Source: an optimization exercise on an open RTL-to-GDS flow (aim: small area and a short achievable clock period). Production flows keep margins and buffers that such runs may drop. At most, simulation tests tie the RTL to the original design; equivalence was not proved. The series may have gaps, and a smaller design here may also do less where the tests do not look. Function not checked in runs 1, 2 and 10: the RTL went through the layout flow alone.

Fig. 1: run 1, power grid
Pins as bars on the die edge. Tap cells in grey.
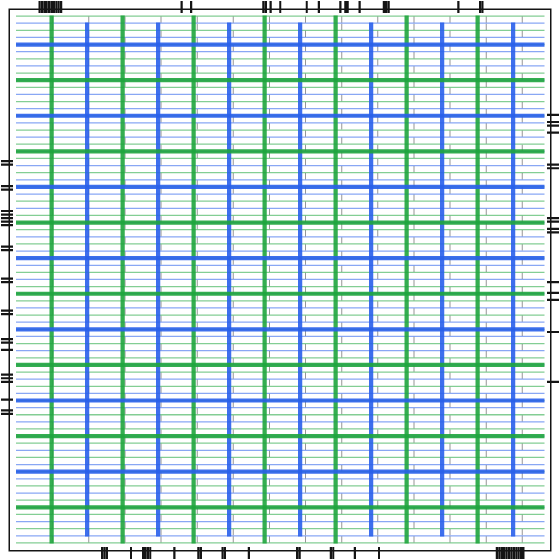
Fig. 2: run 1, placed cells, one colour a class
Bar = 50 µm.
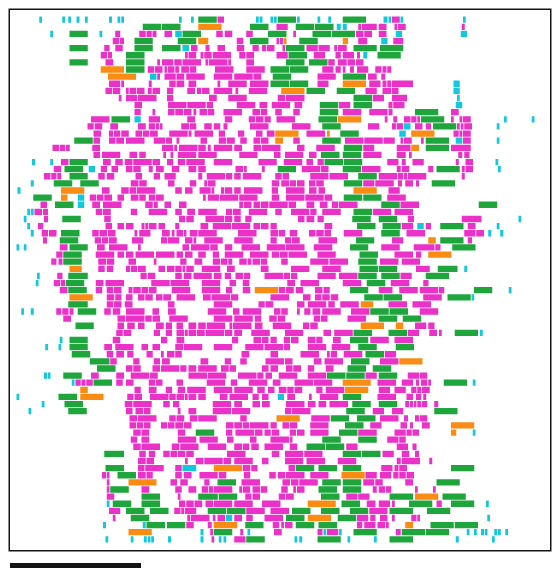
Fig. 3: run 1, clock wires, drivers and flops
Bar = 50 µm.
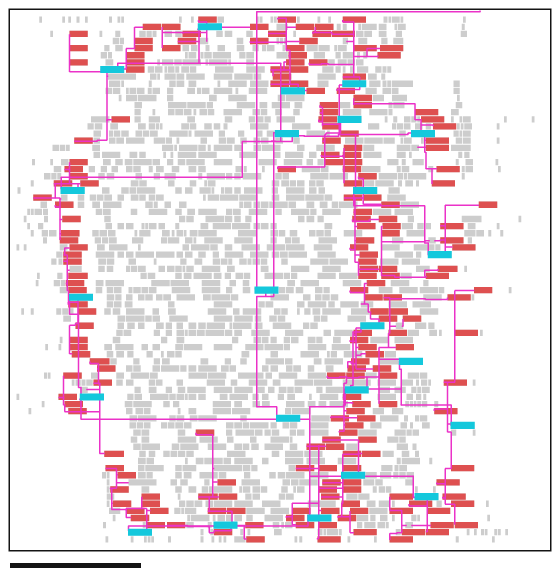
Fig. 4: run 1, finished layout with every layer on
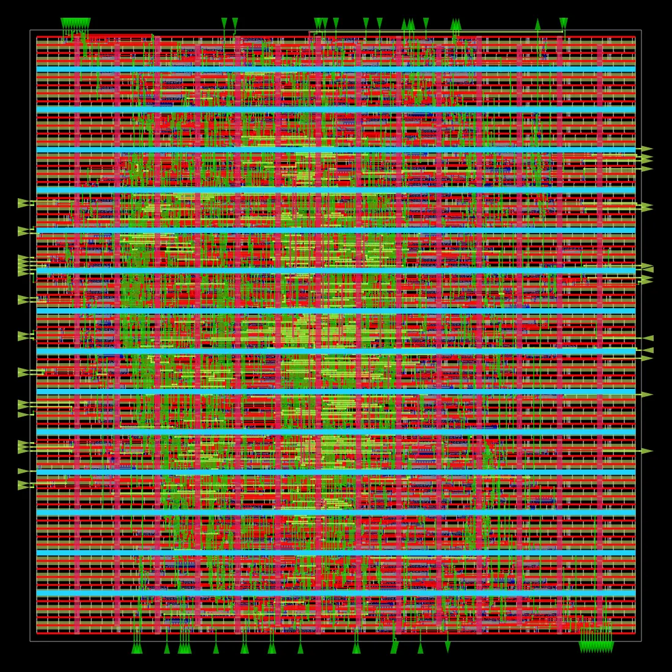
--- flow/design.v: outline only ---
// module sig_altmult_add: 2093 lines
module sig_altmult_add
(
	input signed [15:0] dataa, datab, datac, datad,
	input 		clock, aclr,
	output reg 	[32:0] result
);
  // ...
==> flow/flow/run.sh <==
#!/bin/bash
# The standard layout (standard.sh), with two changes: Yosys's generic
# pre-mapping abc pass is skipped (SYNTH_ARGS=-noabc) so the full adders it
# extracts keep their natural polarity, and the ports are buffered with
# buf_1 cells. The make output goes to run_make.log, each tool's log to
# orfs/logs/.
set -uo pipefail
bash standard.sh "SYNTH_ARGS=-noabc" "BUFFER_PORTS_ARGS=-buffer_cell sky130_fd_sc_hd__buf_1" finish > run_make.log 2>&1
status=$?
tail -20 run_make.log
exit $status
==> flow/standard.sh <==
#!/bin/bash
# synth_recipe.tcl (not shown) runs the flow's synth.tcl, then flattens the netlist and writes it again
# the make line also repeats each setting of config.mk as NAME=value (left out here)
make -C /OpenROAD-flow-scripts/flow DESIGN_CONFIG=/design/flow/config.mk WORK_HOME=/design/flow/orfs CLKGATE_MAP_FILE= SYNTH_SCRIPT=/design/flow/synth_recipe.tcl "${@:-finish}"
==> flow/config.mk <==
export PLATFORM = sky130hd
export DESIGN_NAME = sig_altmult_add
export DESIGN_NICKNAME = sig_altmult_add
export VERILOG_FILES = /design/flow/design.v
export SDC_FILE = /design/flow/constraint.sdc
export NUM_CORES = 4
export LEC_CHECK = 0
export CAP_MARGIN = 20
export CORE_MARGIN = 2
export CORE_UTILIZATION = 40
export SETUP_SLACK_MARGIN = 3.5
export SLEW_MARGIN = 20
==> flow/constraint.sdc <==
create_clock -name core_clock -period 7.0 [get_ports {clock}]
set_input_delay 1.4000 -clock core_clock [delete_from_list [all_inputs] [get_ports {clock}]]
set_output_delay 1.4000 -clock core_clock [all_outputs]
set_load 0.01 [all_outputs]
==> run notes, run 1 <==
H-tree depth 1; Critical Path Stages 7; clock slew at reported path FFs 0.06 ns; total grt overflow 0; Placed Cells 1,942; main combinational cell family by area after synthesis adder cells; Yosys cell types 42; CP required between 5 and 6 ns; M1 GR Usage 29.5%; flip-flop and latch area roughly 4400 µm²; postcts setup bufs 6; fin crit share 50.7%; Cell Chain, Critical Path nand4_1, nor4_4, and3_4, and2_4, nand3_2, xnor2_2, buf_2; Inverters ~50; Synth Cell Area roughly 16,000 µm²; Max Cap Violations 0; Initial Utilization 40.3%; post-synthesis sequential area ratio a little over a quarter; DR top layer met4; hpwl dp around 32 mm; Non-clock buffers ~120; crit path buf inv count 1; status timing/DRC/antenna clean; met3 usage in global routing ~4.8%; Reg2Reg Depth 6; clock network area share 4.75%; Placement Setup Slack roughly 3.4 ns; Ys Warns 1; IO Pins 99; critical path fanouts, max 3; compound-gate portion of the synthesized area between 10% and 20%; initial antenna violation count 0; global-route wire length before repair 66.4 mm; mux cell area share after synthesis less than 1%; met1 WL 19.7 mm; Worst Hold Depth 0; top cells by count, synth 263 x xnor2_1, 240 x a22oi_1, 234 x fa_1; Vias per Instance about 5.5; CTS sink cnt approximately 210; fraction of layout cells with a size suffix above 1 under 10%; Layout non-clock buf frac under 10%; diode count 0; fin crit period approximately 3.5 ns; met2 layer usage reported by global route a little under a third; WL met3 between 3 and 4 mm; largest cell class by area multi-input gates; CTS max path bufs 3; final setup TNS 0 ns; CTS tree built
-- Fig. 1 (at the start) --
| colour | net |
|---|---|
| green | VSS |
| blue | VDD |
met4 straps: 14
tap cells: 532
met5 straps: 14
die height: 206 µm
die width: 206 µm

-- Fig. 2 (at the start) --
| colour | class | cells | share of their area |
|---|---|---|---|
| orange | clock drivers and dummy loads | 42 | 4.9% |
| magenta | remaining logic cells | 1,094 | 67% |
| cyan | remaining buffers and delay cells | 118 | 3.1% |
| green | registers | 208 | 25% |
core area: 40,600 µm²
std cell rows: 74

-- Fig. 3 (at the start) --
[magenta] clock wires | length: 2,770 µm
[cyan] clock-net drivers | count: 23
[red] flip-flops | count: 208
routed clock nets: 24
flops lie: all over the die
Fin Clk Skew: 0.0114 ns
clock latency (worst-skew pair): 0.54 ns

-- Fig. 4 (at the start) --
final cell count without fillers: 1,994
DIE AREA: 42,600 µm²
drt total wl: 42.8 mm
post-route cell area: 17,800 µm²
final core occ: 43.8%

Fig. 5: run 1, metal layers overlaid
Only two layers are drawn.
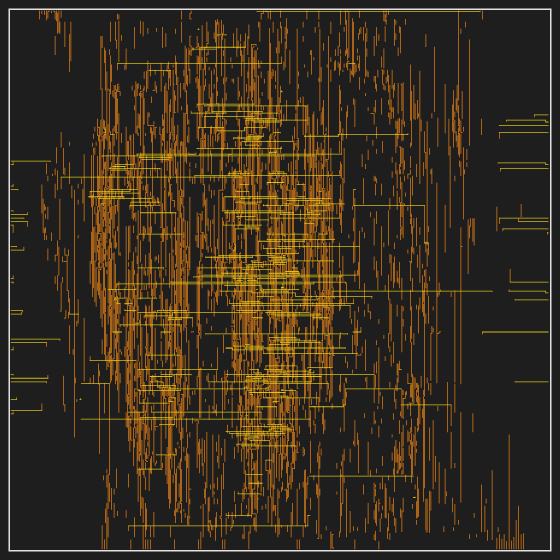

## Run 2: what changed since run 1
--- a/flow/design.v
+++ b/flow/design.v
@@ -8,5 +8,7 @@
   reg [7:0] m0_one_r, m0_two_r, m0_neg_r, m1_one_r, m1_two_r, m1_neg_r;
   reg [91:0] t_r;
-  reg v1, v2;
+  reg [32:0] s_r;
+  reg cy_r;
+  reg v1, v2, v3;
   wire [7:0] one0, two0, neg0;
   wire [7:0] one1, two1, neg1;
@@ -2025,18 +2027,16 @@
     t_r[90] <= c408;
     t_r[91] <= c178;
+    s_r <= sum;
+    cy_r <= cy;
   end
-  reg [32:0] s_r;
-  reg cy_r;
   always @(posedge clock or posedge aclr) begin
     if (aclr) begin
       v1 <= 1'b0;
       v2 <= 1'b0;
-      s_r <= {33{1'b0}};
-      cy_r <= 1'b0;
+      v3 <= 1'b0;
     end else begin
       v1 <= 1'b1;
       v2 <= v1;
-      s_r <= v2 ? sum : {33{1'b0}};
-      cy_r <= v2 & cy;
+      v3 <= v2;
     end
   end
@@ -2090,4 +2090,4 @@
   assign inc[14] = cy_r & ia4_13;
   assign inc[15] = cy_r & ia4_14;
-  always @* result = {s_r[32:17] ^ inc, s_r[16:0]};
+  always @* result = {s_r[32:17] ^ inc, s_r[16:0]} & {33{v3}};
 endmodule
==> flow/flow/run.sh (replaced) <==
#!/bin/bash
set -uo pipefail
here=$(pwd)
bash standard.sh "SYNTH_ARGS=-noabc" \
  "BUFFER_PORTS_ARGS=-buffer_cell sky130_fd_sc_hd__buf_1" \
  "POST_FLOORPLAN_TCL=$here/flow/upsize.tcl" finish > run_make.log 2>&1
status=$?
tail -20 run_make.log
exit $status
==> flow/flow/upsize.tcl (new file) <==
foreach inst [get_cells -quiet {a_r* c_r* m0_* m1_*}] {
  if {[get_property [get_lib_cells -of_objects $inst] name] == "sky130_fd_sc_hd__dfxtp_1"} {
    replace_cell $inst sky130_fd_sc_hd__dfxtp_4
  }
}
--- a/flow/config.mk
+++ b/flow/config.mk
@@ -9,4 +9,4 @@
 export CORE_MARGIN = 2
 export CORE_UTILIZATION = 40
-export SETUP_SLACK_MARGIN = 3.5
+export SETUP_SLACK_MARGIN = 3.8
 export SLEW_MARGIN = 20
Fig. 6: run 2, metal layers overlaid
Only two layers are drawn.
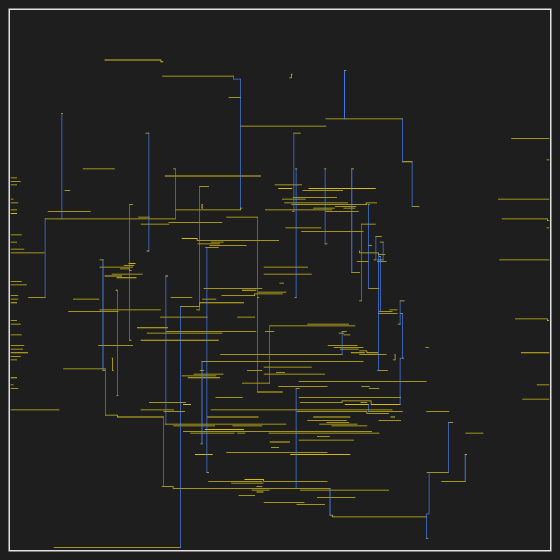
| colour | layer | wire length |
|---|---|---|
| yellow | M3 | 2,750 µm |
| blue | M4 | 1,270 µm |
routed length per instance: 21.3 µm
vias post-DR: 11,000

Fig. 7: run 2, finished layout with every layer on
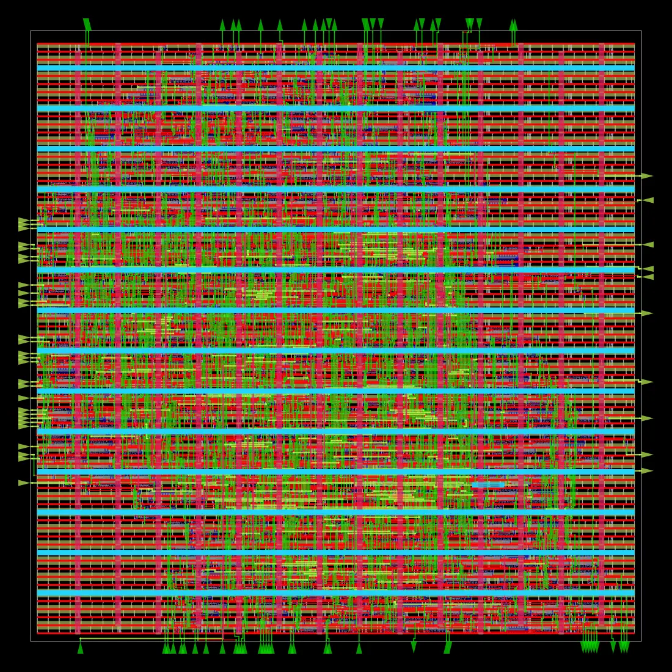
drt total wl: 42.7 mm
die height: 206 µm
std cell rows: 73
DIE AREA: 42,300 µm²

Fig. 8: run 2, placed cells, one colour a class
Bar = 50 µm.
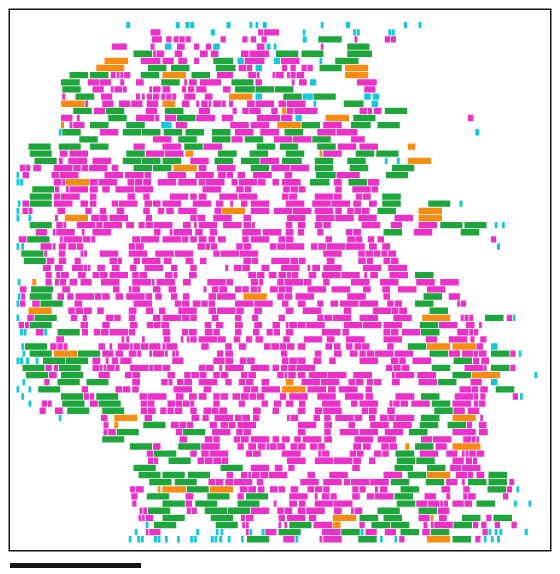
| colour | class | cells | share of their area |
|---|---|---|---|
| magenta | remaining logic cells | 1,113 | 66% |
| orange | clock drivers and dummy loads | 45 | 5.1% |
| cyan | remaining buffers and delay cells | 113 | 2.9% |
| green | registers | 209 | 26% |
sequential share of cell area: 24.8%
final core occ: 45.7%

==> run notes, run 2 <==
die width slightly above 200 µm; mux cell area share after synthesis 0%; final setup TNS 0 ns; CTS sink cnt between 200 and 250; crit path buf inv count 1; post-route cell area between 15,000 and 20,000 µm²; Inverters 53; flip-flop and latch area ~4500 µm²; Vias per Instance 5.48; fin crit share a little over 50%; Reg2Reg Depth 10; diode count 0; CTS max path bufs 3; met3 usage in global routing between 2 and 3%; Placed Cells 1,945; DR top layer met5; final cell count without fillers 2,005; compound-gate portion of the synthesized area roughly 14%; fin crit period about 3.6 ns; Fin Clk Skew 0.0153 ns; main combinational cell family by area after synthesis adder cells; Initial Utilization a little over 40%; IO Pins 99; total grt overflow 0; Worst Hold Depth 0; Cell Chain, Critical Path nand4_4, nor4_4, nand4_2, or3_4, a21boi_2, buf_2; clock slew at reported path FFs 0.06 ns; Max Cap Violations 0; clock latency (worst-skew pair) 0.54 ns; met2 layer usage reported by global route 35.3%; global-route wire length before repair about 68 mm; status timing/DRC/antenna clean; largest cell class by area multi-input gates; WL met3 about 2.7 mm; hpwl dp roughly 31 mm; postcts setup bufs 7; Placement Setup Slack between 3 and 4 ns; met1 WL approximately 17 mm; critical path fanouts, max 3; post-synthesis sequential area ratio 25.8%; Layout non-clock buf frac under 10%; CP required between 5 and 6 ns; Yosys cell types 44
Fig. 9: run 2, power grid
Pins as bars on the die edge. Tap cells in grey.
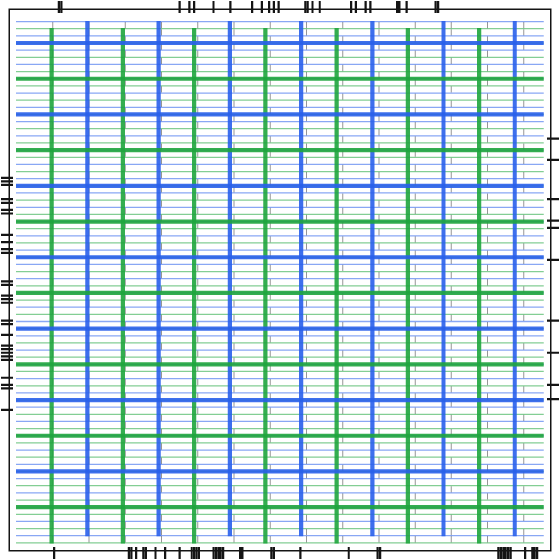

## Run 3: large edit since run 2, in outline
flow/design.v: 2093 -> 2160 lines; modules unchanged: 0
  sig_altmult_add: edited, 2093 -> 2160 lines
--- a/flow/config.mk
+++ b/flow/config.mk
@@ -9,4 +9,4 @@
 export CORE_MARGIN = 2
 export CORE_UTILIZATION = 40
-export SETUP_SLACK_MARGIN = 3.8
+export SETUP_SLACK_MARGIN = 3.95
 export SLEW_MARGIN = 20
Fig. 10: run 3, power grid
Pins as bars on the die edge. Tap cells in grey.
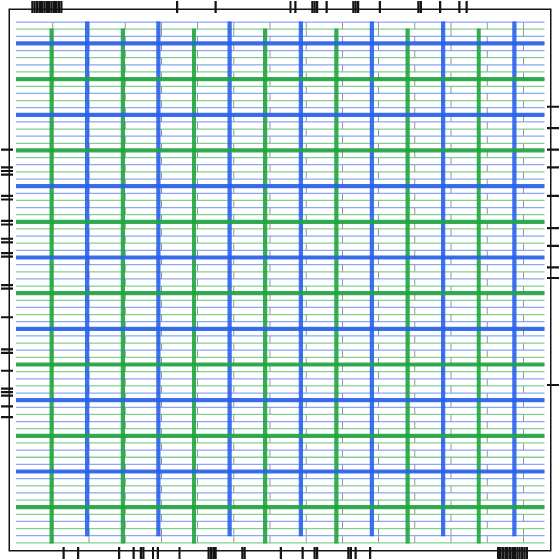
| colour | net |
|---|---|
| green | VSS |
| blue | VDD |
met5 straps: 14
tap cells: 525
rows: 73
die height: 206 µm
core area: 40,000 µm²
die width: 206 µm

Fig. 11: run 3, metal layers overlaid
Only two layers are drawn.
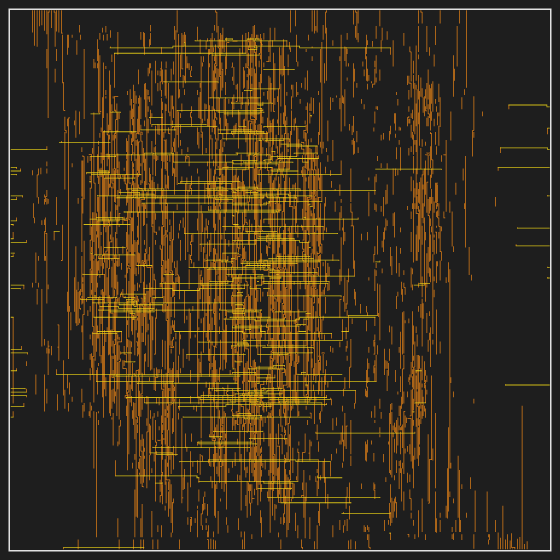
| colour | layer | wire length |
|---|---|---|
| orange | M2 | 19,100 µm |
| yellow | M3 | 4,360 µm |
Tot GR Track Use: 21.0%
drt total wl: 43.8 mm
vias post-DR: 11,300
routed length per instance: 21.4 µm

==> run notes, run 3 <==
status timing/DRC/antenna clean; global-route wire length before repair 68.3 mm; met1 WL approximately 19 mm; CTS sink cnt roughly 210; CTS max path bufs 3; fraction of layout cells with a size suffix above 1 between 10% and 20%; mux cell area share after synthesis 0%; fin crit share between 40% and 50%; fin crit period ~3.0 ns; diode count 0; clock network area share between 4 and 5%; IO Pins slightly below 100; Cell Chain, Critical Path fa_1, xnor2_1, xnor2_1, ha_4, a21o_1, a211o_1, a31oi_4, nand2b_4, a31oi_4, or4b_1, nand4b_1; met3 usage in global routing 5.27%; clock latency (worst-skew pair) 0.54 ns; critical path fanouts, max 4; Synth Cell Area roughly 16,000 µm²; hpwl dp around 32 mm; Placed Cells a little under 2,000; Initial Utilization between 40% and 50%; Ys Warns 1; flip-flop and latch area around 4500 µm²; total grt overflow 0; CP required between 7 and 8 ns; CTS tree built; Reg2Reg Depth 11; Layout non-clock buf frac under 10%; compound-gate portion of the synthesized area roughly 14%; crit path buf inv count 0; largest cell class by area multi-input gates; Inverters between 50 and 60; clock slew at reported path FFs around 0.06 ns; Critical Path Stages 11; main combinational cell family by area after synthesis adder cells; Worst Hold Depth 0; WL met3 around 4.4 mm; Yosys cell types 54; final cell count without fillers 2,043; H-tree depth 1; GRT busiest layer met2; post-route cell area about 18,000 µm²; final core occ a little under half; top cells by count, synth 311 x xnor2_1, 240 x a22oi_1, 205 x dfxtp_1; final setup TNS 0 ns; Max Cap Violations 0; Placement Setup Slack 3.72 ns
Fig. 12: run 3, clock wires, drivers and flops
Bar = 50 µm.
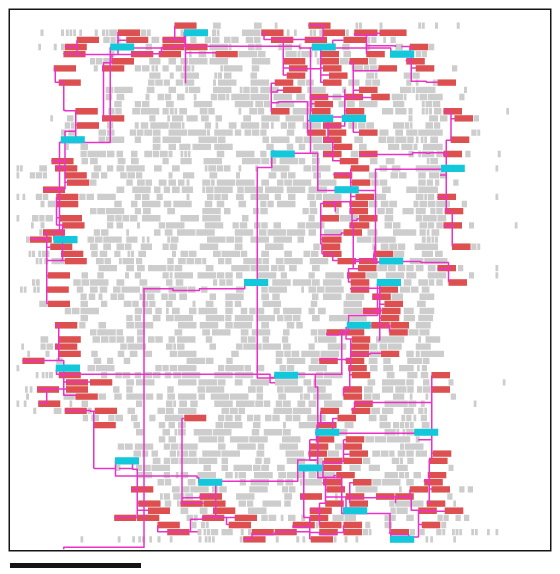
[magenta] clock wires | length: 2,740 µm
[red] flip-flops | count: 208
[cyan] clock-net drivers | count: 24
flops lie: all over the die
routed clock nets: 25
Fin Clk Skew: 0.0123 ns

Fig. 13: run 3, placed cells, one colour a class
Bar = 50 µm.
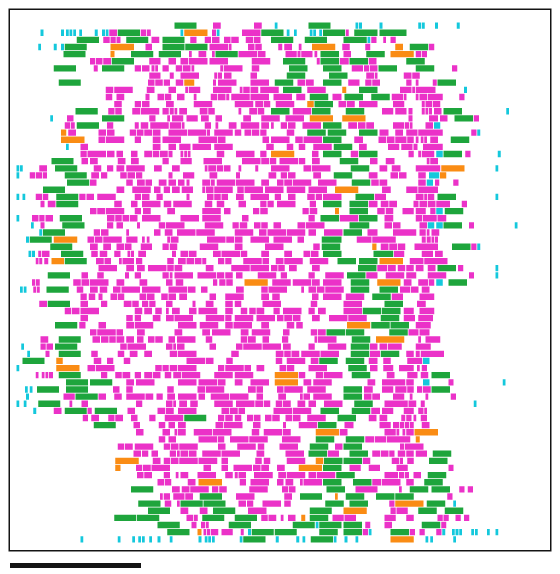

## Run 4: what changed since run 3
--- a/flow/config.mk
+++ b/flow/config.mk
@@ -8,5 +8,5 @@
 export CAP_MARGIN = 20
 export CORE_MARGIN = 2
-export CORE_UTILIZATION = 40
+export CORE_UTILIZATION = 55
 export SETUP_SLACK_MARGIN = 3.95
 export SLEW_MARGIN = 20
Fig. 14: run 4, placed cells, one colour a class
Bar = 50 µm.
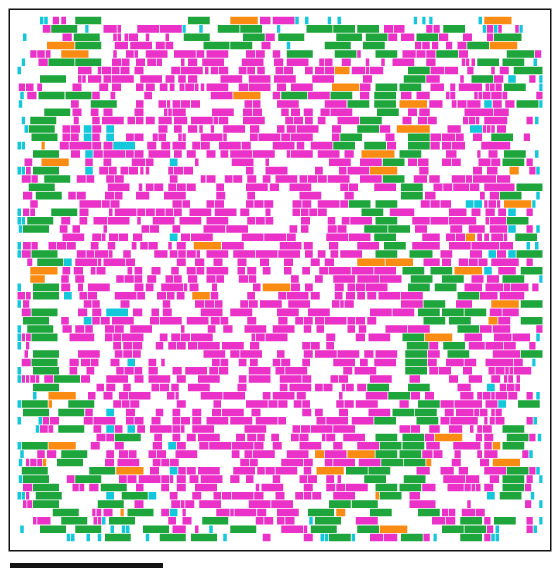
| colour | class | cells | share of their area |
|---|---|---|---|
| green | registers | 208 | 25% |
| orange | clock drivers and dummy loads | 44 | 4.8% |
| cyan | remaining buffers and delay cells | 133 | 3.7% |
| magenta | remaining logic cells | 1,158 | 67% |
post-route cell area: 18,500 µm²
final core occ: 62.8%

Fig. 15: run 4, clock wires, drivers and flops
Bar = 50 µm.
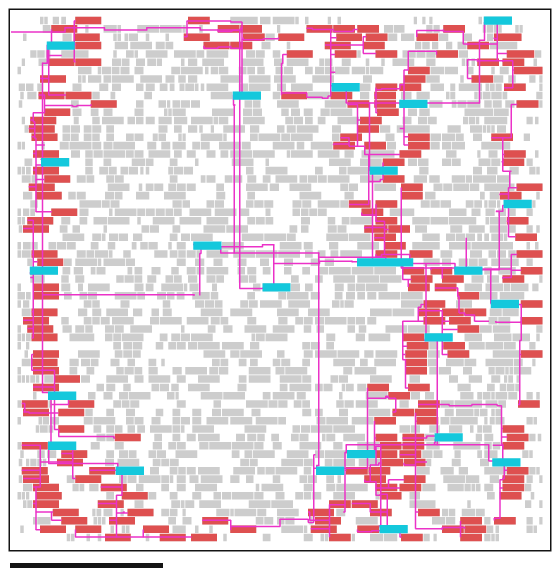
[magenta] clock wires | length: 2,770 µm
[cyan] clock-net drivers | count: 24
[red] flip-flops | count: 208
routed clock nets: 25
flops lie: all over the die
Fin Clk Skew: 0.0149 ns

==> run notes, run 4 <==
diode count 0; post-synthesis sequential area ratio around 26%; Vias per Instance ~5.8; CTS tree built; largest cell class by area multi-input gates; Critical Path Stages 11; fraction of layout cells with a size suffix above 1 15.0%; compound-gate portion of the synthesized area about 14%; Cell Chain, Critical Path fa_1, xnor2_1, xnor2_1, ha_4, a21o_1, a211o_1, a31oi_4, nand2b_4, a31oi_4, or4b_1, nand4b_1; die height around 180 µm; flip-flop and latch area around 4500 µm²; Placed Cells between 1,500 and 2,000; Initial Utilization 55.4%; critical path fanouts, max 4; H-tree depth 1; sequential share of cell area approximately a quarter; Yosys cell types 54; final setup TNS 0 ns; Max Cap Violations 0; main combinational cell family by area after synthesis adder cells; clock latency (worst-skew pair) ~0.54 ns; met3 usage in global routing 6.76%; met2 layer usage reported by global route about 41%; Synth Cell Area between 15,000 and 20,000 µm²; initial antenna violation count 0; Reg2Reg Depth 11; postcts setup bufs 5; mux cell area share after synthesis 0%; CTS sink cnt ~210; M1 GR Usage between 40% and 50%; status timing/DRC/antenna clean; std cell rows 63; DR top layer met4; DIE AREA between 30,000 and 40,000 µm²; WL met3 between 4 and 5 mm; Non-clock buffers 133; global-route wire length before repair about 67 mm; crit path buf inv count 0; IO Pins just under 100; core area between 20,000 and 30,000 µm²
Fig. 16: run 4, metal layers overlaid
Only two layers are drawn.
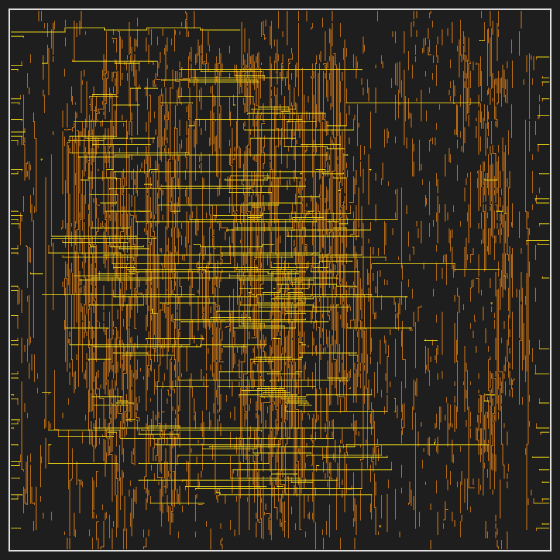
| colour | layer | wire length |
|---|---|---|
| orange | M2 | 18,100 µm |
| yellow | M3 | 4,400 µm |
vias post-DR: 11,300
drt total wl: 43.3 mm
routed length per instance: 22.4 µm
Tot GR Track Use: 28.2%

Fig. 17: run 4, finished layout with every layer on
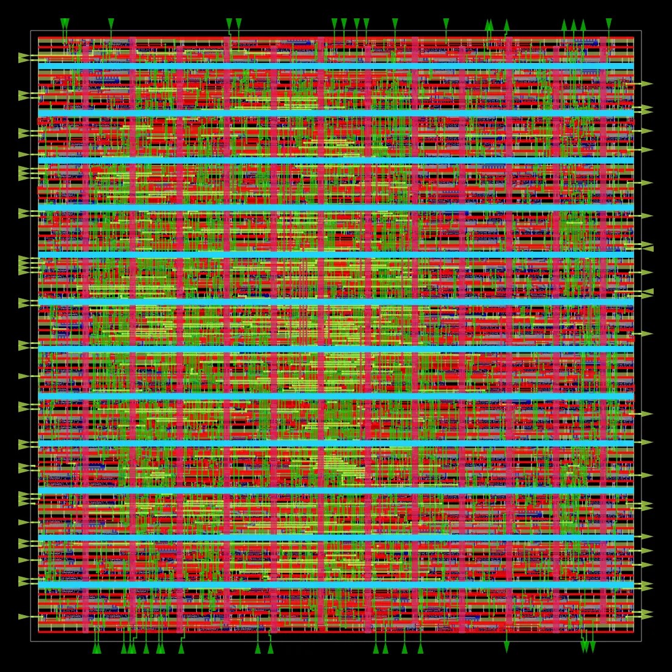

## Run 5: what changed since run 4
==> flow/flow/upsize.tcl (replaced) <==
foreach inst [get_cells -quiet {a_r* c_r* m0_* m1_*}] {
  if {[get_property [get_lib_cells -of_objects $inst] name] == "sky130_fd_sc_hd__dfxtp_1"} {
    replace_cell $inst sky130_fd_sc_hd__dfxtp_2
  }
}
--- a/flow/config.mk
+++ b/flow/config.mk
@@ -8,5 +8,5 @@
 export CAP_MARGIN = 20
 export CORE_MARGIN = 2
-export CORE_UTILIZATION = 55
+export CORE_UTILIZATION = 40
 export SETUP_SLACK_MARGIN = 3.95
 export SLEW_MARGIN = 20
Fig. 18: run 5, finished layout with every layer on
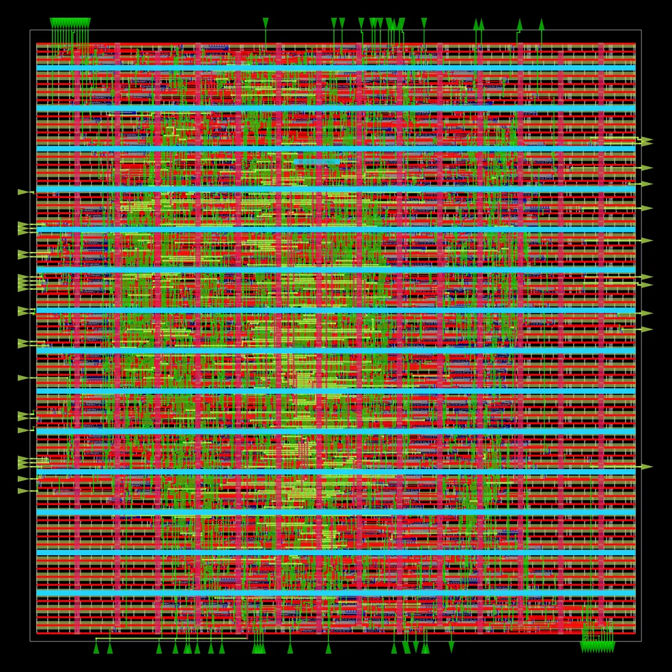
drt total wl: 44.2 mm
IO Pins: 99

Fig. 19: run 5, clock wires, drivers and flops
Bar = 50 µm.
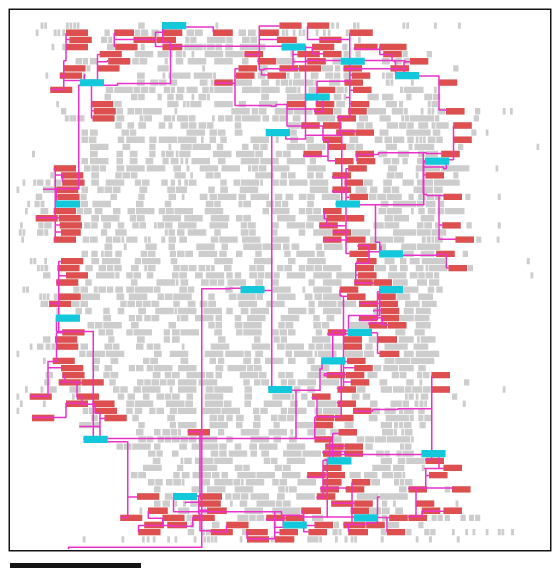
[red] flip-flops | count: 208
[magenta] clock wires | length: 2,690 µm
[cyan] clock-net drivers | count: 23
routed clock nets: 24
flops lie: all over the die
Fin Clk Skew: 0.0105 ns
clock latency (worst-skew pair): 0.53 ns

Fig. 20: run 5, metal layers overlaid
Only two layers are drawn.
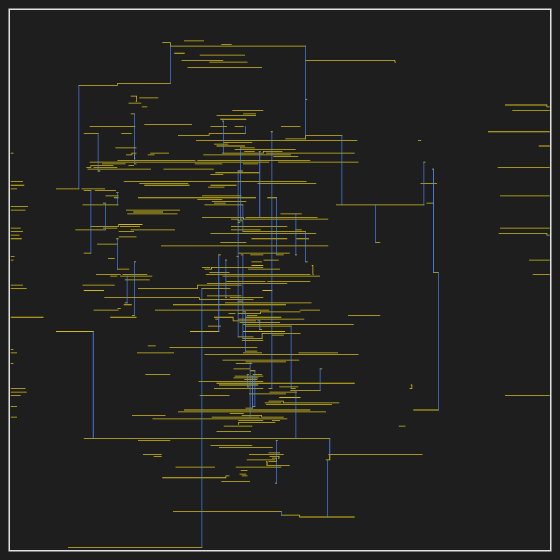
| colour | layer | wire length |
|---|---|---|
| yellow | M3 | 3,930 µm |
| blue | M4 | 1,020 µm |
Tot GR Track Use: 21.0%
routed length per instance: 21.6 µm
vias post-DR: 11,400

==> run notes, run 5 <==
status timing/DRC/antenna clean; M1 GR Usage slightly above 30%; post-route cell area around 18,000 µm²; Yosys cell types 54; Vias per Instance 5.59; met2 layer usage reported by global route between 30% and 40%; main combinational cell family by area after synthesis adder cells; clock network area share under 10%; Ys Warns 1; fin crit share 43.7%; Reg2Reg Depth 11; core area approximately 40,000 µm²; Inverters between 50 and 60; final setup TNS 0 ns; Critical Path Stages 11; GRT busiest layer met2; std cell rows 73; fin crit period about 3.1 ns; CTS tree built; post-synthesis sequential area ratio 25.6%; crit path buf inv count 0; Cell Chain, Critical Path ha_4, xnor2_2, xnor2_2, maj3_2, ha_4, and4_1, a221o_2, o21a_1, o21a_4, or4_4, o311ai_2; mux cell area share after synthesis 0%; Seq cells between 200 and 250; WL met3 about 4 mm; compound-gate portion of the synthesized area ~14%; fraction of layout cells with a size suffix above 1 a little over an eighth; Synth Cell Area ~16,000 µm²; die width ~210 µm; met3 usage in global routing ~4.6%; H-tree depth 1; top cells by count, synth 311 x xnor2_1, 240 x a22oi_1, 205 x dfxtp_1; Initial Utilization between 40% and 50%; clock slew at reported path FFs about 0.060 ns; diode count 0; Placement Setup Slack around 3.7 ns; largest cell class by area multi-input gates; global-route wire length before repair 69.0 mm; Non-clock buffers roughly 110; DR top layer met5; Max Cap Violations 0; met1 WL just under 20 mm; Worst Hold Depth 0; flip-flop and latch area between 4000 and 5000 µm²; final core occ between 40% and 50%; Layout non-clock buf frac between 2 and 3%; hpwl dp 32.0 mm; critical path fanouts, max 5; sequential share of cell area 24.2%; postcts setup bufs 6
Fig. 21: run 5, power grid
Pins as bars on the die edge. Tap cells in grey.
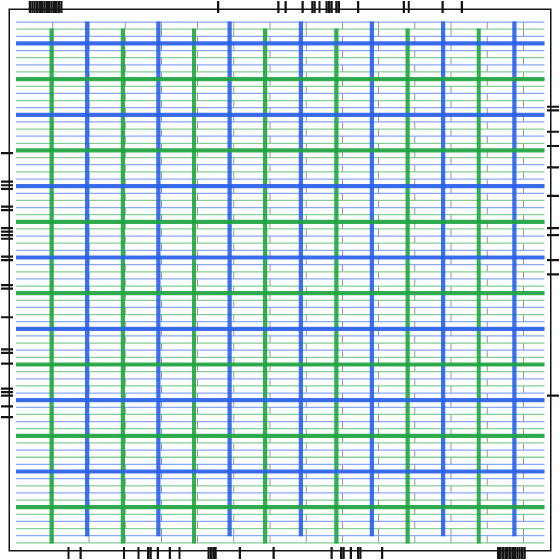

## Run 6: what changed since run 5
==> flow/flow/upsize.tcl (replaced) <==
foreach inst [get_cells -quiet {a_r* c_r* m0_* m1_*}] {
  if {[get_property [get_lib_cells -of_objects $inst] name] == "sky130_fd_sc_hd__dfxtp_1"} {
    replace_cell $inst sky130_fd_sc_hd__dfxtp_4
  }
}
--- a/flow/config.mk
+++ b/flow/config.mk
@@ -9,4 +9,7 @@
 export CORE_MARGIN = 2
 export CORE_UTILIZATION = 40
-export SETUP_SLACK_MARGIN = 3.95
+export CTS_BUF_LIST = sky130_fd_sc_hd__clkbuf_8
+export CTS_CLUSTER_DIAMETER = 60
+export CTS_CLUSTER_SIZE = 16
+export SETUP_SLACK_MARGIN = 4.05
 export SLEW_MARGIN = 20
Fig. 22: run 6, power grid
Pins as bars on the die edge. Tap cells in grey.
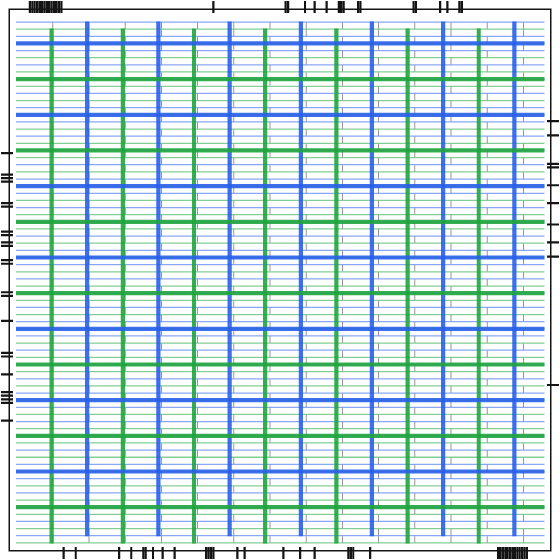
| colour | net |
|---|---|
| green | VSS |
| blue | VDD |
rows: 73
tap cells: 525

Fig. 23: run 6, placed cells, one colour a class
Bar = 50 µm.
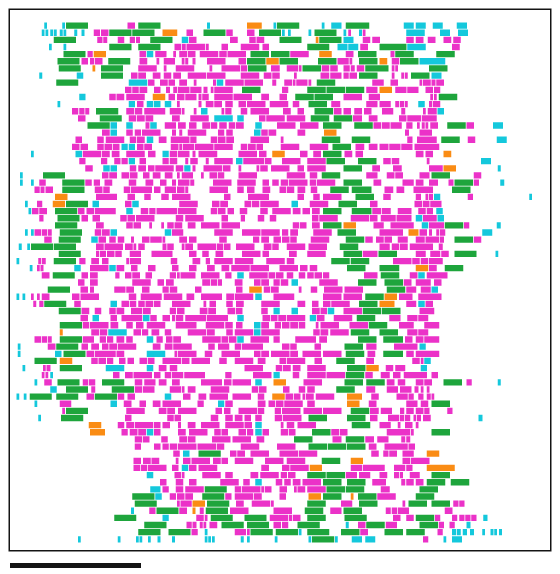
| colour | class | cells | share of their area |
|---|---|---|---|
| magenta | remaining logic cells | 1,158 | 66% |
| cyan | remaining buffers and delay cells | 190 | 7.1% |
| green | registers | 208 | 24% |
| orange | clock drivers and dummy loads | 39 | 2.7% |
post-route cell area: 19,000 µm²
sequential share of cell area: 23.6%
final core occ: 47.5%

==> run notes, run 6 <==
status timing/DRC/antenna clean; CTS max path bufs 3; Max Cap Violations 0; diode count 0; global-route wire length before repair 70.5 mm; Ys Warns 1; clock network area share 2.65%; M1 GR Usage 30.5%; largest cell class by area multi-input gates; met3 usage in global routing between 4 and 5%; Seq cells 208; critical path fanouts, max 3; post-synthesis sequential area ratio about a quarter; main combinational cell family by area after synthesis adder cells; fraction of layout cells with a size suffix above 1 21.8%; fin crit period roughly 3 ns; Reg2Reg Depth 11; IO Pins ~100; Placed Cells just under 2,000; Inverters 54; CTS tree built; die height between 200 and 250 µm; Layout non-clock buf frac approximately 7%; CTS sink cnt around 210; GRT busiest layer met2; CP required approximately 7.5 ns; vias post-DR approximately 12,000; hpwl dp approximately 32 mm; Vias per Instance around 5.5
Fig. 24: run 6, finished layout with every layer on
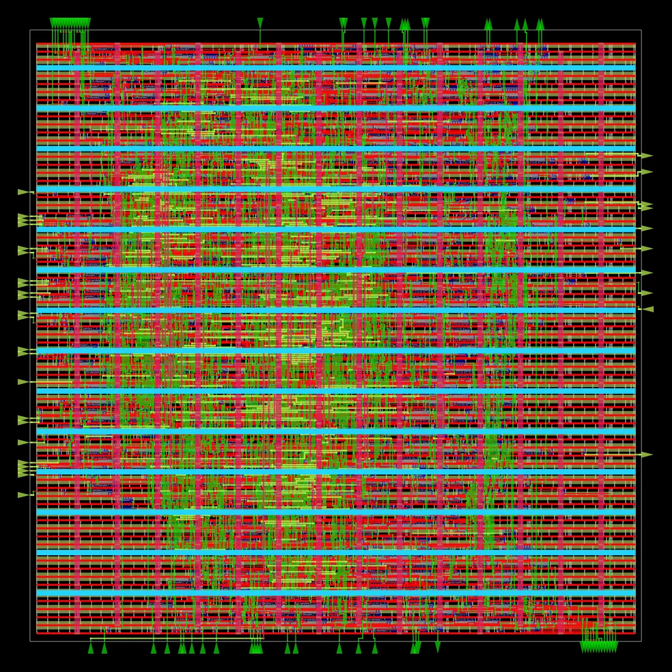
DIE AREA: 42,400 µm²
drt total wl: 46.4 mm
final cell count without fillers: 2,120

Fig. 25: run 6, clock wires, drivers and flops
Bar = 50 µm.
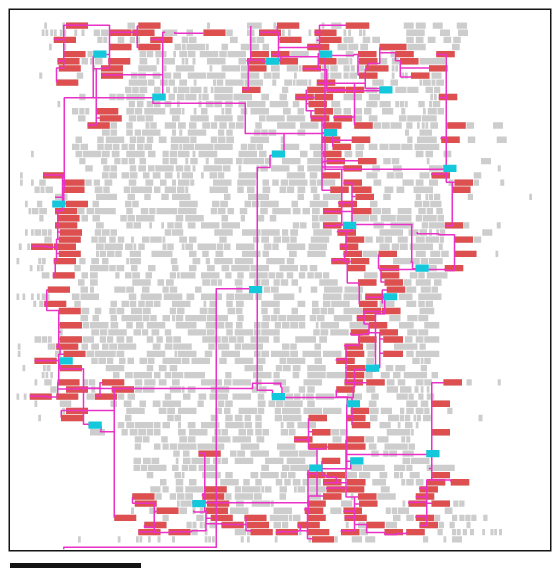

## Run 7: what changed since run 6
--- a/flow/config.mk
+++ b/flow/config.mk
@@ -12,4 +12,5 @@
 export CTS_CLUSTER_DIAMETER = 60
 export CTS_CLUSTER_SIZE = 16
-export SETUP_SLACK_MARGIN = 4.05
+export SETUP_SLACK_MARGIN = 3.95
 export SLEW_MARGIN = 20
+export TNS_END_PERCENT = 10
Fig. 26: run 7, clock wires, drivers and flops
Bar = 50 µm.
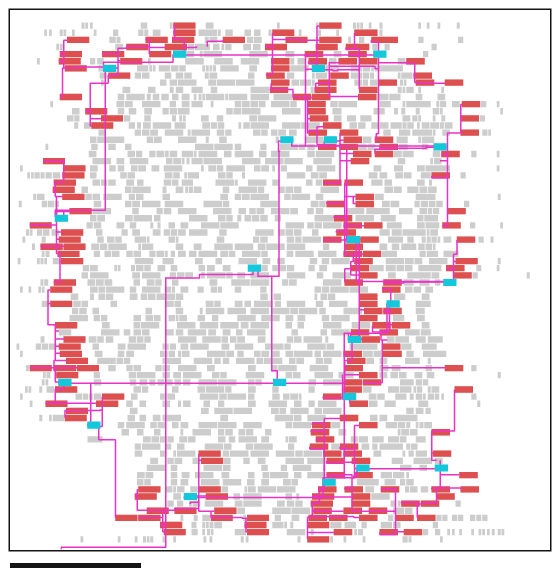
[magenta] clock wires | length: 2,670 µm
[cyan] clock-net drivers | count: 21
[red] flip-flops | count: 208
routed clock nets: 22
clock latency (worst-skew pair): 0.57 ns
Fin Clk Skew: 0.0244 ns

Fig. 27: run 7, finished layout with every layer on
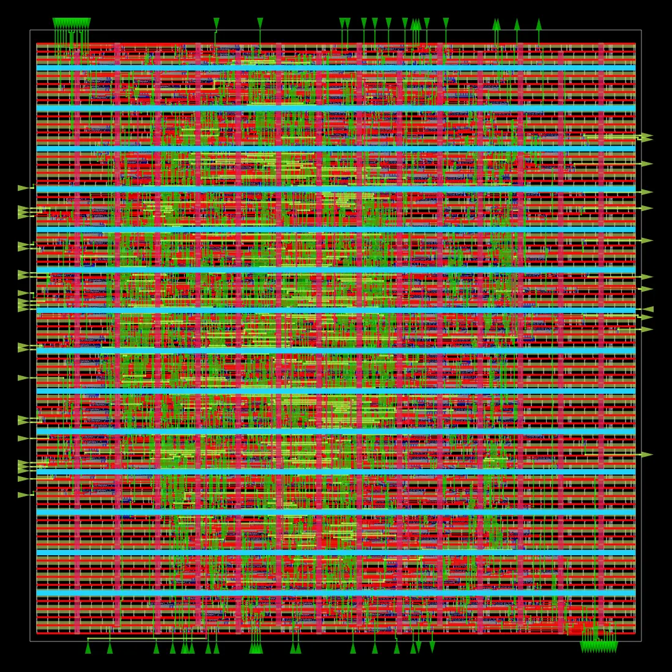
final cell count without fillers: 2,033
drt total wl: 43.4 mm
post-route cell area: 17,900 µm²
final core occ: 44.7%

Fig. 28: run 7, placed cells, one colour a class
Bar = 50 µm.
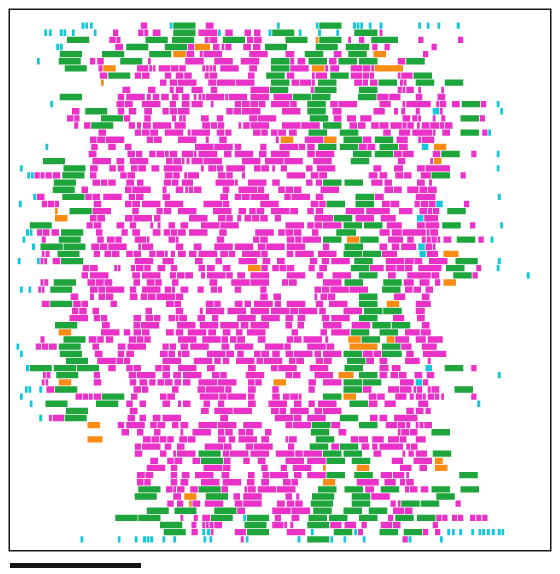
| colour | class | cells | share of their area |
|---|---|---|---|
| green | registers | 208 | 26% |
| orange | clock drivers and dummy loads | 36 | 2.7% |
| cyan | remaining buffers and delay cells | 106 | 2.5% |
| magenta | remaining logic cells | 1,158 | 69% |
sequential share of cell area: 25.1%

==> run notes, run 7 <==
top cells by count, synth 311 x xnor2_1, 240 x a22oi_1, 205 x dfxtp_1; Layout non-clock buf frac under 10%; H-tree depth 1; Seq cells between 200 and 250; CTS sink cnt 208; CTS tree built; Synth Cell Area approximately 16,000 µm²; hpwl dp approximately 32 mm; diode count 0; Reg2Reg Depth 11; total grt overflow 0; Non-clock buffers approximately 110; main combinational cell family by area after synthesis adder cells; Tot GR Track Use between 20% and 30%; crit path buf inv count 0; initial antenna violation count 0; die width slightly above 200 µm; clock slew at reported path FFs about 0.1 ns; GRT busiest layer met2; Yosys cell types 54; fin crit share 45.0%; largest cell class by area multi-input gates; mux cell area share after synthesis 0%; std cell rows between 70 and 80; met1 WL between 15 and 20 mm; Critical Path Stages 11; Inverters 54; status timing/DRC/antenna clean; Placed Cells just under 2,000; CTS max path bufs 3; IO Pins 99; CP required 7.47 ns; global-route wire length before repair 68.0 mm; met2 layer usage reported by global route ~32%
Fig. 29: run 7, power grid
Pins as bars on the die edge. Tap cells in grey.
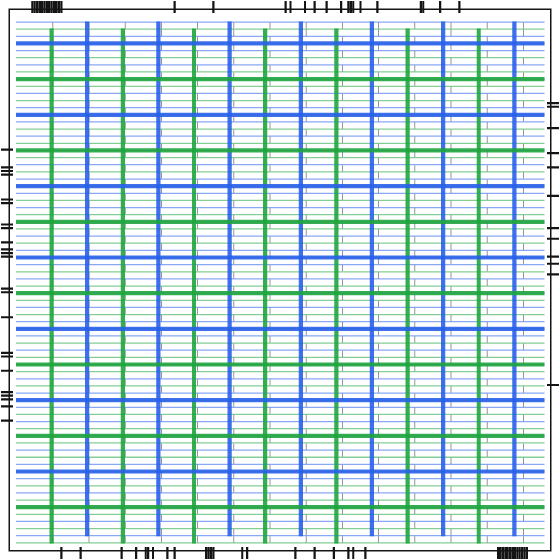

## Run 8: what changed since run 7
--- a/flow/config.mk
+++ b/flow/config.mk
@@ -14,3 +14,3 @@
 export SETUP_SLACK_MARGIN = 3.95
 export SLEW_MARGIN = 20
-export TNS_END_PERCENT = 10
+export TNS_END_PERCENT = 30
Fig. 30: run 8, power grid
Pins as bars on the die edge. Tap cells in grey.
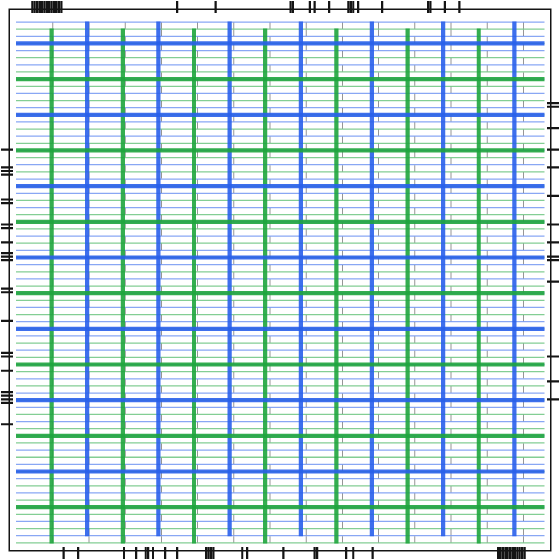
| colour | net |
|---|---|
| green | VSS |
| blue | VDD |
met4 straps: 14
met1 rails: 74
tap cells: 525
signal pins: 99
met5 straps: 14

Fig. 31: run 8, placed cells, one colour a class
Bar = 50 µm.
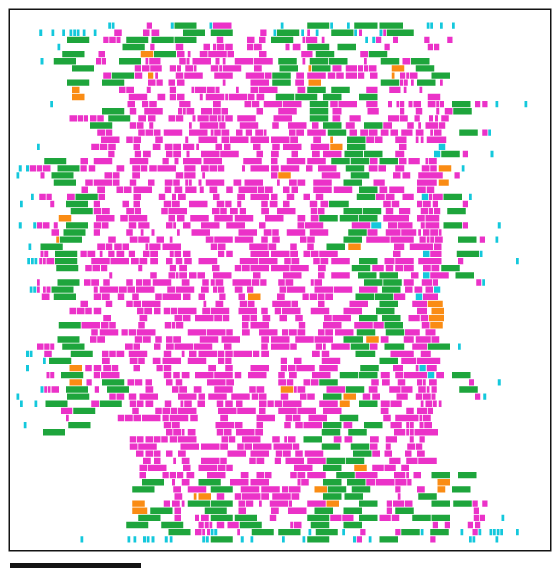
| colour | class | cells | share of their area |
|---|---|---|---|
| orange | clock drivers and dummy loads | 36 | 2.5% |
| magenta | remaining logic cells | 1,158 | 69% |
| cyan | remaining buffers and delay cells | 108 | 2.6% |
| green | registers | 208 | 26% |
sequential share of cell area: 25.1%
final core occ: 44.6%

Fig. 32: run 8, metal layers overlaid
Only two layers are drawn.
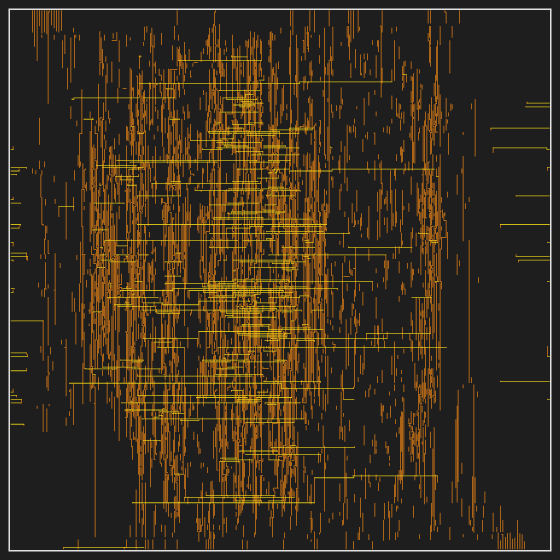
| colour | layer | wire length |
|---|---|---|
| yellow | M3 | 3,690 µm |
| orange | M2 | 19,000 µm |
Tot GR Track Use: 20.9%
drt total wl: 43.7 mm
routed length per instance: 21.5 µm

==> run notes, run 8 <==
hpwl dp ~32 mm; DIE AREA 42,400 µm²; Worst Hold Depth 0; WL met3 approximately 3.7 mm; Ys Warns 1; diode count 0; Vias per Instance ~5.5; GRT busiest layer met2; Yosys cell types 54; crit path buf inv count 0; clock slew at reported path FFs around 0.10 ns; met2 layer usage reported by global route 31.9%; Cell Chain, Critical Path fa_1, xnor2_1, xnor2_1, ha_4, a21o_1, a211o_1, a31oi_4, nand2b_4, a31oi_4, or4b_4, nand4b_1; Seq cells 208; post-route cell area 17,900 µm²; mux cell area share after synthesis 0%; Placement Setup Slack 3.66 ns; fraction of layout cells with a size suffix above 1 a little under an eighth; die height slightly above 200 µm; CTS sink cnt 208; final cell count without fillers ~2,000; post-synthesis sequential area ratio about a quarter; Initial Utilization around 41%; main combinational cell family by area after synthesis adder cells; Non-clock buffers about 110; status timing/DRC/antenna clean
Fig. 33: run 8, finished layout with every layer on
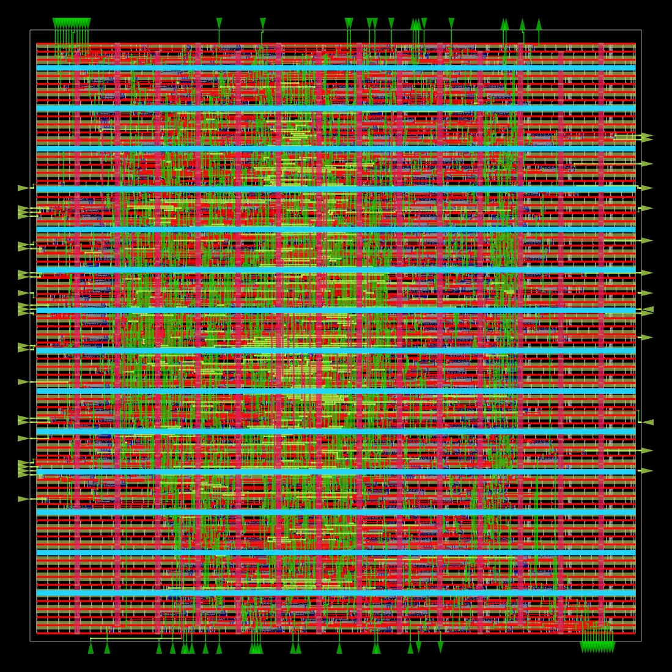

## Run 9: what changed since run 8
--- a/flow/config.mk
+++ b/flow/config.mk
@@ -14,3 +14,2 @@
 export SETUP_SLACK_MARGIN = 3.95
 export SLEW_MARGIN = 20
-export TNS_END_PERCENT = 30
Fig. 34: run 9, finished layout with every layer on
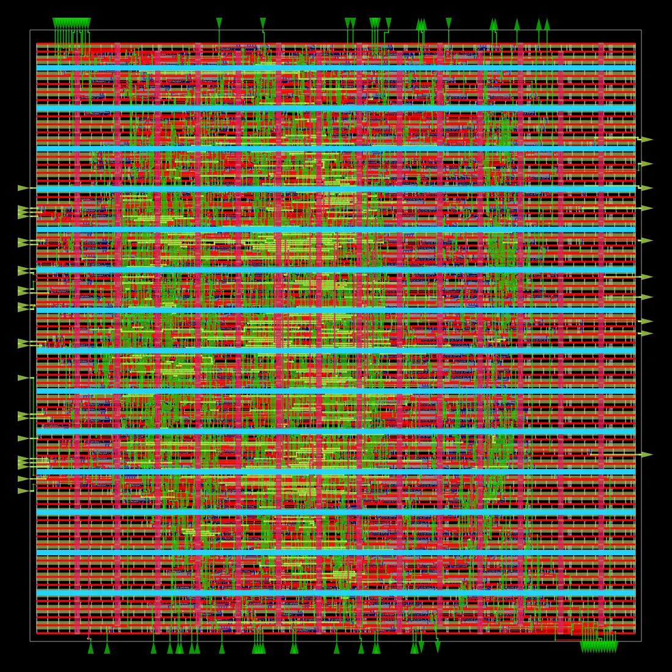
final cell count without fillers: 2,049
post-route cell area: 18,100 µm²
drt total wl: 44.2 mm
final core occ: 45.2%

Fig. 35: run 9, placed cells, one colour a class
Bar = 50 µm.
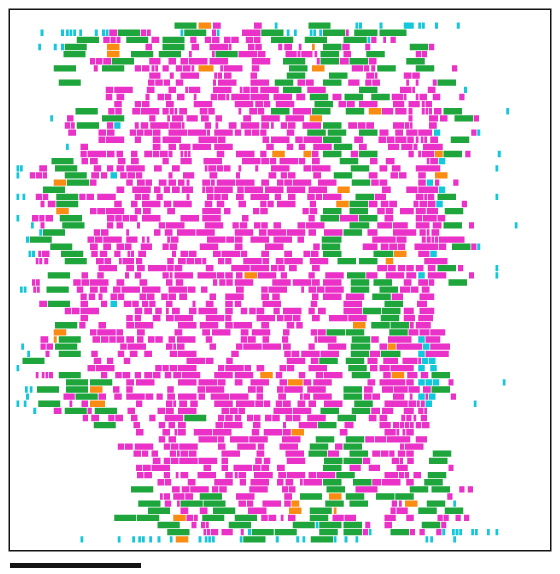
| colour | class | cells | share of their area |
|---|---|---|---|
| green | registers | 208 | 26% |
| magenta | remaining logic cells | 1,158 | 69% |
| orange | clock drivers and dummy loads | 36 | 2.6% |
| cyan | remaining buffers and delay cells | 122 | 3.2% |
sequential share of cell area: 24.8%

Fig. 36: run 9, metal layers overlaid
Only two layers are drawn.
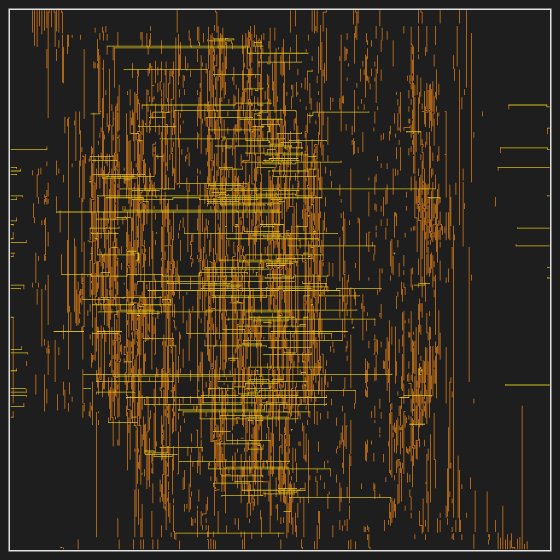
| colour | layer | wire length |
|---|---|---|
| orange | M2 | 19,300 µm |
| yellow | M3 | 4,220 µm |
routed length per instance: 21.6 µm
Tot GR Track Use: 21.0%

==> run notes, run 9 <==
fin crit period around 3 ns; clock latency (worst-skew pair) 0.58 ns; Placement Setup Slack approximately 3.7 ns; main combinational cell family by area after synthesis adder cells; Initial Utilization about two fifths; CTS tree built; clock network area share between 2 and 2.5%; Placed Cells ~2,000; Worst Hold Depth 0; Synth Cell Area 16,300 µm²; compound-gate portion of the synthesized area between 10 and 15%; Seq cells 208; Vias per Instance around 5.5; met3 usage in global routing under 10%; die height between 200 and 250 µm; WL met3 4.22 mm; met2 layer usage reported by global route 32.0%; CTS max path bufs 3; largest cell class by area multi-input gates; Reg2Reg Depth 11; Inverters 54; critical path fanouts, max 3; Yosys cell types 54; CP required between 7 and 8 ns; initial antenna violation count 0; H-tree depth 1; crit path buf inv count 0; total grt overflow 0; postcts setup bufs 16; Critical Path Stages 11; GRT busiest layer met2; Cell Chain, Critical Path fa_1, xnor2_1, xnor2_1, ha_4, a21o_1, a211o_1, a31oi_4, nand2b_4, a31oi_4, or4b_1, nand4b_1; mux cell area share after synthesis 0%; die width approximately 200 µm; DR top layer met4; fin crit share 43.6%; Layout non-clock buf frac around 3.1%; core area between 40,000 and 50,000 µm²; M1 GR Usage 29.9%; flip-flop and latch area 4490 µm²; Max Cap Violations 0; fraction of layout cells with a size suffix above 1 between 10% and 20%; vias post-DR about 11,000; CTS sink cnt 208; status timing/DRC/antenna clean
Fig. 37: run 9, clock wires, drivers and flops
Bar = 50 µm.
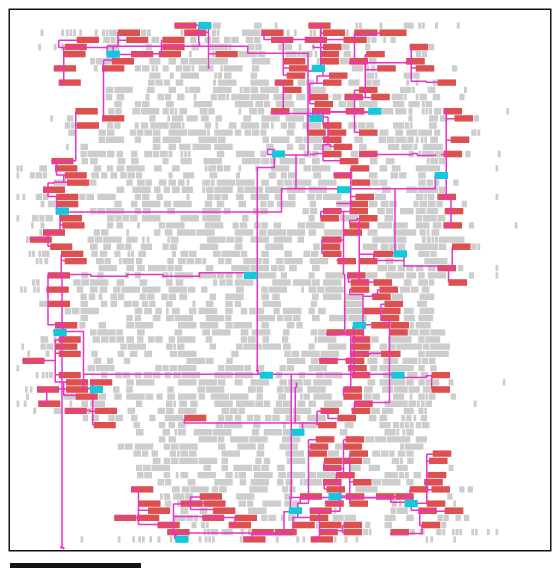

## Run 10: what changed since run 9
--- a/flow/design.v
+++ b/flow/design.v
@@ -9,5 +9,5 @@
   reg [91:0] t_r;
   reg [32:0] s_r;
-  reg v1, v2, v3;
+  reg v1, v2;
   wire [7:0] one0, two0, neg0;
   wire [7:0] one1, two1, neg1;
@@ -2144,5 +2144,4 @@
     t_r[90] <= c408;
     t_r[91] <= c178;
-    s_r <= sum;
   end
   always @(posedge clock or posedge aclr) begin
@@ -2150,11 +2149,11 @@
       v1 <= 1'b0;
       v2 <= 1'b0;
-      v3 <= 1'b0;
+      s_r <= {33{1'b0}};
     end else begin
       v1 <= 1'b1;
       v2 <= v1;
-      v3 <= v2;
+      s_r <= v2 ? sum : {33{1'b0}};
     end
   end
-  always @* result = s_r & {33{v3}};
+  always @* result = s_r;
 endmodule
Fig. 38: run 10, clock wires, drivers and flops
Bar = 50 µm.
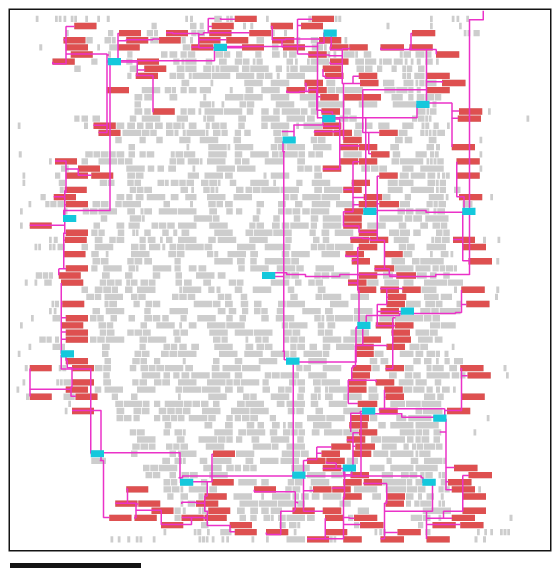
[magenta] clock wires | length: 2,740 µm
[cyan] clock-net drivers | count: 21
[red] flip-flops | count: 207
routed clock nets: 22
flops lie: all over the die
Fin Clk Skew: 0.0215 ns

Fig. 39: run 10, placed cells, one colour a class
Bar = 50 µm.
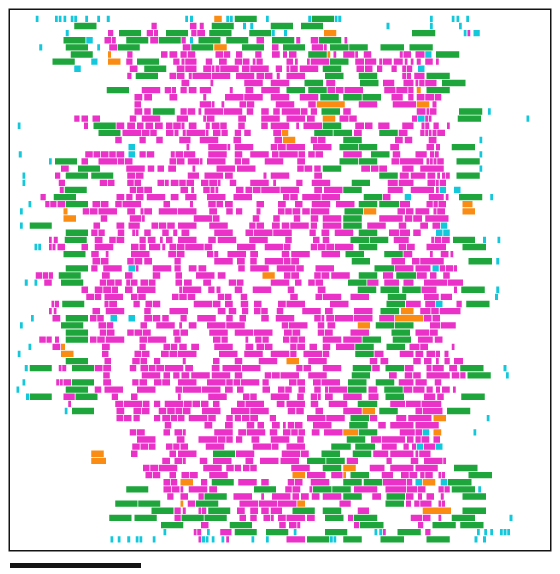
| colour | class | cells | share of their area |
|---|---|---|---|
| orange | clock drivers and dummy loads | 38 | 2.8% |
| cyan | remaining buffers and delay cells | 123 | 3.2% |
| magenta | remaining logic cells | 1,145 | 68% |
| green | registers | 207 | 26% |
sequential share of cell area: 25.4%
std cell rows: 74
post-route cell area: 18,200 µm²
core area: 40,600 µm²
final core occ: 45.0%

Fig. 40: run 10, finished layout with every layer on
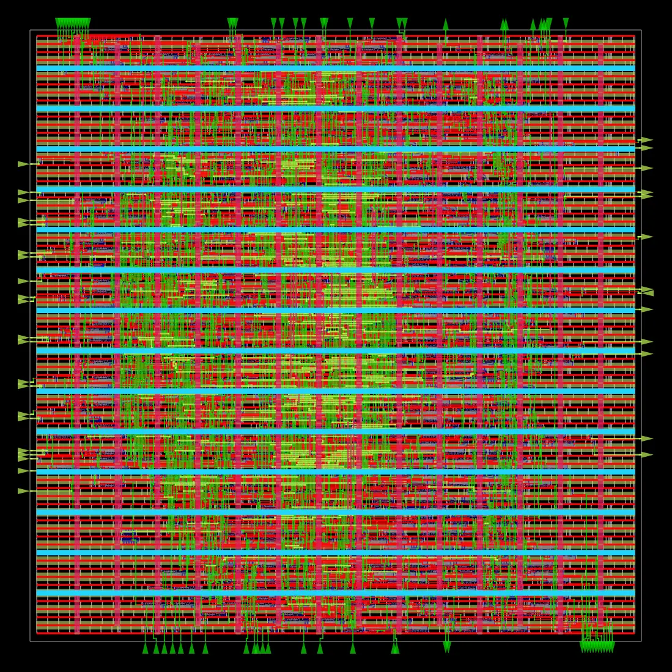
die width: 206 µm
die height: 206 µm
DIE AREA: 42,400 µm²
final cell count without fillers: 2,045

==> run notes, run 10 <==
met3 usage in global routing under 10%; met1 WL approximately 20 mm; fraction of layout cells with a size suffix above 1 approximately 15%; total grt overflow 0; Max Cap Violations 0; Worst Hold Depth 0; Yosys cell types 54; fin crit share between 40% and 50%; Ys Warns 1; flip-flop and latch area roughly 4600 µm²; clock latency (worst-skew pair) 0.57 ns; compound-gate portion of the synthesized area 14.2%; CP required 7.50 ns; fin crit period a little over 3 ns; CTS max path bufs 3; met2 layer usage reported by global route 31.5%; Cell Chain, Critical Path ha_2, xnor2_2, xnor2_2, maj3_2, ha_4, a21o_1, a21o_1, a21oi_2, o211ai_4, a221o_2, a2111o_1, nand3_1; Reg2Reg Depth 12; Non-clock buffers ~120; drt total wl approximately 44 mm; Tot GR Track Use about a fifth; Placed Cells between 1,500 and 2,000; crit path buf inv count 0; global-route wire length before repair 68.1 mm; DR top layer met4; mux cell area share after synthesis less than 1%; top cells by count, synth 311 x xnor2_1, 240 x a22oi_1, 203 x fa_1; IO Pins between 90 and 100; initial antenna violation count 1; routed length per instance approximately 22 µm; Synth Cell Area 16,300 µm²; CTS tree built; WL met3 ~3.9 mm; vias post-DR 11,300; Placement Setup Slack 3.76 ns; GRT busiest layer met2; status timing/DRC/antenna clean; Seq cells 207; diode count 0; Vias per Instance between 5 and 6; Layout non-clock buf frac 3.05%; Initial Utilization roughly 40%
Fig. 41: run 10, metal layers overlaid
Only two layers are drawn.
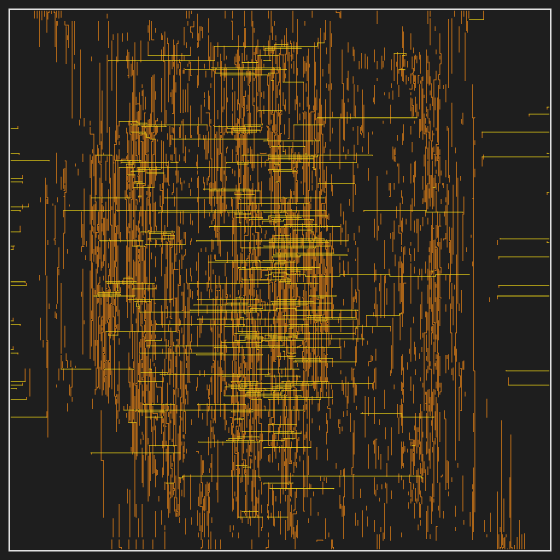

## Run 11: what changed since run 10
--- a/flow/design.v
+++ b/flow/design.v
@@ -9,5 +9,5 @@
   reg [91:0] t_r;
   reg [32:0] s_r;
-  reg v1, v2;
+  reg v1, v2, v3;
   wire [7:0] one0, two0, neg0;
   wire [7:0] one1, two1, neg1;
@@ -2144,4 +2144,5 @@
     t_r[90] <= c408;
     t_r[91] <= c178;
+    s_r <= sum;
   end
   always @(posedge clock or posedge aclr) begin
@@ -2149,11 +2150,11 @@
       v1 <= 1'b0;
       v2 <= 1'b0;
-      s_r <= {33{1'b0}};
+      v3 <= 1'b0;
     end else begin
       v1 <= 1'b1;
       v2 <= v1;
-      s_r <= v2 ? sum : {33{1'b0}};
+      v3 <= v2;
     end
   end
-  always @* result = s_r;
+  always @* result = s_r & {33{v3}};
 endmodule
--- a/flow/config.mk
+++ b/flow/config.mk
@@ -9,7 +9,7 @@
 export CORE_MARGIN = 2
 export CORE_UTILIZATION = 40
-export CTS_BUF_LIST = sky130_fd_sc_hd__clkbuf_8
-export CTS_CLUSTER_DIAMETER = 60
-export CTS_CLUSTER_SIZE = 16
+export CTS_BUF_LIST = sky130_fd_sc_hd__clkbuf_16
+export CTS_CLUSTER_DIAMETER = 100
+export CTS_CLUSTER_SIZE = 28
 export SETUP_SLACK_MARGIN = 3.95
 export SLEW_MARGIN = 20
Fig. 42: run 11, metal layers overlaid
Only two layers are drawn.
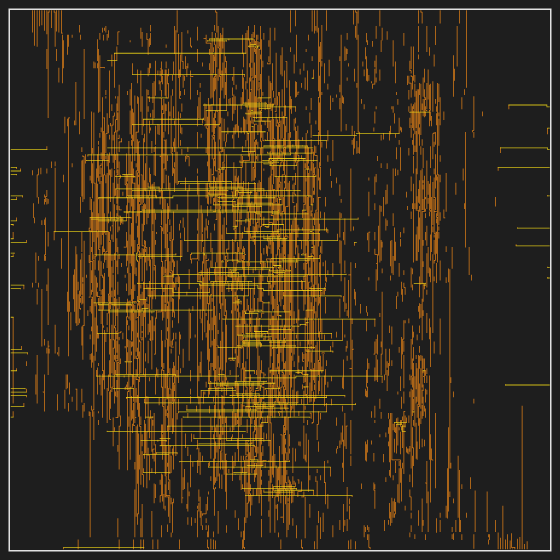
| colour | layer | wire length |
|---|---|---|
| yellow | M3 | 3,660 µm |
| orange | M2 | 19,200 µm |
vias post-DR: 11,100
routed length per instance: 21.5 µm
Tot GR Track Use: 20.8%

Fig. 43: run 11, finished layout with every layer on
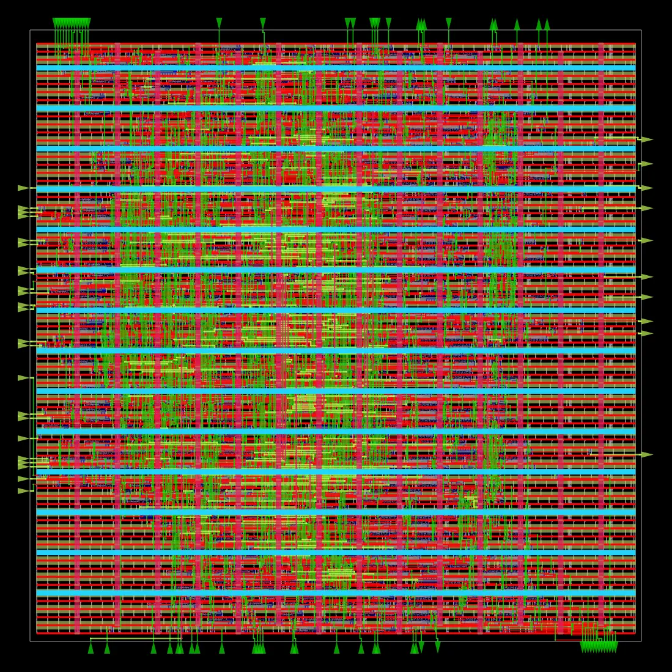
final core occ: 44.5%
die height: 206 µm
drt total wl: 43.4 mm
die width: 206 µm
DIE AREA: 42,400 µm²

Fig. 44: run 11, clock wires, drivers and flops
Bar = 50 µm.
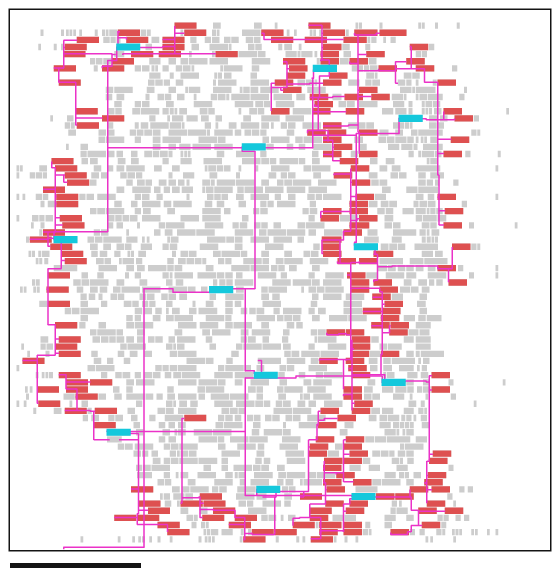
[magenta] clock wires | length: 2,420 µm
[red] flip-flops | count: 208
[cyan] clock-net drivers | count: 12
routed clock nets: 13
clock latency (worst-skew pair): 0.50 ns

==> run notes, run 11 <==
status timing/DRC/antenna clean; GRT busiest layer met2; CTS tree built; postcts setup bufs 6; diode count 0; compound-gate portion of the synthesized area 14.1%; CP required 7.45 ns; fin crit share a little over two fifths; post-route cell area 17,800 µm²; clock slew at reported path FFs roughly 0.1 ns; flip-flop and latch area approximately 4500 µm²; Layout non-clock buf frac roughly 2.4%; Placement Setup Slack around 3.7 ns; Inverters 54; met1 WL around 20 mm; total grt overflow 0; CTS sink cnt between 200 and 250; std cell rows 73; global-route wire length before repair between 60 and 70 mm; Reg2Reg Depth 11; Critical Path Stages 11; M1 GR Usage approximately 30%; IO Pins 99; met2 layer usage reported by global route around a third; mux cell area share after synthesis 0%; core area between 40,000 and 50,000 µm²; top cells by count, synth 311 x xnor2_1, 240 x a22oi_1, 205 x dfxtp_1; Max Cap Violations 0
Fig. 45: run 11, placed cells, one colour a class
Bar = 50 µm.
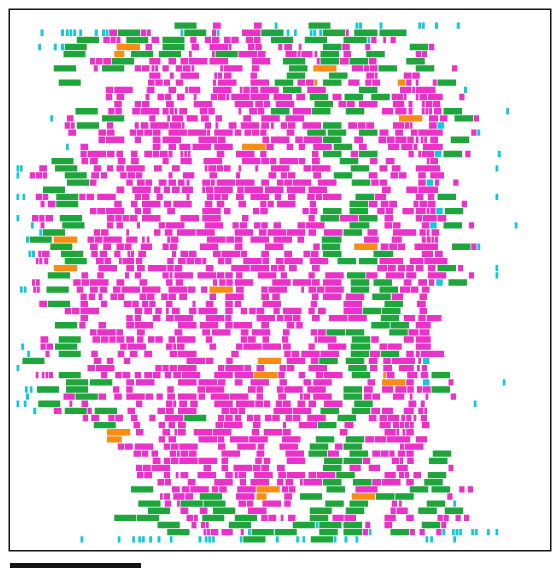

## Run 12: what changed since run 11
==> flow/flow/run.sh (replaced) <==
#!/bin/bash
# The standard layout (standard.sh), with two changes: Yosys's generic
# pre-mapping abc pass is skipped (SYNTH_ARGS=-noabc) so the full adders it
# extracts keep their natural polarity, and the ports are buffered with
# buf_1 cells. The make output goes to run_make.log, each tool's log to
# orfs/logs/.
set -uo pipefail
bash standard.sh "SYNTH_ARGS=-noabc" "BUFFER_PORTS_ARGS=-buffer_cell sky130_fd_sc_hd__buf_1" finish > run_make.log 2>&1
status=$?
tail -20 run_make.log
exit $status
--- a/flow/config.mk
+++ b/flow/config.mk
@@ -9,7 +9,7 @@
 export CORE_MARGIN = 2
 export CORE_UTILIZATION = 40
-export CTS_BUF_LIST = sky130_fd_sc_hd__clkbuf_16
-export CTS_CLUSTER_DIAMETER = 100
-export CTS_CLUSTER_SIZE = 28
+export CTS_BUF_LIST = sky130_fd_sc_hd__clkbuf_8
+export CTS_CLUSTER_DIAMETER = 60
+export CTS_CLUSTER_SIZE = 16
 export SETUP_SLACK_MARGIN = 3.95
 export SLEW_MARGIN = 20
removed: flow/flow/upsize.tcl
Fig. 46: run 12, placed cells, one colour a class
Bar = 50 µm.
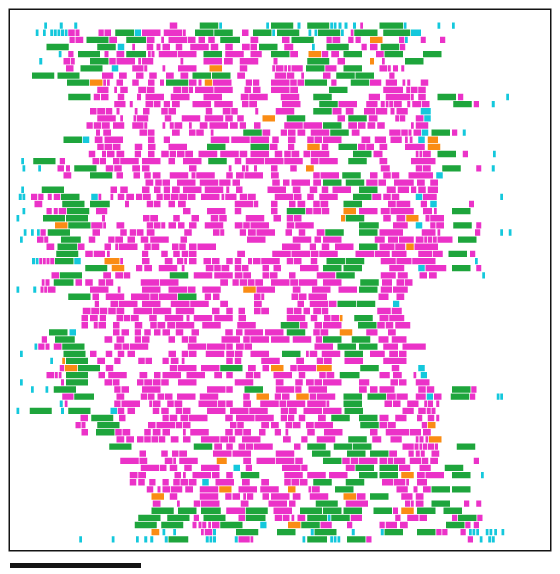
| colour | class | cells | share of their area |
|---|---|---|---|
| cyan | remaining buffers and delay cells | 123 | 3.2% |
| orange | clock drivers and dummy loads | 38 | 2.6% |
| green | registers | 208 | 25% |
| magenta | remaining logic cells | 1,158 | 69% |
core area: 40,000 µm²
sequential share of cell area: 24.5%
post-route cell area: 18,000 µm²
std cell rows: 73

Fig. 47: run 12, clock wires, drivers and flops
Bar = 50 µm.
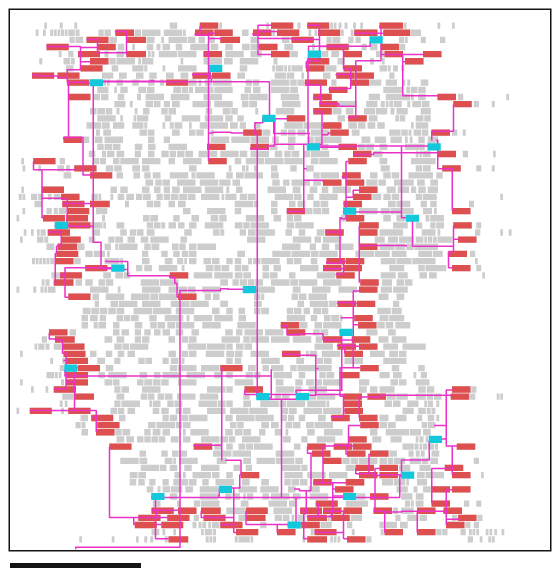
[magenta] clock wires | length: 2,980 µm
[cyan] clock-net drivers | count: 22
[red] flip-flops | count: 208
flops lie: all over the die
clock latency (worst-skew pair): 0.59 ns
Fin Clk Skew: 0.0271 ns

==> run notes, run 12 <==
diode count 0; Yosys cell types between 50 and 60; Cell Chain, Critical Path ha_4, maj3_2, xnor2_2, xnor2_2, ha_4, a21o_4, a211o_1, a31oi_4, nand2b_4, a31oi_4, or4b_1, nand4b_1; Non-clock buffers approximately 120; Vias per Instance about 5.6; crit path buf inv count 0; mux cell area share after synthesis 0%; Seq cells between 200 and 250; Placed Cells roughly 2,000; Initial Utilization roughly two fifths; IO Pins a little under 100; post-synthesis sequential area ratio 25.6%; flip-flop and latch area 4410 µm²; die width 206 µm; Ys Warns 1; DR top layer met4; status timing/DRC/antenna clean; Critical Path Stages 12; die height roughly 200 µm; WL met3 around 4.2 mm; final cell count without fillers 2,052; Reg2Reg Depth 12; met2 layer usage reported by global route about a third; clock network area share 2.53%; clock slew at reported path FFs around 0.1 ns; Inverters 54; fin crit share 44.6%; H-tree depth 1; fin crit period between 3 and 4 ns; M1 GR Usage 31.3%; Layout non-clock buf frac around 3.1%
Fig. 48: run 12, metal layers overlaid
Only two layers are drawn.
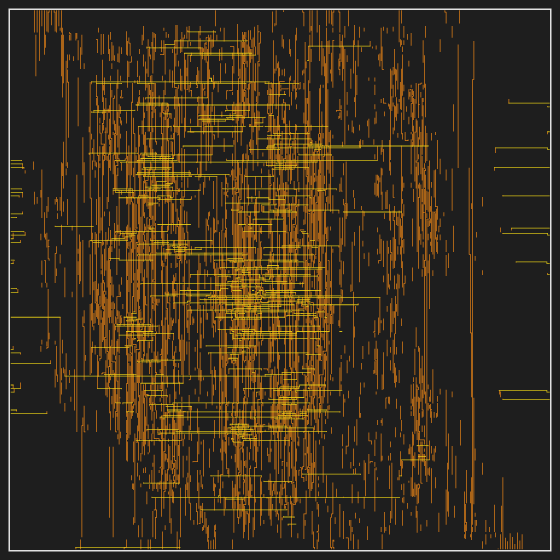
| colour | layer | wire length |
|---|---|---|
| orange | M2 | 20,000 µm |
| yellow | M3 | 4,200 µm |
drt total wl: 45.5 mm
Tot GR Track Use: 21.5%
vias post-DR: 11,500
routed length per instance: 22.2 µm

Fig. 49: run 12, power grid
Pins as bars on the die edge. Tap cells in grey.
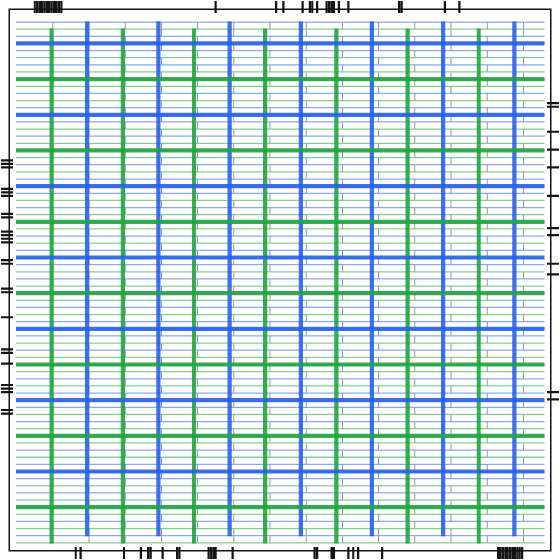

## Run 13: what changed since run 12
--- a/flow/design.v
+++ b/flow/design.v
@@ -9,5 +9,5 @@
   reg [91:0] t_r;
   reg [32:0] s_r;
-  reg v1, v2, v3;
+  reg v1, v2;
   wire [7:0] one0, two0, neg0;
   wire [7:0] one1, two1, neg1;
@@ -823,166 +823,4 @@
   wire c538;
   wire [32:0] g0, p0;
-  wire cg1_1;
-  wire cp1_1;
-  wire cg1_3;
-  wire cp1_3;
-  wire cg1_5;
-  wire cp1_5;
-  wire cg1_7;
-  wire cp1_7;
-  wire cg1_9;
-  wire cp1_9;
-  wire cg1_11;
-  wire cp1_11;
-  wire cg1_13;
-  wire cp1_13;
-  wire cg1_15;
-  wire cp1_15;
-  wire cg1_17;
-  wire cp1_17;
-  wire cg1_19;
-  wire cp1_19;
-  wire cg1_21;
-  wire cp1_21;
-  wire cg1_23;
-  wire cp1_23;
-  wire cg1_25;
-  wire cp1_25;
-  wire cg1_27;
-  wire cp1_27;
-  wire cg1_29;
-  wire cp1_29;
-  wire cg1_31;
-  wire cp1_31;
-  wire cg2_2;
-  wire cp2_2;
-  wire cg2_3;
-  wire cp2_3;
-  wire cg2_6;
-  wire cp2_6;
-  wire cg2_7;
-  wire cp2_7;
-  wire cg2_10;
-  wire cp2_10;
-  wire cg2_11;
-  wire cp2_11;
-  wire cg2_14;
-  wire cp2_14;
-  wire cg2_15;
-  wire cp2_15;
-  wire cg2_18;
-  wire cp2_18;
-  wire cg2_19;
-  wire cp2_19;
-  wire cg2_22;
-  wire cp2_22;
-  wire cg2_23;
-  wire cp2_23;
-  wire cg2_26;
-  wire cp2_26;
-  wire cg2_27;
-  wire cp2_27;
-  wire cg2_30;
-  wire cp2_30;
-  wire cg2_31;
-  wire cp2_31;
-  wire cg3_4;
-  wire cp3_4;
-  wire cg3_5;
-  wire cp3_5;
-  wire cg3_6;
-  wire cp3_6;
-  wire cg3_7;
-  wire cp3_7;
-  wire cg3_12;
-  wire cp3_12;
-  wire cg3_13;
-  wire cp3_13;
-  wire cg3_14;
-  wire cp3_14;
-  wire cg3_15;
-  wire cp3_15;
-  wire cg3_20;
-  wire cp3_20;
-  wire cg3_21;
-  wire cp3_21;
-  wire cg3_22;
-  wire cp3_22;
-  wire cg3_23;
-  wire cp3_23;
-  wire cg3_28;
-  wire cp3_28;
-  wire cg3_29;
-  wire cp3_29;
-  wire cg3_30;
-  wire cp3_30;
-  wire cg3_31;
-  wire cp3_31;
-  wire cg4_8;
-  wire cp4_8;
-  wire cg4_9;
-  wire cp4_9;
-  wire cg4_10;
-  wire cp4_10;
-  wire cg4_11;
-  wire cp4_11;
-  wire cg4_12;
-  wire cp4_12;
-  wire cg4_13;
-  wire cp4_13;
-  wire cg4_14;
-  wire cp4_14;
-  wire cg4_15;
-  wire cp4_15;
-  wire cg4_24;
-  wire cp4_24;
-  wire cg4_25;
-  wire cp4_25;
-  wire cg4_26;
-  wire cp4_26;
-  wire cg4_27;
-  wire cp4_27;
-  wire cg4_28;
-  wire cp4_28;
-  wire cg4_29;
-  wire cp4_29;
-  wire cg4_30;
-  wire cp4_30;
-  wire cg4_31;
-  wire cp4_31;
-  wire cg5_16;
-  wire cp5_16;
-  wire cg5_17;
-  wire cp5_17;
-  wire cg5_18;
-  wire cp5_18;
-  wire cg5_19;
-  wire cp5_19;
-  wire cg5_20;
-  wire cp5_20;
-  wire cg5_21;
-  wire cp5_21;
-  wire cg5_22;
-  wire cp5_22;
-  wire cg5_23;
-  wire cp5_23;
-  wire cg5_24;
-  wire cp5_24;
-  wire cg5_25;
-  wire cp5_25;
-  wire cg5_26;
-  wire cp5_26;
-  wire cg5_27;
-  wire cp5_27;
-  wire cg5_28;
-  wire cp5_28;
-  wire cg5_29;
-  wire cp5_29;
-  wire cg5_30;
-  wire cp5_30;
-  wire cg5_31;
-  wire cp5_31;
-  wire cg6_32;
-  wire cp6_32;
   wire [32:0] row0, row1, sum;
   assign one0[0] = datab[0] ^ 1'b0;
@@ -1848,199 +1686,5 @@
   assign g0 = row0 & row1;
   assign p0 = row0 ^ row1;
-  assign cg1_1 = g0[1] | (p0[1] & g0[0]);
-  assign cp1_1 = p0[1] & p0[0];
-  assign cg1_3 = g0[3] | (p0[3] & g0[2]);
-  assign cp1_3 = p0[3] & p0[2];
-  assign cg1_5 = g0[5] | (p0[5] & g0[4]);
-  assign cp1_5 = p0[5] & p0[4];
-  assign cg1_7 = g0[7] | (p0[7] & g0[6]);
-  assign cp1_7 = p0[7] & p0[6];
-  assign cg1_9 = g0[9] | (p0[9] & g0[8]);
-  assign cp1_9 = p0[9] & p0[8];
-  assign cg1_11 = g0[11] | (p0[11] & g0[10]);
-  assign cp1_11 = p0[11] & p0[10];
-  assign cg1_13 = g0[13] | (p0[13] & g0[12]);
-  assign cp1_13 = p0[13] & p0[12];
-  assign cg1_15 = g0[15] | (p0[15] & g0[14]);
-  assign cp1_15 = p0[15] & p0[14];
-  assign cg1_17 = g0[17] | (p0[17] & g0[16]);
-  assign cp1_17 = p0[17] & p0[16];
-  assign cg1_19 = g0[19] | (p0[19] & g0[18]);
-  assign cp1_19 = p0[19] & p0[18];
-  assign cg1_21 = g0[21] | (p0[21] & g0[20]);
-  assign cp1_21 = p0[21] & p0[20];
-  assign cg1_23 = g0[23] | (p0[23] & g0[22]);
-  assign cp1_23 = p0[23] & p0[22];
-  assign cg1_25 = g0[25] | (p0[25] & g0[24]);
-  assign cp1_25 = p0[25] & p0[24];
-  assign cg1_27 = g0[27] | (p0[27] & g0[26]);
-  assign cp1_27 = p0[27] & p0[26];
-  assign cg1_29 = g0[29] | (p0[29] & g0[28]);
-  assign cp1_29 = p0[29] & p0[28];
-  assign cg1_31 = g0[31] | (p0[31] & g0[30]);
-  assign cp1_31 = p0[31] & p0[30];
-  assign cg2_2 = g0[2] | (p0[2] & cg1_1);
-  assign cp2_2 = p0[2] & cp1_1;
-  assign cg2_3 = cg1_3 | (cp1_3 & cg1_1);
-  assign cp2_3 = cp1_3 & cp1_1;
-  assign cg2_6 = g0[6] | (p0[6] & cg1_5);
-  assign cp2_6 = p0[6] & cp1_5;
-  assign cg2_7 = cg1_7 | (cp1_7 & cg1_5);
-  assign cp2_7 = cp1_7 & cp1_5;
-  assign cg2_10 = g0[10] | (p0[10] & cg1_9);
-  assign cp2_10 = p0[10] & cp1_9;
-  assign cg2_11 = cg1_11 | (cp1_11 & cg1_9);
-  assign cp2_11 = cp1_11 & cp1_9;
-  assign cg2_14 = g0[14] | (p0[14] & cg1_13);
-  assign cp2_14 = p0[14] & cp1_13;
-  assign cg2_15 = cg1_15 | (cp1_15 & cg1_13);
-  assign cp2_15 = cp1_15 & cp1_13;
-  assign cg2_18 = g0[18] | (p0[18] & cg1_17);
-  assign cp2_18 = p0[18] & cp1_17;
-  assign cg2_19 = cg1_19 | (cp1_19 & cg1_17);
-  assign cp2_19 = cp1_19 & cp1_17;
-  assign cg2_22 = g0[22] | (p0[22] & cg1_21);
-  assign cp2_22 = p0[22] & cp1_21;
-  assign cg2_23 = cg1_23 | (cp1_23 & cg1_21);
-  assign cp2_23 = cp1_23 & cp1_21;
-  assign cg2_26 = g0[26] | (p0[26] & cg1_25);
-  assign cp2_26 = p0[26] & cp1_25;
-  assign cg2_27 = cg1_27 | (cp1_27 & cg1_25);
-  assign cp2_27 = cp1_27 & cp1_25;
-  assign cg2_30 = g0[30] | (p0[30] & cg1_29);
-  assign cp2_30 = p0[30] & cp1_29;
-  assign cg2_31 = cg1_31 | (cp1_31 & cg1_29);
-  assign cp2_31 = cp1_31 & cp1_29;
-  assign cg3_4 = g0[4] | (p0[4] & cg2_3);
-  assign cp3_4 = p0[4] & cp2_3;
-  assign cg3_5 = cg1_5 | (cp1_5 & cg2_3);
-  assign cp3_5 = cp1_5 & cp2_3;
-  assign cg3_6 = cg2_6 | (cp2_6 & cg2_3);
-  assign cp3_6 = cp2_6 & cp2_3;
-  assign cg3_7 = cg2_7 | (cp2_7 & cg2_3);
-  assign cp3_7 = cp2_7 & cp2_3;
-  assign cg3_12 = g0[12] | (p0[12] & cg2_11);
-  assign cp3_12 = p0[12] & cp2_11;
-  assign cg3_13 = cg1_13 | (cp1_13 & cg2_11);
-  assign cp3_13 = cp1_13 & cp2_11;
-  assign cg3_14 = cg2_14 | (cp2_14 & cg2_11);
-  assign cp3_14 = cp2_14 & cp2_11;
-  assign cg3_15 = cg2_15 | (cp2_15 & cg2_11);
-  assign cp3_15 = cp2_15 & cp2_11;
-  assign cg3_20 = g0[20] | (p0[20] & cg2_19);
-  assign cp3_20 = p0[20] & cp2_19;
-  assign cg3_21 = cg1_21 | (cp1_21 & cg2_19);
-  assign cp3_21 = cp1_21 & cp2_19;
-  assign cg3_22 = cg2_22 | (cp2_22 & cg2_19);
-  assign cp3_22 = cp2_22 & cp2_19;
-  assign cg3_23 = cg2_23 | (cp2_23 & cg2_19);
-  assign cp3_23 = cp2_23 & cp2_19;
-  assign cg3_28 = g0[28] | (p0[28] & cg2_27);
-  assign cp3_28 = p0[28] & cp2_27;
-  assign cg3_29 = cg1_29 | (cp1_29 & cg2_27);
-  assign cp3_29 = cp1_29 & cp2_27;
-  assign cg3_30 = cg2_30 | (cp2_30 & cg2_27);
-  assign cp3_30 = cp2_30 & cp2_27;
-  assign cg3_31 = cg2_31 | (cp2_31 & cg2_27);
-  assign cp3_31 = cp2_31 & cp2_27;
-  assign cg4_8 = g0[8] | (p0[8] & cg3_7);
-  assign cp4_8 = p0[8] & cp3_7;
-  assign cg4_9 = cg1_9 | (cp1_9 & cg3_7);
-  assign cp4_9 = cp1_9 & cp3_7;
-  assign cg4_10 = cg2_10 | (cp2_10 & cg3_7);
-  assign cp4_10 = cp2_10 & cp3_7;
-  assign cg4_11 = cg2_11 | (cp2_11 & cg3_7);
-  assign cp4_11 = cp2_11 & cp3_7;
-  assign cg4_12 = cg3_12 | (cp3_12 & cg3_7);
-  assign cp4_12 = cp3_12 & cp3_7;
-  assign cg4_13 = cg3_13 | (cp3_13 & cg3_7);
-  assign cp4_13 = cp3_13 & cp3_7;
-  assign cg4_14 = cg3_14 | (cp3_14 & cg3_7);
-  assign cp4_14 = cp3_14 & cp3_7;
-  assign cg4_15 = cg3_15 | (cp3_15 & cg3_7);
-  assign cp4_15 = cp3_15 & cp3_7;
-  assign cg4_24 = g0[24] | (p0[24] & cg3_23);
-  assign cp4_24 = p0[24] & cp3_23;
-  assign cg4_25 = cg1_25 | (cp1_25 & cg3_23);
-  assign cp4_25 = cp1_25 & cp3_23;
-  assign cg4_26 = cg2_26 | (cp2_26 & cg3_23);
-  assign cp4_26 = cp2_26 & cp3_23;
-  assign cg4_27 = cg2_27 | (cp2_27 & cg3_23);
-  assign cp4_27 = cp2_27 & cp3_23;
-  assign cg4_28 = cg3_28 | (cp3_28 & cg3_23);
-  assign cp4_28 = cp3_28 & cp3_23;
-  assign cg4_29 = cg3_29 | (cp3_29 & cg3_23);
-  assign cp4_29 = cp3_29 & cp3_23;
-  assign cg4_30 = cg3_30 | (cp3_30 & cg3_23);
-  assign cp4_30 = cp3_30 & cp3_23;
-  assign cg4_31 = cg3_31 | (cp3_31 & cg3_23);
-  assign cp4_31 = cp3_31 & cp3_23;
-  assign cg5_16 = g0[16] | (p0[16] & cg4_15);
-  assign cp5_16 = p0[16] & cp4_15;
-  assign cg5_17 = cg1_17 | (cp1_17 & cg4_15);
-  assign cp5_17 = cp1_17 & cp4_15;
-  assign cg5_18 = cg2_18 | (cp2_18 & cg4_15);
-  assign cp5_18 = cp2_18 & cp4_15;
-  assign cg5_19 = cg2_19 | (cp2_19 & cg4_15);
-  assign cp5_19 = cp2_19 & cp4_15;
-  assign cg5_20 = cg3_20 | (cp3_20 & cg4_15);
-  assign cp5_20 = cp3_20 & cp4_15;
-  assign cg5_21 = cg3_21 | (cp3_21 & cg4_15);
-  assign cp5_21 = cp3_21 & cp4_15;
-  assign cg5_22 = cg3_22 | (cp3_22 & cg4_15);
-  assign cp5_22 = cp3_22 & cp4_15;
-  assign cg5_23 = cg3_23 | (cp3_23 & cg4_15);
-  assign cp5_23 = cp3_23 & cp4_15;
-  assign cg5_24 = cg4_24 | (cp4_24 & cg4_15);
-  assign cp5_24 = cp4_24 & cp4_15;
-  assign cg5_25 = cg4_25 | (cp4_25 & cg4_15);
-  assign cp5_25 = cp4_25 & cp4_15;
-  assign cg5_26 = cg4_26 | (cp4_26 & cg4_15);
-  assign cp5_26 = cp4_26 & cp4_15;
-  assign cg5_27 = cg4_27 | (cp4_27 & cg4_15);
-  assign cp5_27 = cp4_27 & cp4_15;
-  assign cg5_28 = cg4_28 | (cp4_28 & cg4_15);
-  assign cp5_28 = cp4_28 & cp4_15;
-  assign cg5_29 = cg4_29 | (cp4_29 & cg4_15);
-  assign cp5_29 = cp4_29 & cp4_15;
-  assign cg5_30 = cg4_30 | (cp4_30 & cg4_15);
-  assign cp5_30 = cp4_30 & cp4_15;
-  assign cg5_31 = cg4_31 | (cp4_31 & cg4_15);
-  assign cp5_31 = cp4_31 & cp4_15;
-  assign cg6_32 = g0[32] | (p0[32] & cg5_31);
-  assign cp6_32 = p0[32] & cp5_31;
-  assign sum[0] = p0[0];
-  assign sum[1] = p0[1] ^ g0[0];
-  assign sum[2] = p0[2] ^ cg1_1;
-  assign sum[3] = p0[3] ^ cg2_2;
-  assign sum[4] = p0[4] ^ cg2_3;
-  assign sum[5] = p0[5] ^ cg3_4;
-  assign sum[6] = p0[6] ^ cg3_5;
-  assign sum[7] = p0[7] ^ cg3_6;
-  assign sum[8] = p0[8] ^ cg3_7;
-  assign sum[9] = p0[9] ^ cg4_8;
-  assign sum[10] = p0[10] ^ cg4_9;
-  assign sum[11] = p0[11] ^ cg4_10;
-  assign sum[12] = p0[12] ^ cg4_11;
-  assign sum[13] = p0[13] ^ cg4_12;
-  assign sum[14] = p0[14] ^ cg4_13;
-  assign sum[15] = p0[15] ^ cg4_14;
-  assign sum[16] = p0[16] ^ cg4_15;
-  assign sum[17] = p0[17] ^ cg5_16;
-  assign sum[18] = p0[18] ^ cg5_17;
-  assign sum[19] = p0[19] ^ cg5_18;
-  assign sum[20] = p0[20] ^ cg5_19;
-  assign sum[21] = p0[21] ^ cg5_20;
-  assign sum[22] = p0[22] ^ cg5_21;
-  assign sum[23] = p0[23] ^ cg5_22;
-  assign sum[24] = p0[24] ^ cg5_23;
-  assign sum[25] = p0[25] ^ cg5_24;
-  assign sum[26] = p0[26] ^ cg5_25;
-  assign sum[27] = p0[27] ^ cg5_26;
-  assign sum[28] = p0[28] ^ cg5_27;
-  assign sum[29] = p0[29] ^ cg5_28;
-  assign sum[30] = p0[30] ^ cg5_29;
-  assign sum[31] = p0[31] ^ cg5_30;
-  assign sum[32] = p0[32] ^ cg5_31;
+  assign sum = row0 + row1;
   always @(posedge clock) begin
     a_r <= dataa;
@@ -2144,5 +1788,4 @@
     t_r[90] <= c408;
     t_r[91] <= c178;
-    s_r <= sum;
   end
   always @(posedge clock or posedge aclr) begin
@@ -2150,11 +1793,11 @@
       v1 <= 1'b0;
       v2 <= 1'b0;
-      v3 <= 1'b0;
+      s_r <= {33{1'b0}};
     end else begin
       v1 <= 1'b1;
       v2 <= v1;
-      v3 <= v2;
+      s_r <= v2 ? sum : {33{1'b0}};
     end
   end
-  always @* result = s_r & {33{v3}};
+  always @* result = s_r;
 endmodule
==> flow/flow/run.sh (replaced) <==
#!/bin/bash
set -uo pipefail
here=$(pwd)
bash standard.sh "SYNTH_ARGS=-noabc" \
  "BUFFER_PORTS_ARGS=-buffer_cell sky130_fd_sc_hd__buf_1" \
  "POST_FLOORPLAN_TCL=$here/flow/upsize.tcl" finish > run_make.log 2>&1
status=$?
tail -20 run_make.log
exit $status
==> flow/flow/upsize.tcl (new file) <==
foreach inst [get_cells -quiet {a_r* c_r* m0_* m1_*}] {
  if {[get_property [get_lib_cells -of_objects $inst] name] == "sky130_fd_sc_hd__dfxtp_1"} {
    replace_cell $inst sky130_fd_sc_hd__dfxtp_4
  }
}
Fig. 50: run 13, power grid
Pins as bars on the die edge. Tap cells in grey.
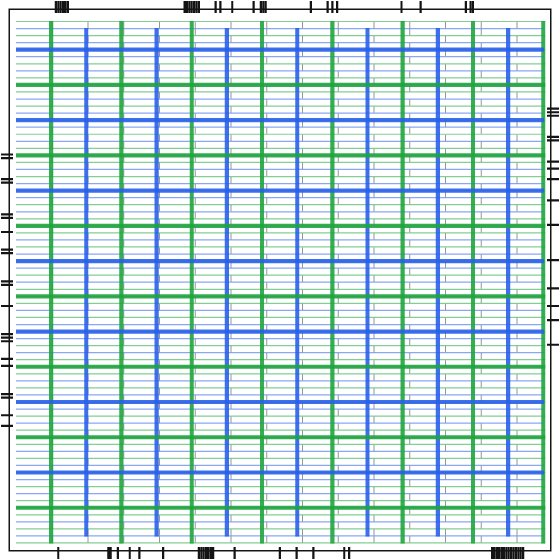
| colour | net |
|---|---|
| green | VSS |
| blue | VDD |
met1 rails: 75
signal pins: 99
rows: 74
core area: 41,000 µm²
die height: 208 µm
die width: 208 µm

Fig. 51: run 13, metal layers overlaid
Only two layers are drawn.
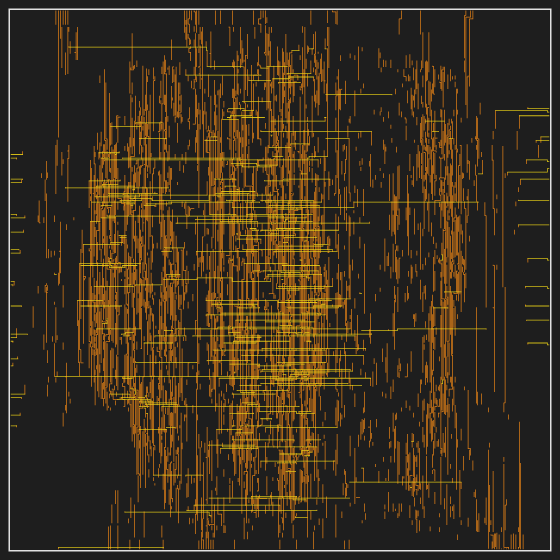
| colour | layer | wire length |
|---|---|---|
| yellow | M3 | 3,990 µm |
| orange | M2 | 20.5 mm |
vias post-DR: 11,700
routed length per instance: 21.8 µm

==> run notes, run 13 <==
clock network area share between 2 and 3%; Worst Hold Depth 0; top cells by count, synth 314 x xnor2_1, 240 x a22oi_1, 201 x fa_1; Placed Cells a little over 2,000; total grt overflow 0; clock latency (worst-skew pair) 0.60 ns; crit path buf inv count 0; H-tree depth 1; WL met3 3.99 mm; status timing/DRC/antenna clean; Synth Cell Area 16,700 µm²; drt total wl ~46 mm; Layout non-clock buf frac roughly 2.5%; M1 GR Usage slightly below 30%; clock slew at reported path FFs approximately 0.09 ns; Reg2Reg Depth 12; hpwl dp 33.4 mm; met3 usage in global routing 4.39%; Vias per Instance 5.57; Non-clock buffers 110; post-route cell area 18,400 µm²; critical path fanouts, max 4; Seq cells a little over 200; fraction of layout cells with a size suffix above 1 approximately 13%; Inverters between 50 and 60; met2 layer usage reported by global route 32.5%; Tot GR Track Use between 20% and 30%; IO Pins a little under 100; Cell Chain, Critical Path ha_4, maj3_2, xnor2_2, xnor2_2, ha_4, a21oi_2, o21ai_1, a21o_1, a221o_1, a41oi_4, xnor2_1, and2_1; flip-flop and latch area approximately 4600 µm²; Placement Setup Slack roughly 3.8 ns; Yosys cell types 58; final setup TNS 0 ns; DR top layer met4; diode count 0; Initial Utilization slightly above 40%
Fig. 52: run 13, placed cells, one colour a class
Bar = 50 µm.
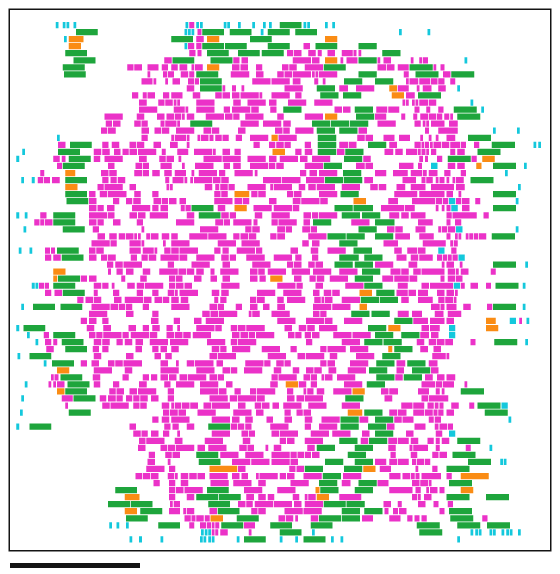
| colour | class | cells | share of their area |
|---|---|---|---|
| green | registers | 207 | 26% |
| cyan | remaining buffers and delay cells | 110 | 2.6% |
| orange | clock drivers and dummy loads | 41 | 3.1% |
| magenta | remaining logic cells | 1,203 | 68% |
sequential share of cell area: 25.1%
final core occ: 44.9%

Fig. 53: run 13, clock wires, drivers and flops
Bar = 50 µm.
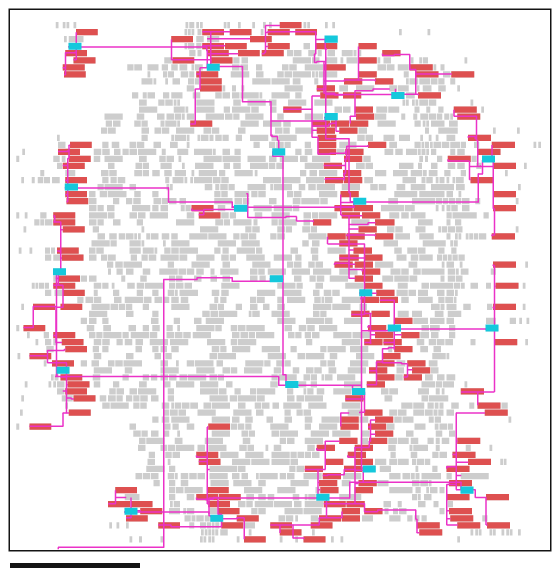

## Run 14: what changed since run 13
--- a/flow/config.mk
+++ b/flow/config.mk
@@ -9,7 +9,7 @@
 export CORE_MARGIN = 2
 export CORE_UTILIZATION = 40
-export CTS_BUF_LIST = sky130_fd_sc_hd__clkbuf_8
-export CTS_CLUSTER_DIAMETER = 60
-export CTS_CLUSTER_SIZE = 16
-export SETUP_SLACK_MARGIN = 3.95
+export CTS_BUF_LIST = sky130_fd_sc_hd__clkbuf_16
+export CTS_CLUSTER_DIAMETER = 100
+export CTS_CLUSTER_SIZE = 28
+export SETUP_SLACK_MARGIN = 4.1
 export SLEW_MARGIN = 20
Fig. 54: run 14, clock wires, drivers and flops
Bar = 50 µm.
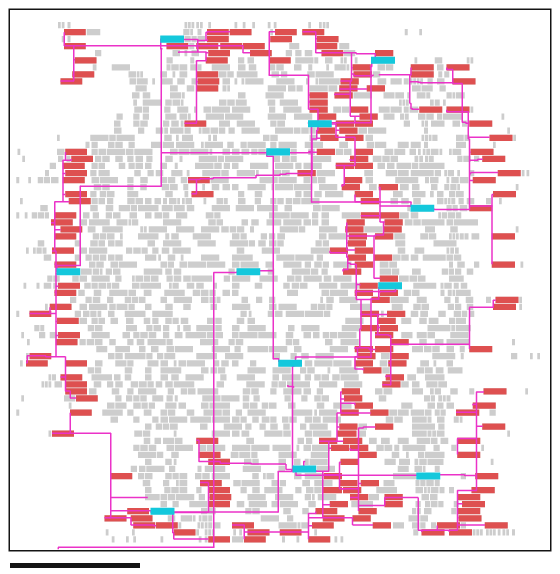
[magenta] clock wires | length: 2,600 µm
[cyan] clock-net drivers | count: 12
[red] flip-flops | count: 207
flops lie: all over the die
Fin Clk Skew: 0.0259 ns
clock latency (worst-skew pair): 0.51 ns

Fig. 55: run 14, metal layers overlaid
Only two layers are drawn.
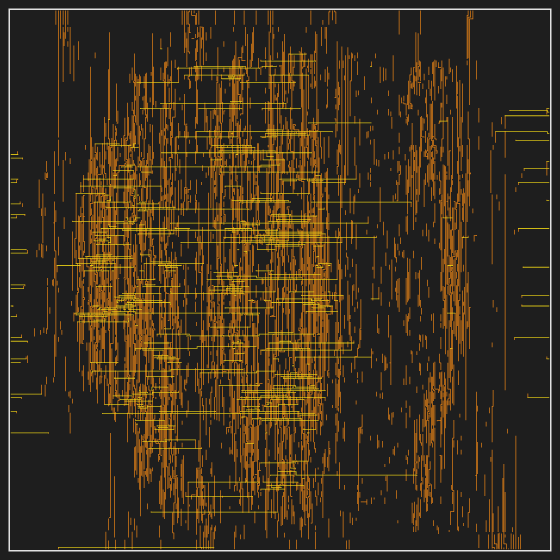
| colour | layer | wire length |
|---|---|---|
| yellow | M3 | 3,940 µm |
| orange | M2 | 21.2 mm |
routed length per instance: 21.9 µm
Tot GR Track Use: 20.9%
vias post-DR: 12,100
drt total wl: 47.1 mm

Fig. 56: run 14, placed cells, one colour a class
Bar = 50 µm.
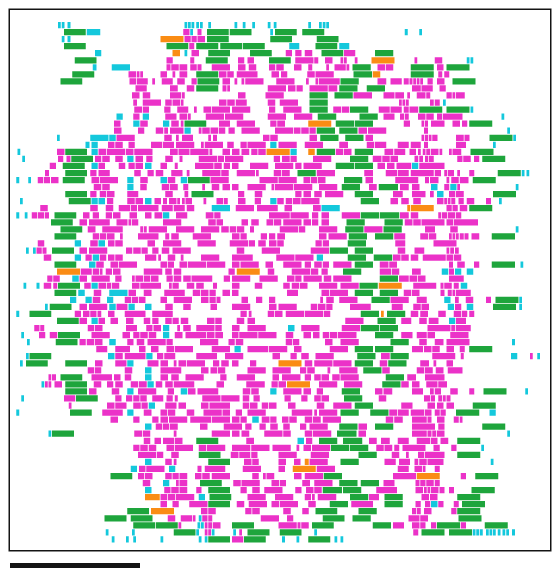
| colour | class | cells | share of their area |
|---|---|---|---|
| orange | clock drivers and dummy loads | 20 | 2.1% |
| cyan | remaining buffers and delay cells | 187 | 6.0% |
| green | registers | 207 | 25% |
| magenta | remaining logic cells | 1,203 | 67% |
post-route cell area: 19,100 µm²
sequential share of cell area: 24.2%
final core occ: 46.6%

==> run notes, run 14 <==
met3 usage in global routing around 3.6%; Critical Path Stages 11; Placed Cells around 2,000; Cell Chain, Critical Path ha_1, maj3_1, maj3_2, ha_2, a21oi_2, o21ai_1, a21o_1, a221o_1, a41oi_4, xnor2_1, and2_1; top cells by count, synth 314 x xnor2_1, 240 x a22oi_1, 201 x fa_1; die height around 210 µm; std cell rows 74; Vias per Instance 5.61; global-route wire length before repair 71.3 mm; fraction of layout cells with a size suffix above 1 a little under a fifth; status timing/DRC/antenna clean; final setup TNS 0 ns; fin crit period 2.96 ns; diode count 0; Reg2Reg Depth 11; crit path buf inv count 0; WL met3 3.94 mm; main combinational cell family by area after synthesis adder cells; Yosys cell types 58; total grt overflow 0; met2 layer usage reported by global route between 30 and 40%; Inverters 56; clock slew at reported path FFs between 0.1 and 0.15 ns; Max Cap Violations 0; DR top layer met4; Placement Setup Slack slightly below 4 ns; final cell count without fillers approximately 2,100
Fig. 57: run 14, power grid
Pins as bars on the die edge. Tap cells in grey.
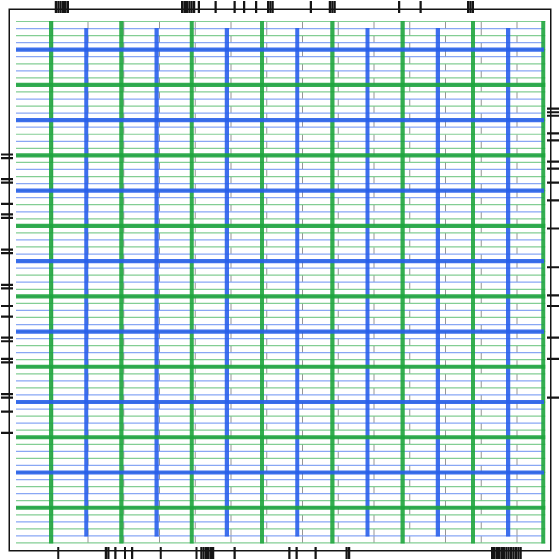

## Run 15: what changed since run 14
--- a/flow/config.mk
+++ b/flow/config.mk
@@ -12,4 +12,5 @@
 export CTS_CLUSTER_DIAMETER = 100
 export CTS_CLUSTER_SIZE = 28
-export SETUP_SLACK_MARGIN = 4.1
+export PLACE_DENSITY = 0.8
+export SETUP_SLACK_MARGIN = 3.95
 export SLEW_MARGIN = 20
Fig. 58: run 15, power grid
Pins as bars on the die edge. Tap cells in grey.
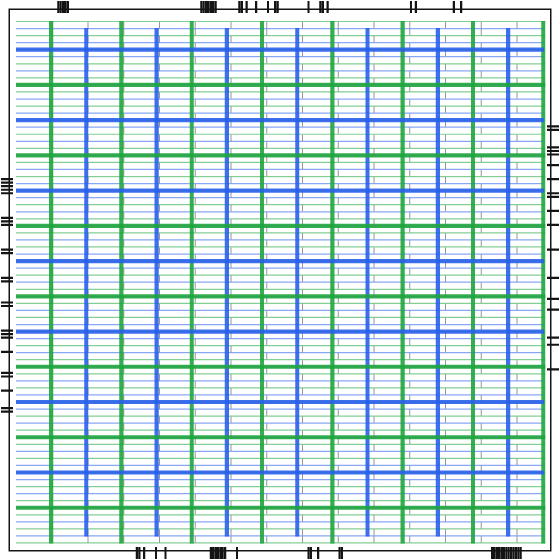
| colour | net |
|---|---|
| blue | VDD |
| green | VSS |
tap cells: 532
signal pins: 99
met4 straps: 15
met1 rails: 75

Fig. 59: run 15, clock wires, drivers and flops
Bar = 50 µm.
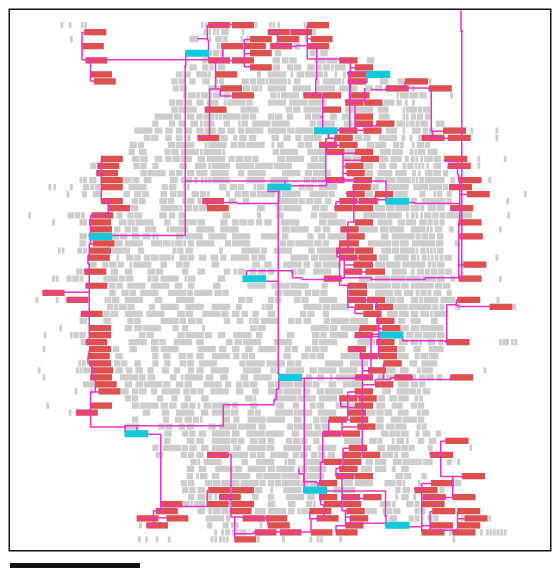
[cyan] clock-net drivers | count: 12
[red] flip-flops | count: 207
[magenta] clock wires | length: 2,450 µm
routed clock nets: 13
Fin Clk Skew: 0.0170 ns
clock latency (worst-skew pair): 0.50 ns

Fig. 60: run 15, metal layers overlaid
Only two layers are drawn.
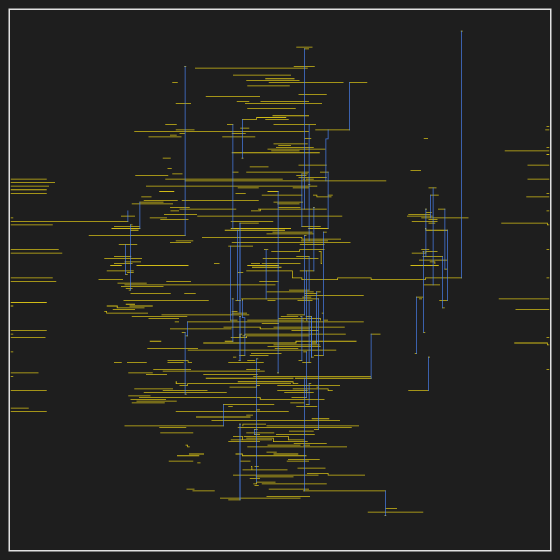
| colour | layer | wire length |
|---|---|---|
| blue | M4 | 1,360 µm |
| yellow | M3 | 4,640 µm |
vias post-DR: 11,900
Tot GR Track Use: 20.5%
drt total wl: 44.9 mm
routed length per instance: 21.6 µm

==> run notes, run 15 <==
status timing/DRC/antenna clean; fin crit period approximately 3.0 ns; Vias per Instance around 5.7; post-route cell area approximately 18,000 µm²; post-synthesis sequential area ratio between 20% and 30%; final core occ roughly 45%; postcts setup bufs 3; Layout non-clock buf frac between 2 and 3%; DIE AREA about 43,000 µm²; met2 layer usage reported by global route 32.8%; std cell rows between 70 and 80; main combinational cell family by area after synthesis adder cells; die width 208 µm; H-tree depth 1; CTS max path bufs 3; diode count 0; mux cell area share after synthesis 0.359%; largest cell class by area multi-input gates; Yosys cell types slightly below 60; hpwl dp 32.9 mm; met1 WL 18.5 mm; clock slew at reported path FFs about 0.1 ns; IO Pins 99; sequential share of cell area about a quarter; Synth Cell Area ~17,000 µm²; total grt overflow 0; crit path buf inv count 0; WL met3 approximately 4.6 mm; final cell count without fillers 2,076; top cells by count, synth 314 x xnor2_1, 240 x a22oi_1, 201 x fa_1; GRT busiest layer met2; Seq cells just over 200; final setup TNS 0 ns; DR top layer met5; Worst Hold Depth 0
Fig. 61: run 15, finished layout with every layer on
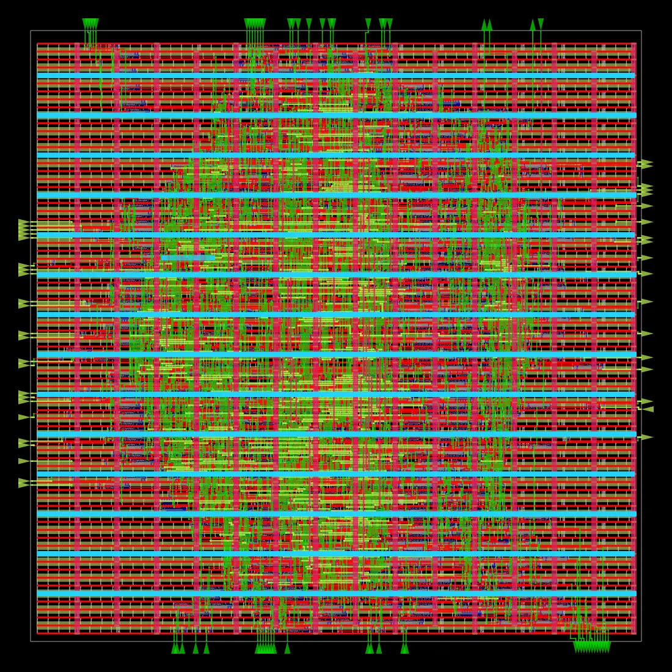

## Run 16: what changed since run 15
--- a/flow/config.mk
+++ b/flow/config.mk
@@ -12,5 +12,4 @@
 export CTS_CLUSTER_DIAMETER = 100
 export CTS_CLUSTER_SIZE = 28
-export PLACE_DENSITY = 0.8
-export SETUP_SLACK_MARGIN = 3.95
+export SETUP_SLACK_MARGIN = 3.85
 export SLEW_MARGIN = 20
Fig. 62: run 16, finished layout with every layer on
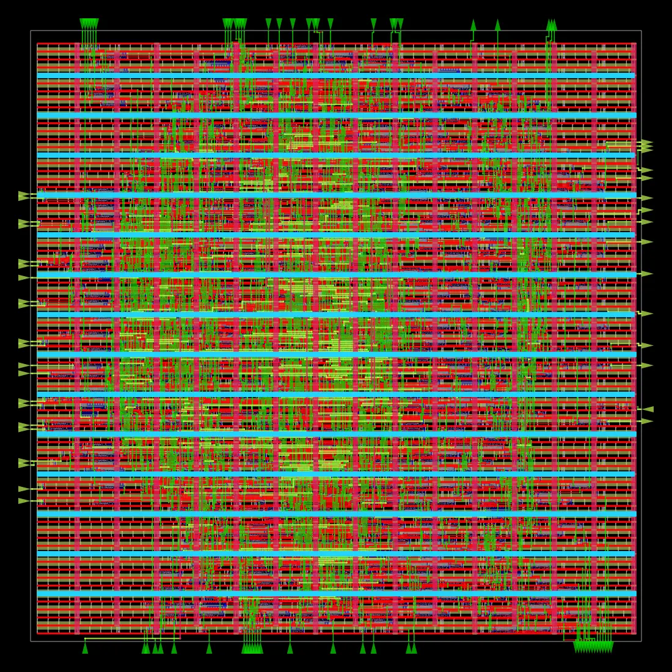
std cell rows: 74
drt total wl: 44.5 mm
post-route cell area: 18,100 µm²

Fig. 63: run 16, placed cells, one colour a class
Bar = 50 µm.
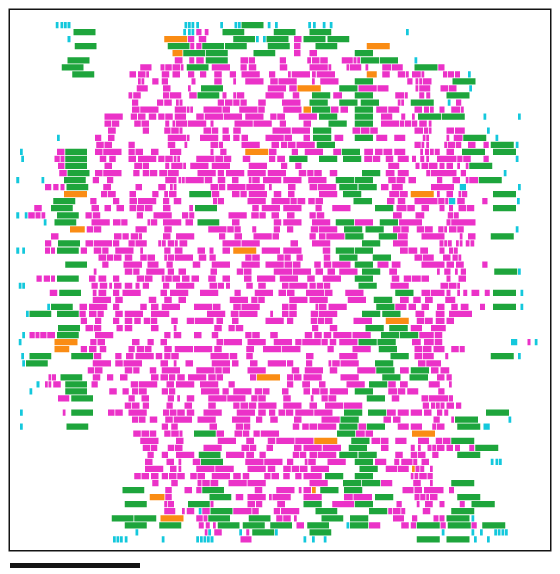
| colour | class | cells | share of their area |
|---|---|---|---|
| magenta | remaining logic cells | 1,203 | 69% |
| green | registers | 207 | 27% |
| orange | clock drivers and dummy loads | 21 | 2.4% |
| cyan | remaining buffers and delay cells | 102 | 2.3% |
sequential share of cell area: 25.6%
final core occ: 44.1%

==> run notes, run 16 <==
status timing/DRC/antenna clean; Tot GR Track Use 20.4%; Critical Path Stages 12; flip-flop and latch area ~4600 µm²; IO Pins 99; initial antenna violation count 0; total grt overflow 0; Placement Setup Slack roughly 3.8 ns; CTS max path bufs 3; Max Cap Violations 0; H-tree depth 1; Vias per Instance about 5.5; Placed Cells a little over 2,000; top cells by count, synth 314 x xnor2_1, 240 x a22oi_1, 201 x fa_1; CTS tree built; met3 usage in global routing approximately 4.0%; Fin Clk Skew 0.0244 ns; Ys Warns 1; die height 208 µm; final setup TNS 0 ns; main combinational cell family by area after synthesis adder cells; global-route wire length before repair between 60 and 70 mm; DIE AREA 43,400 µm²; Non-clock buffers 102; CTS sink cnt just over 200; CP required between 7 and 8 ns; post-synthesis sequential area ratio 25.8%; routed length per instance about 22 µm; fraction of layout cells with a size suffix above 1 about a tenth; DR top layer met4; met1 WL roughly 20 mm; Seq cells a little over 200; GRT busiest layer met2; die width around 210 µm; fin crit period a little over 3 ns; Worst Hold Depth 0; mux cell area share after synthesis 0.359%; WL met3 3.76 mm; M1 GR Usage between 20 and 30%; Reg2Reg Depth 12; core area between 40,000 and 50,000 µm²; hpwl dp between 30 and 40 mm; clock network area share ~2.3%; vias post-DR roughly 11,000; Cell Chain, Critical Path ha_1, maj3_2, xnor2_1, xnor2_1, ha_4, a21oi_2, o21ai_0, a21o_1, a221o_1, a41oi_4, o21ai_1, mux2i_1; fin crit share approximately 43%
Fig. 64: run 16, clock wires, drivers and flops
Bar = 50 µm.
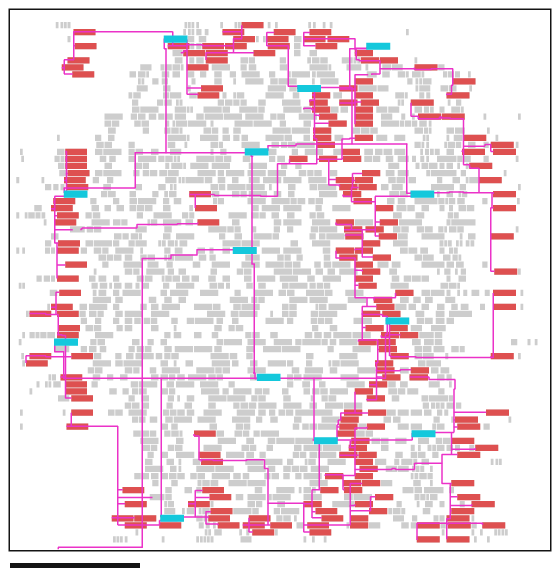
[cyan] clock-net drivers | count: 13
[magenta] clock wires | length: 2,710 µm
[red] flip-flops | count: 207
routed clock nets: 14
flops lie: all over the die
clock latency (worst-skew pair): 0.51 ns


## Gallery

Power grid.
Pins as bars on the die edge. Tap cells in grey.
image #1
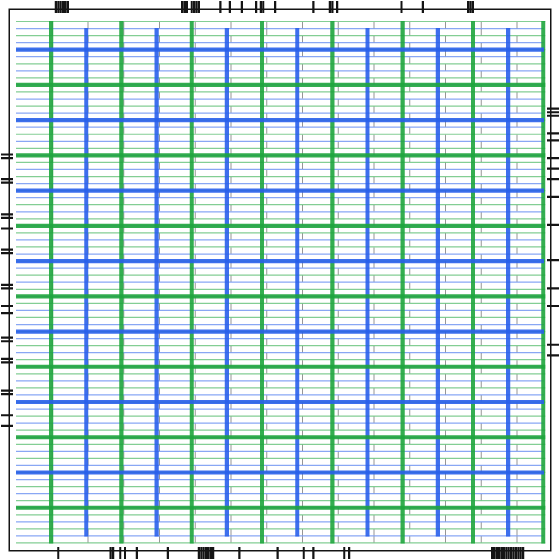
image #2
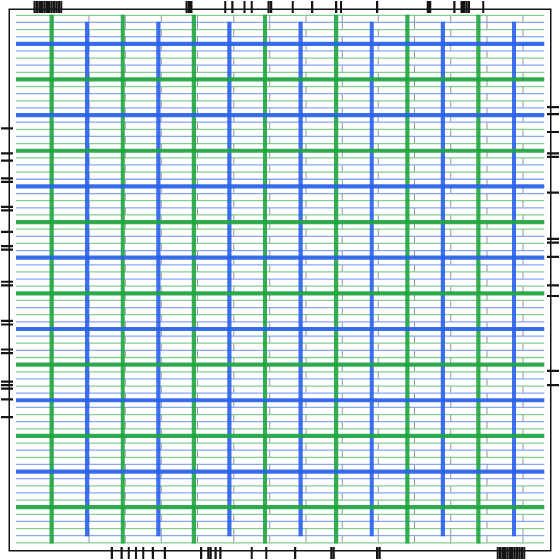
image #3
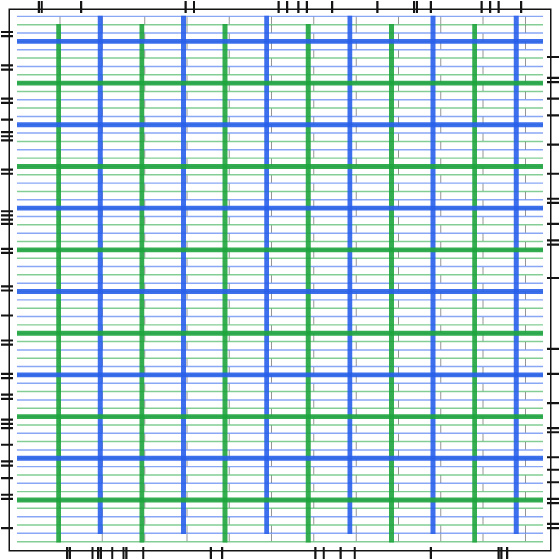
For run 4, see image #3.
For run 10, see image #2.
For run 16, see image #1.
- smallest die: image #3

## what the ideal ports hide
No port has a modelled driver above. Below, the same layouts with a new extraction and two added sets of constraints. Step 1 assumes that a clkbuf_16 drives the clock port and a buf_2 every other input. Step 2 adds t to the input delays and takes it off the output delays; t is the mean of the earliest and latest rising clock arrival at the registers after step 1. Input paths then give back, and output paths get back, about the clock's delay inside the block. Slacks: ideal / step 1 / step 2; pairs: ideal / step 1.
run | shift t [ns] | setup slack, ns | latest minus earliest clock arrival (ns)
run 1 | 0.587 | 3.454 / 3.403 / 3.532 | 0.011 / 0.011
run 2 | 0.584 | 3.435 / 3.384 / 3.818 | 0.016 / 0.016
run 3 | 0.584 | 3.955 / 3.955 / 3.955 | 0.014 / 0.014
run 4 | 0.587 | 3.889 / 3.889 / 3.889 | 0.015 / 0.015
run 5 | 0.571 | 3.942 / 3.942 / 3.942 | 0.013 / 0.013
run 6 | 0.610 | 3.919 / 3.919 / 3.919 | 0.029 / 0.028
run 7 | 0.606 | 3.851 / 3.851 / 3.851 | 0.025 / 0.024
run 8 | 0.598 | 3.894 / 3.894 / 3.894 | 0.024 / 0.024
run 9 | 0.611 | 3.950 / 3.909 / 3.950 | 0.043 / 0.043
run 10 | 0.605 | 3.915 / 3.915 / 3.915 | 0.022 / 0.022
run 11 | 0.541 | 3.943 / 3.943 / 3.943 | 0.026 / 0.026
run 12 | 0.621 | 3.881 / 3.881 / 3.881 | 0.031 / 0.031
run 13 | 0.644 | 4.045 / 4.045 / 4.045 | 0.019 / 0.020
run 14 | 0.545 | 4.041 / 4.041 / 4.041 | 0.026 / 0.026
run 15 | 0.544 | 4.003 / 4.003 / 4.003 | 0.018 / 0.018
run 16 | 0.552 | 3.964 / 3.964 / 3.964 | 0.024 / 0.024
After both steps setup and hold are still met in every run listed.
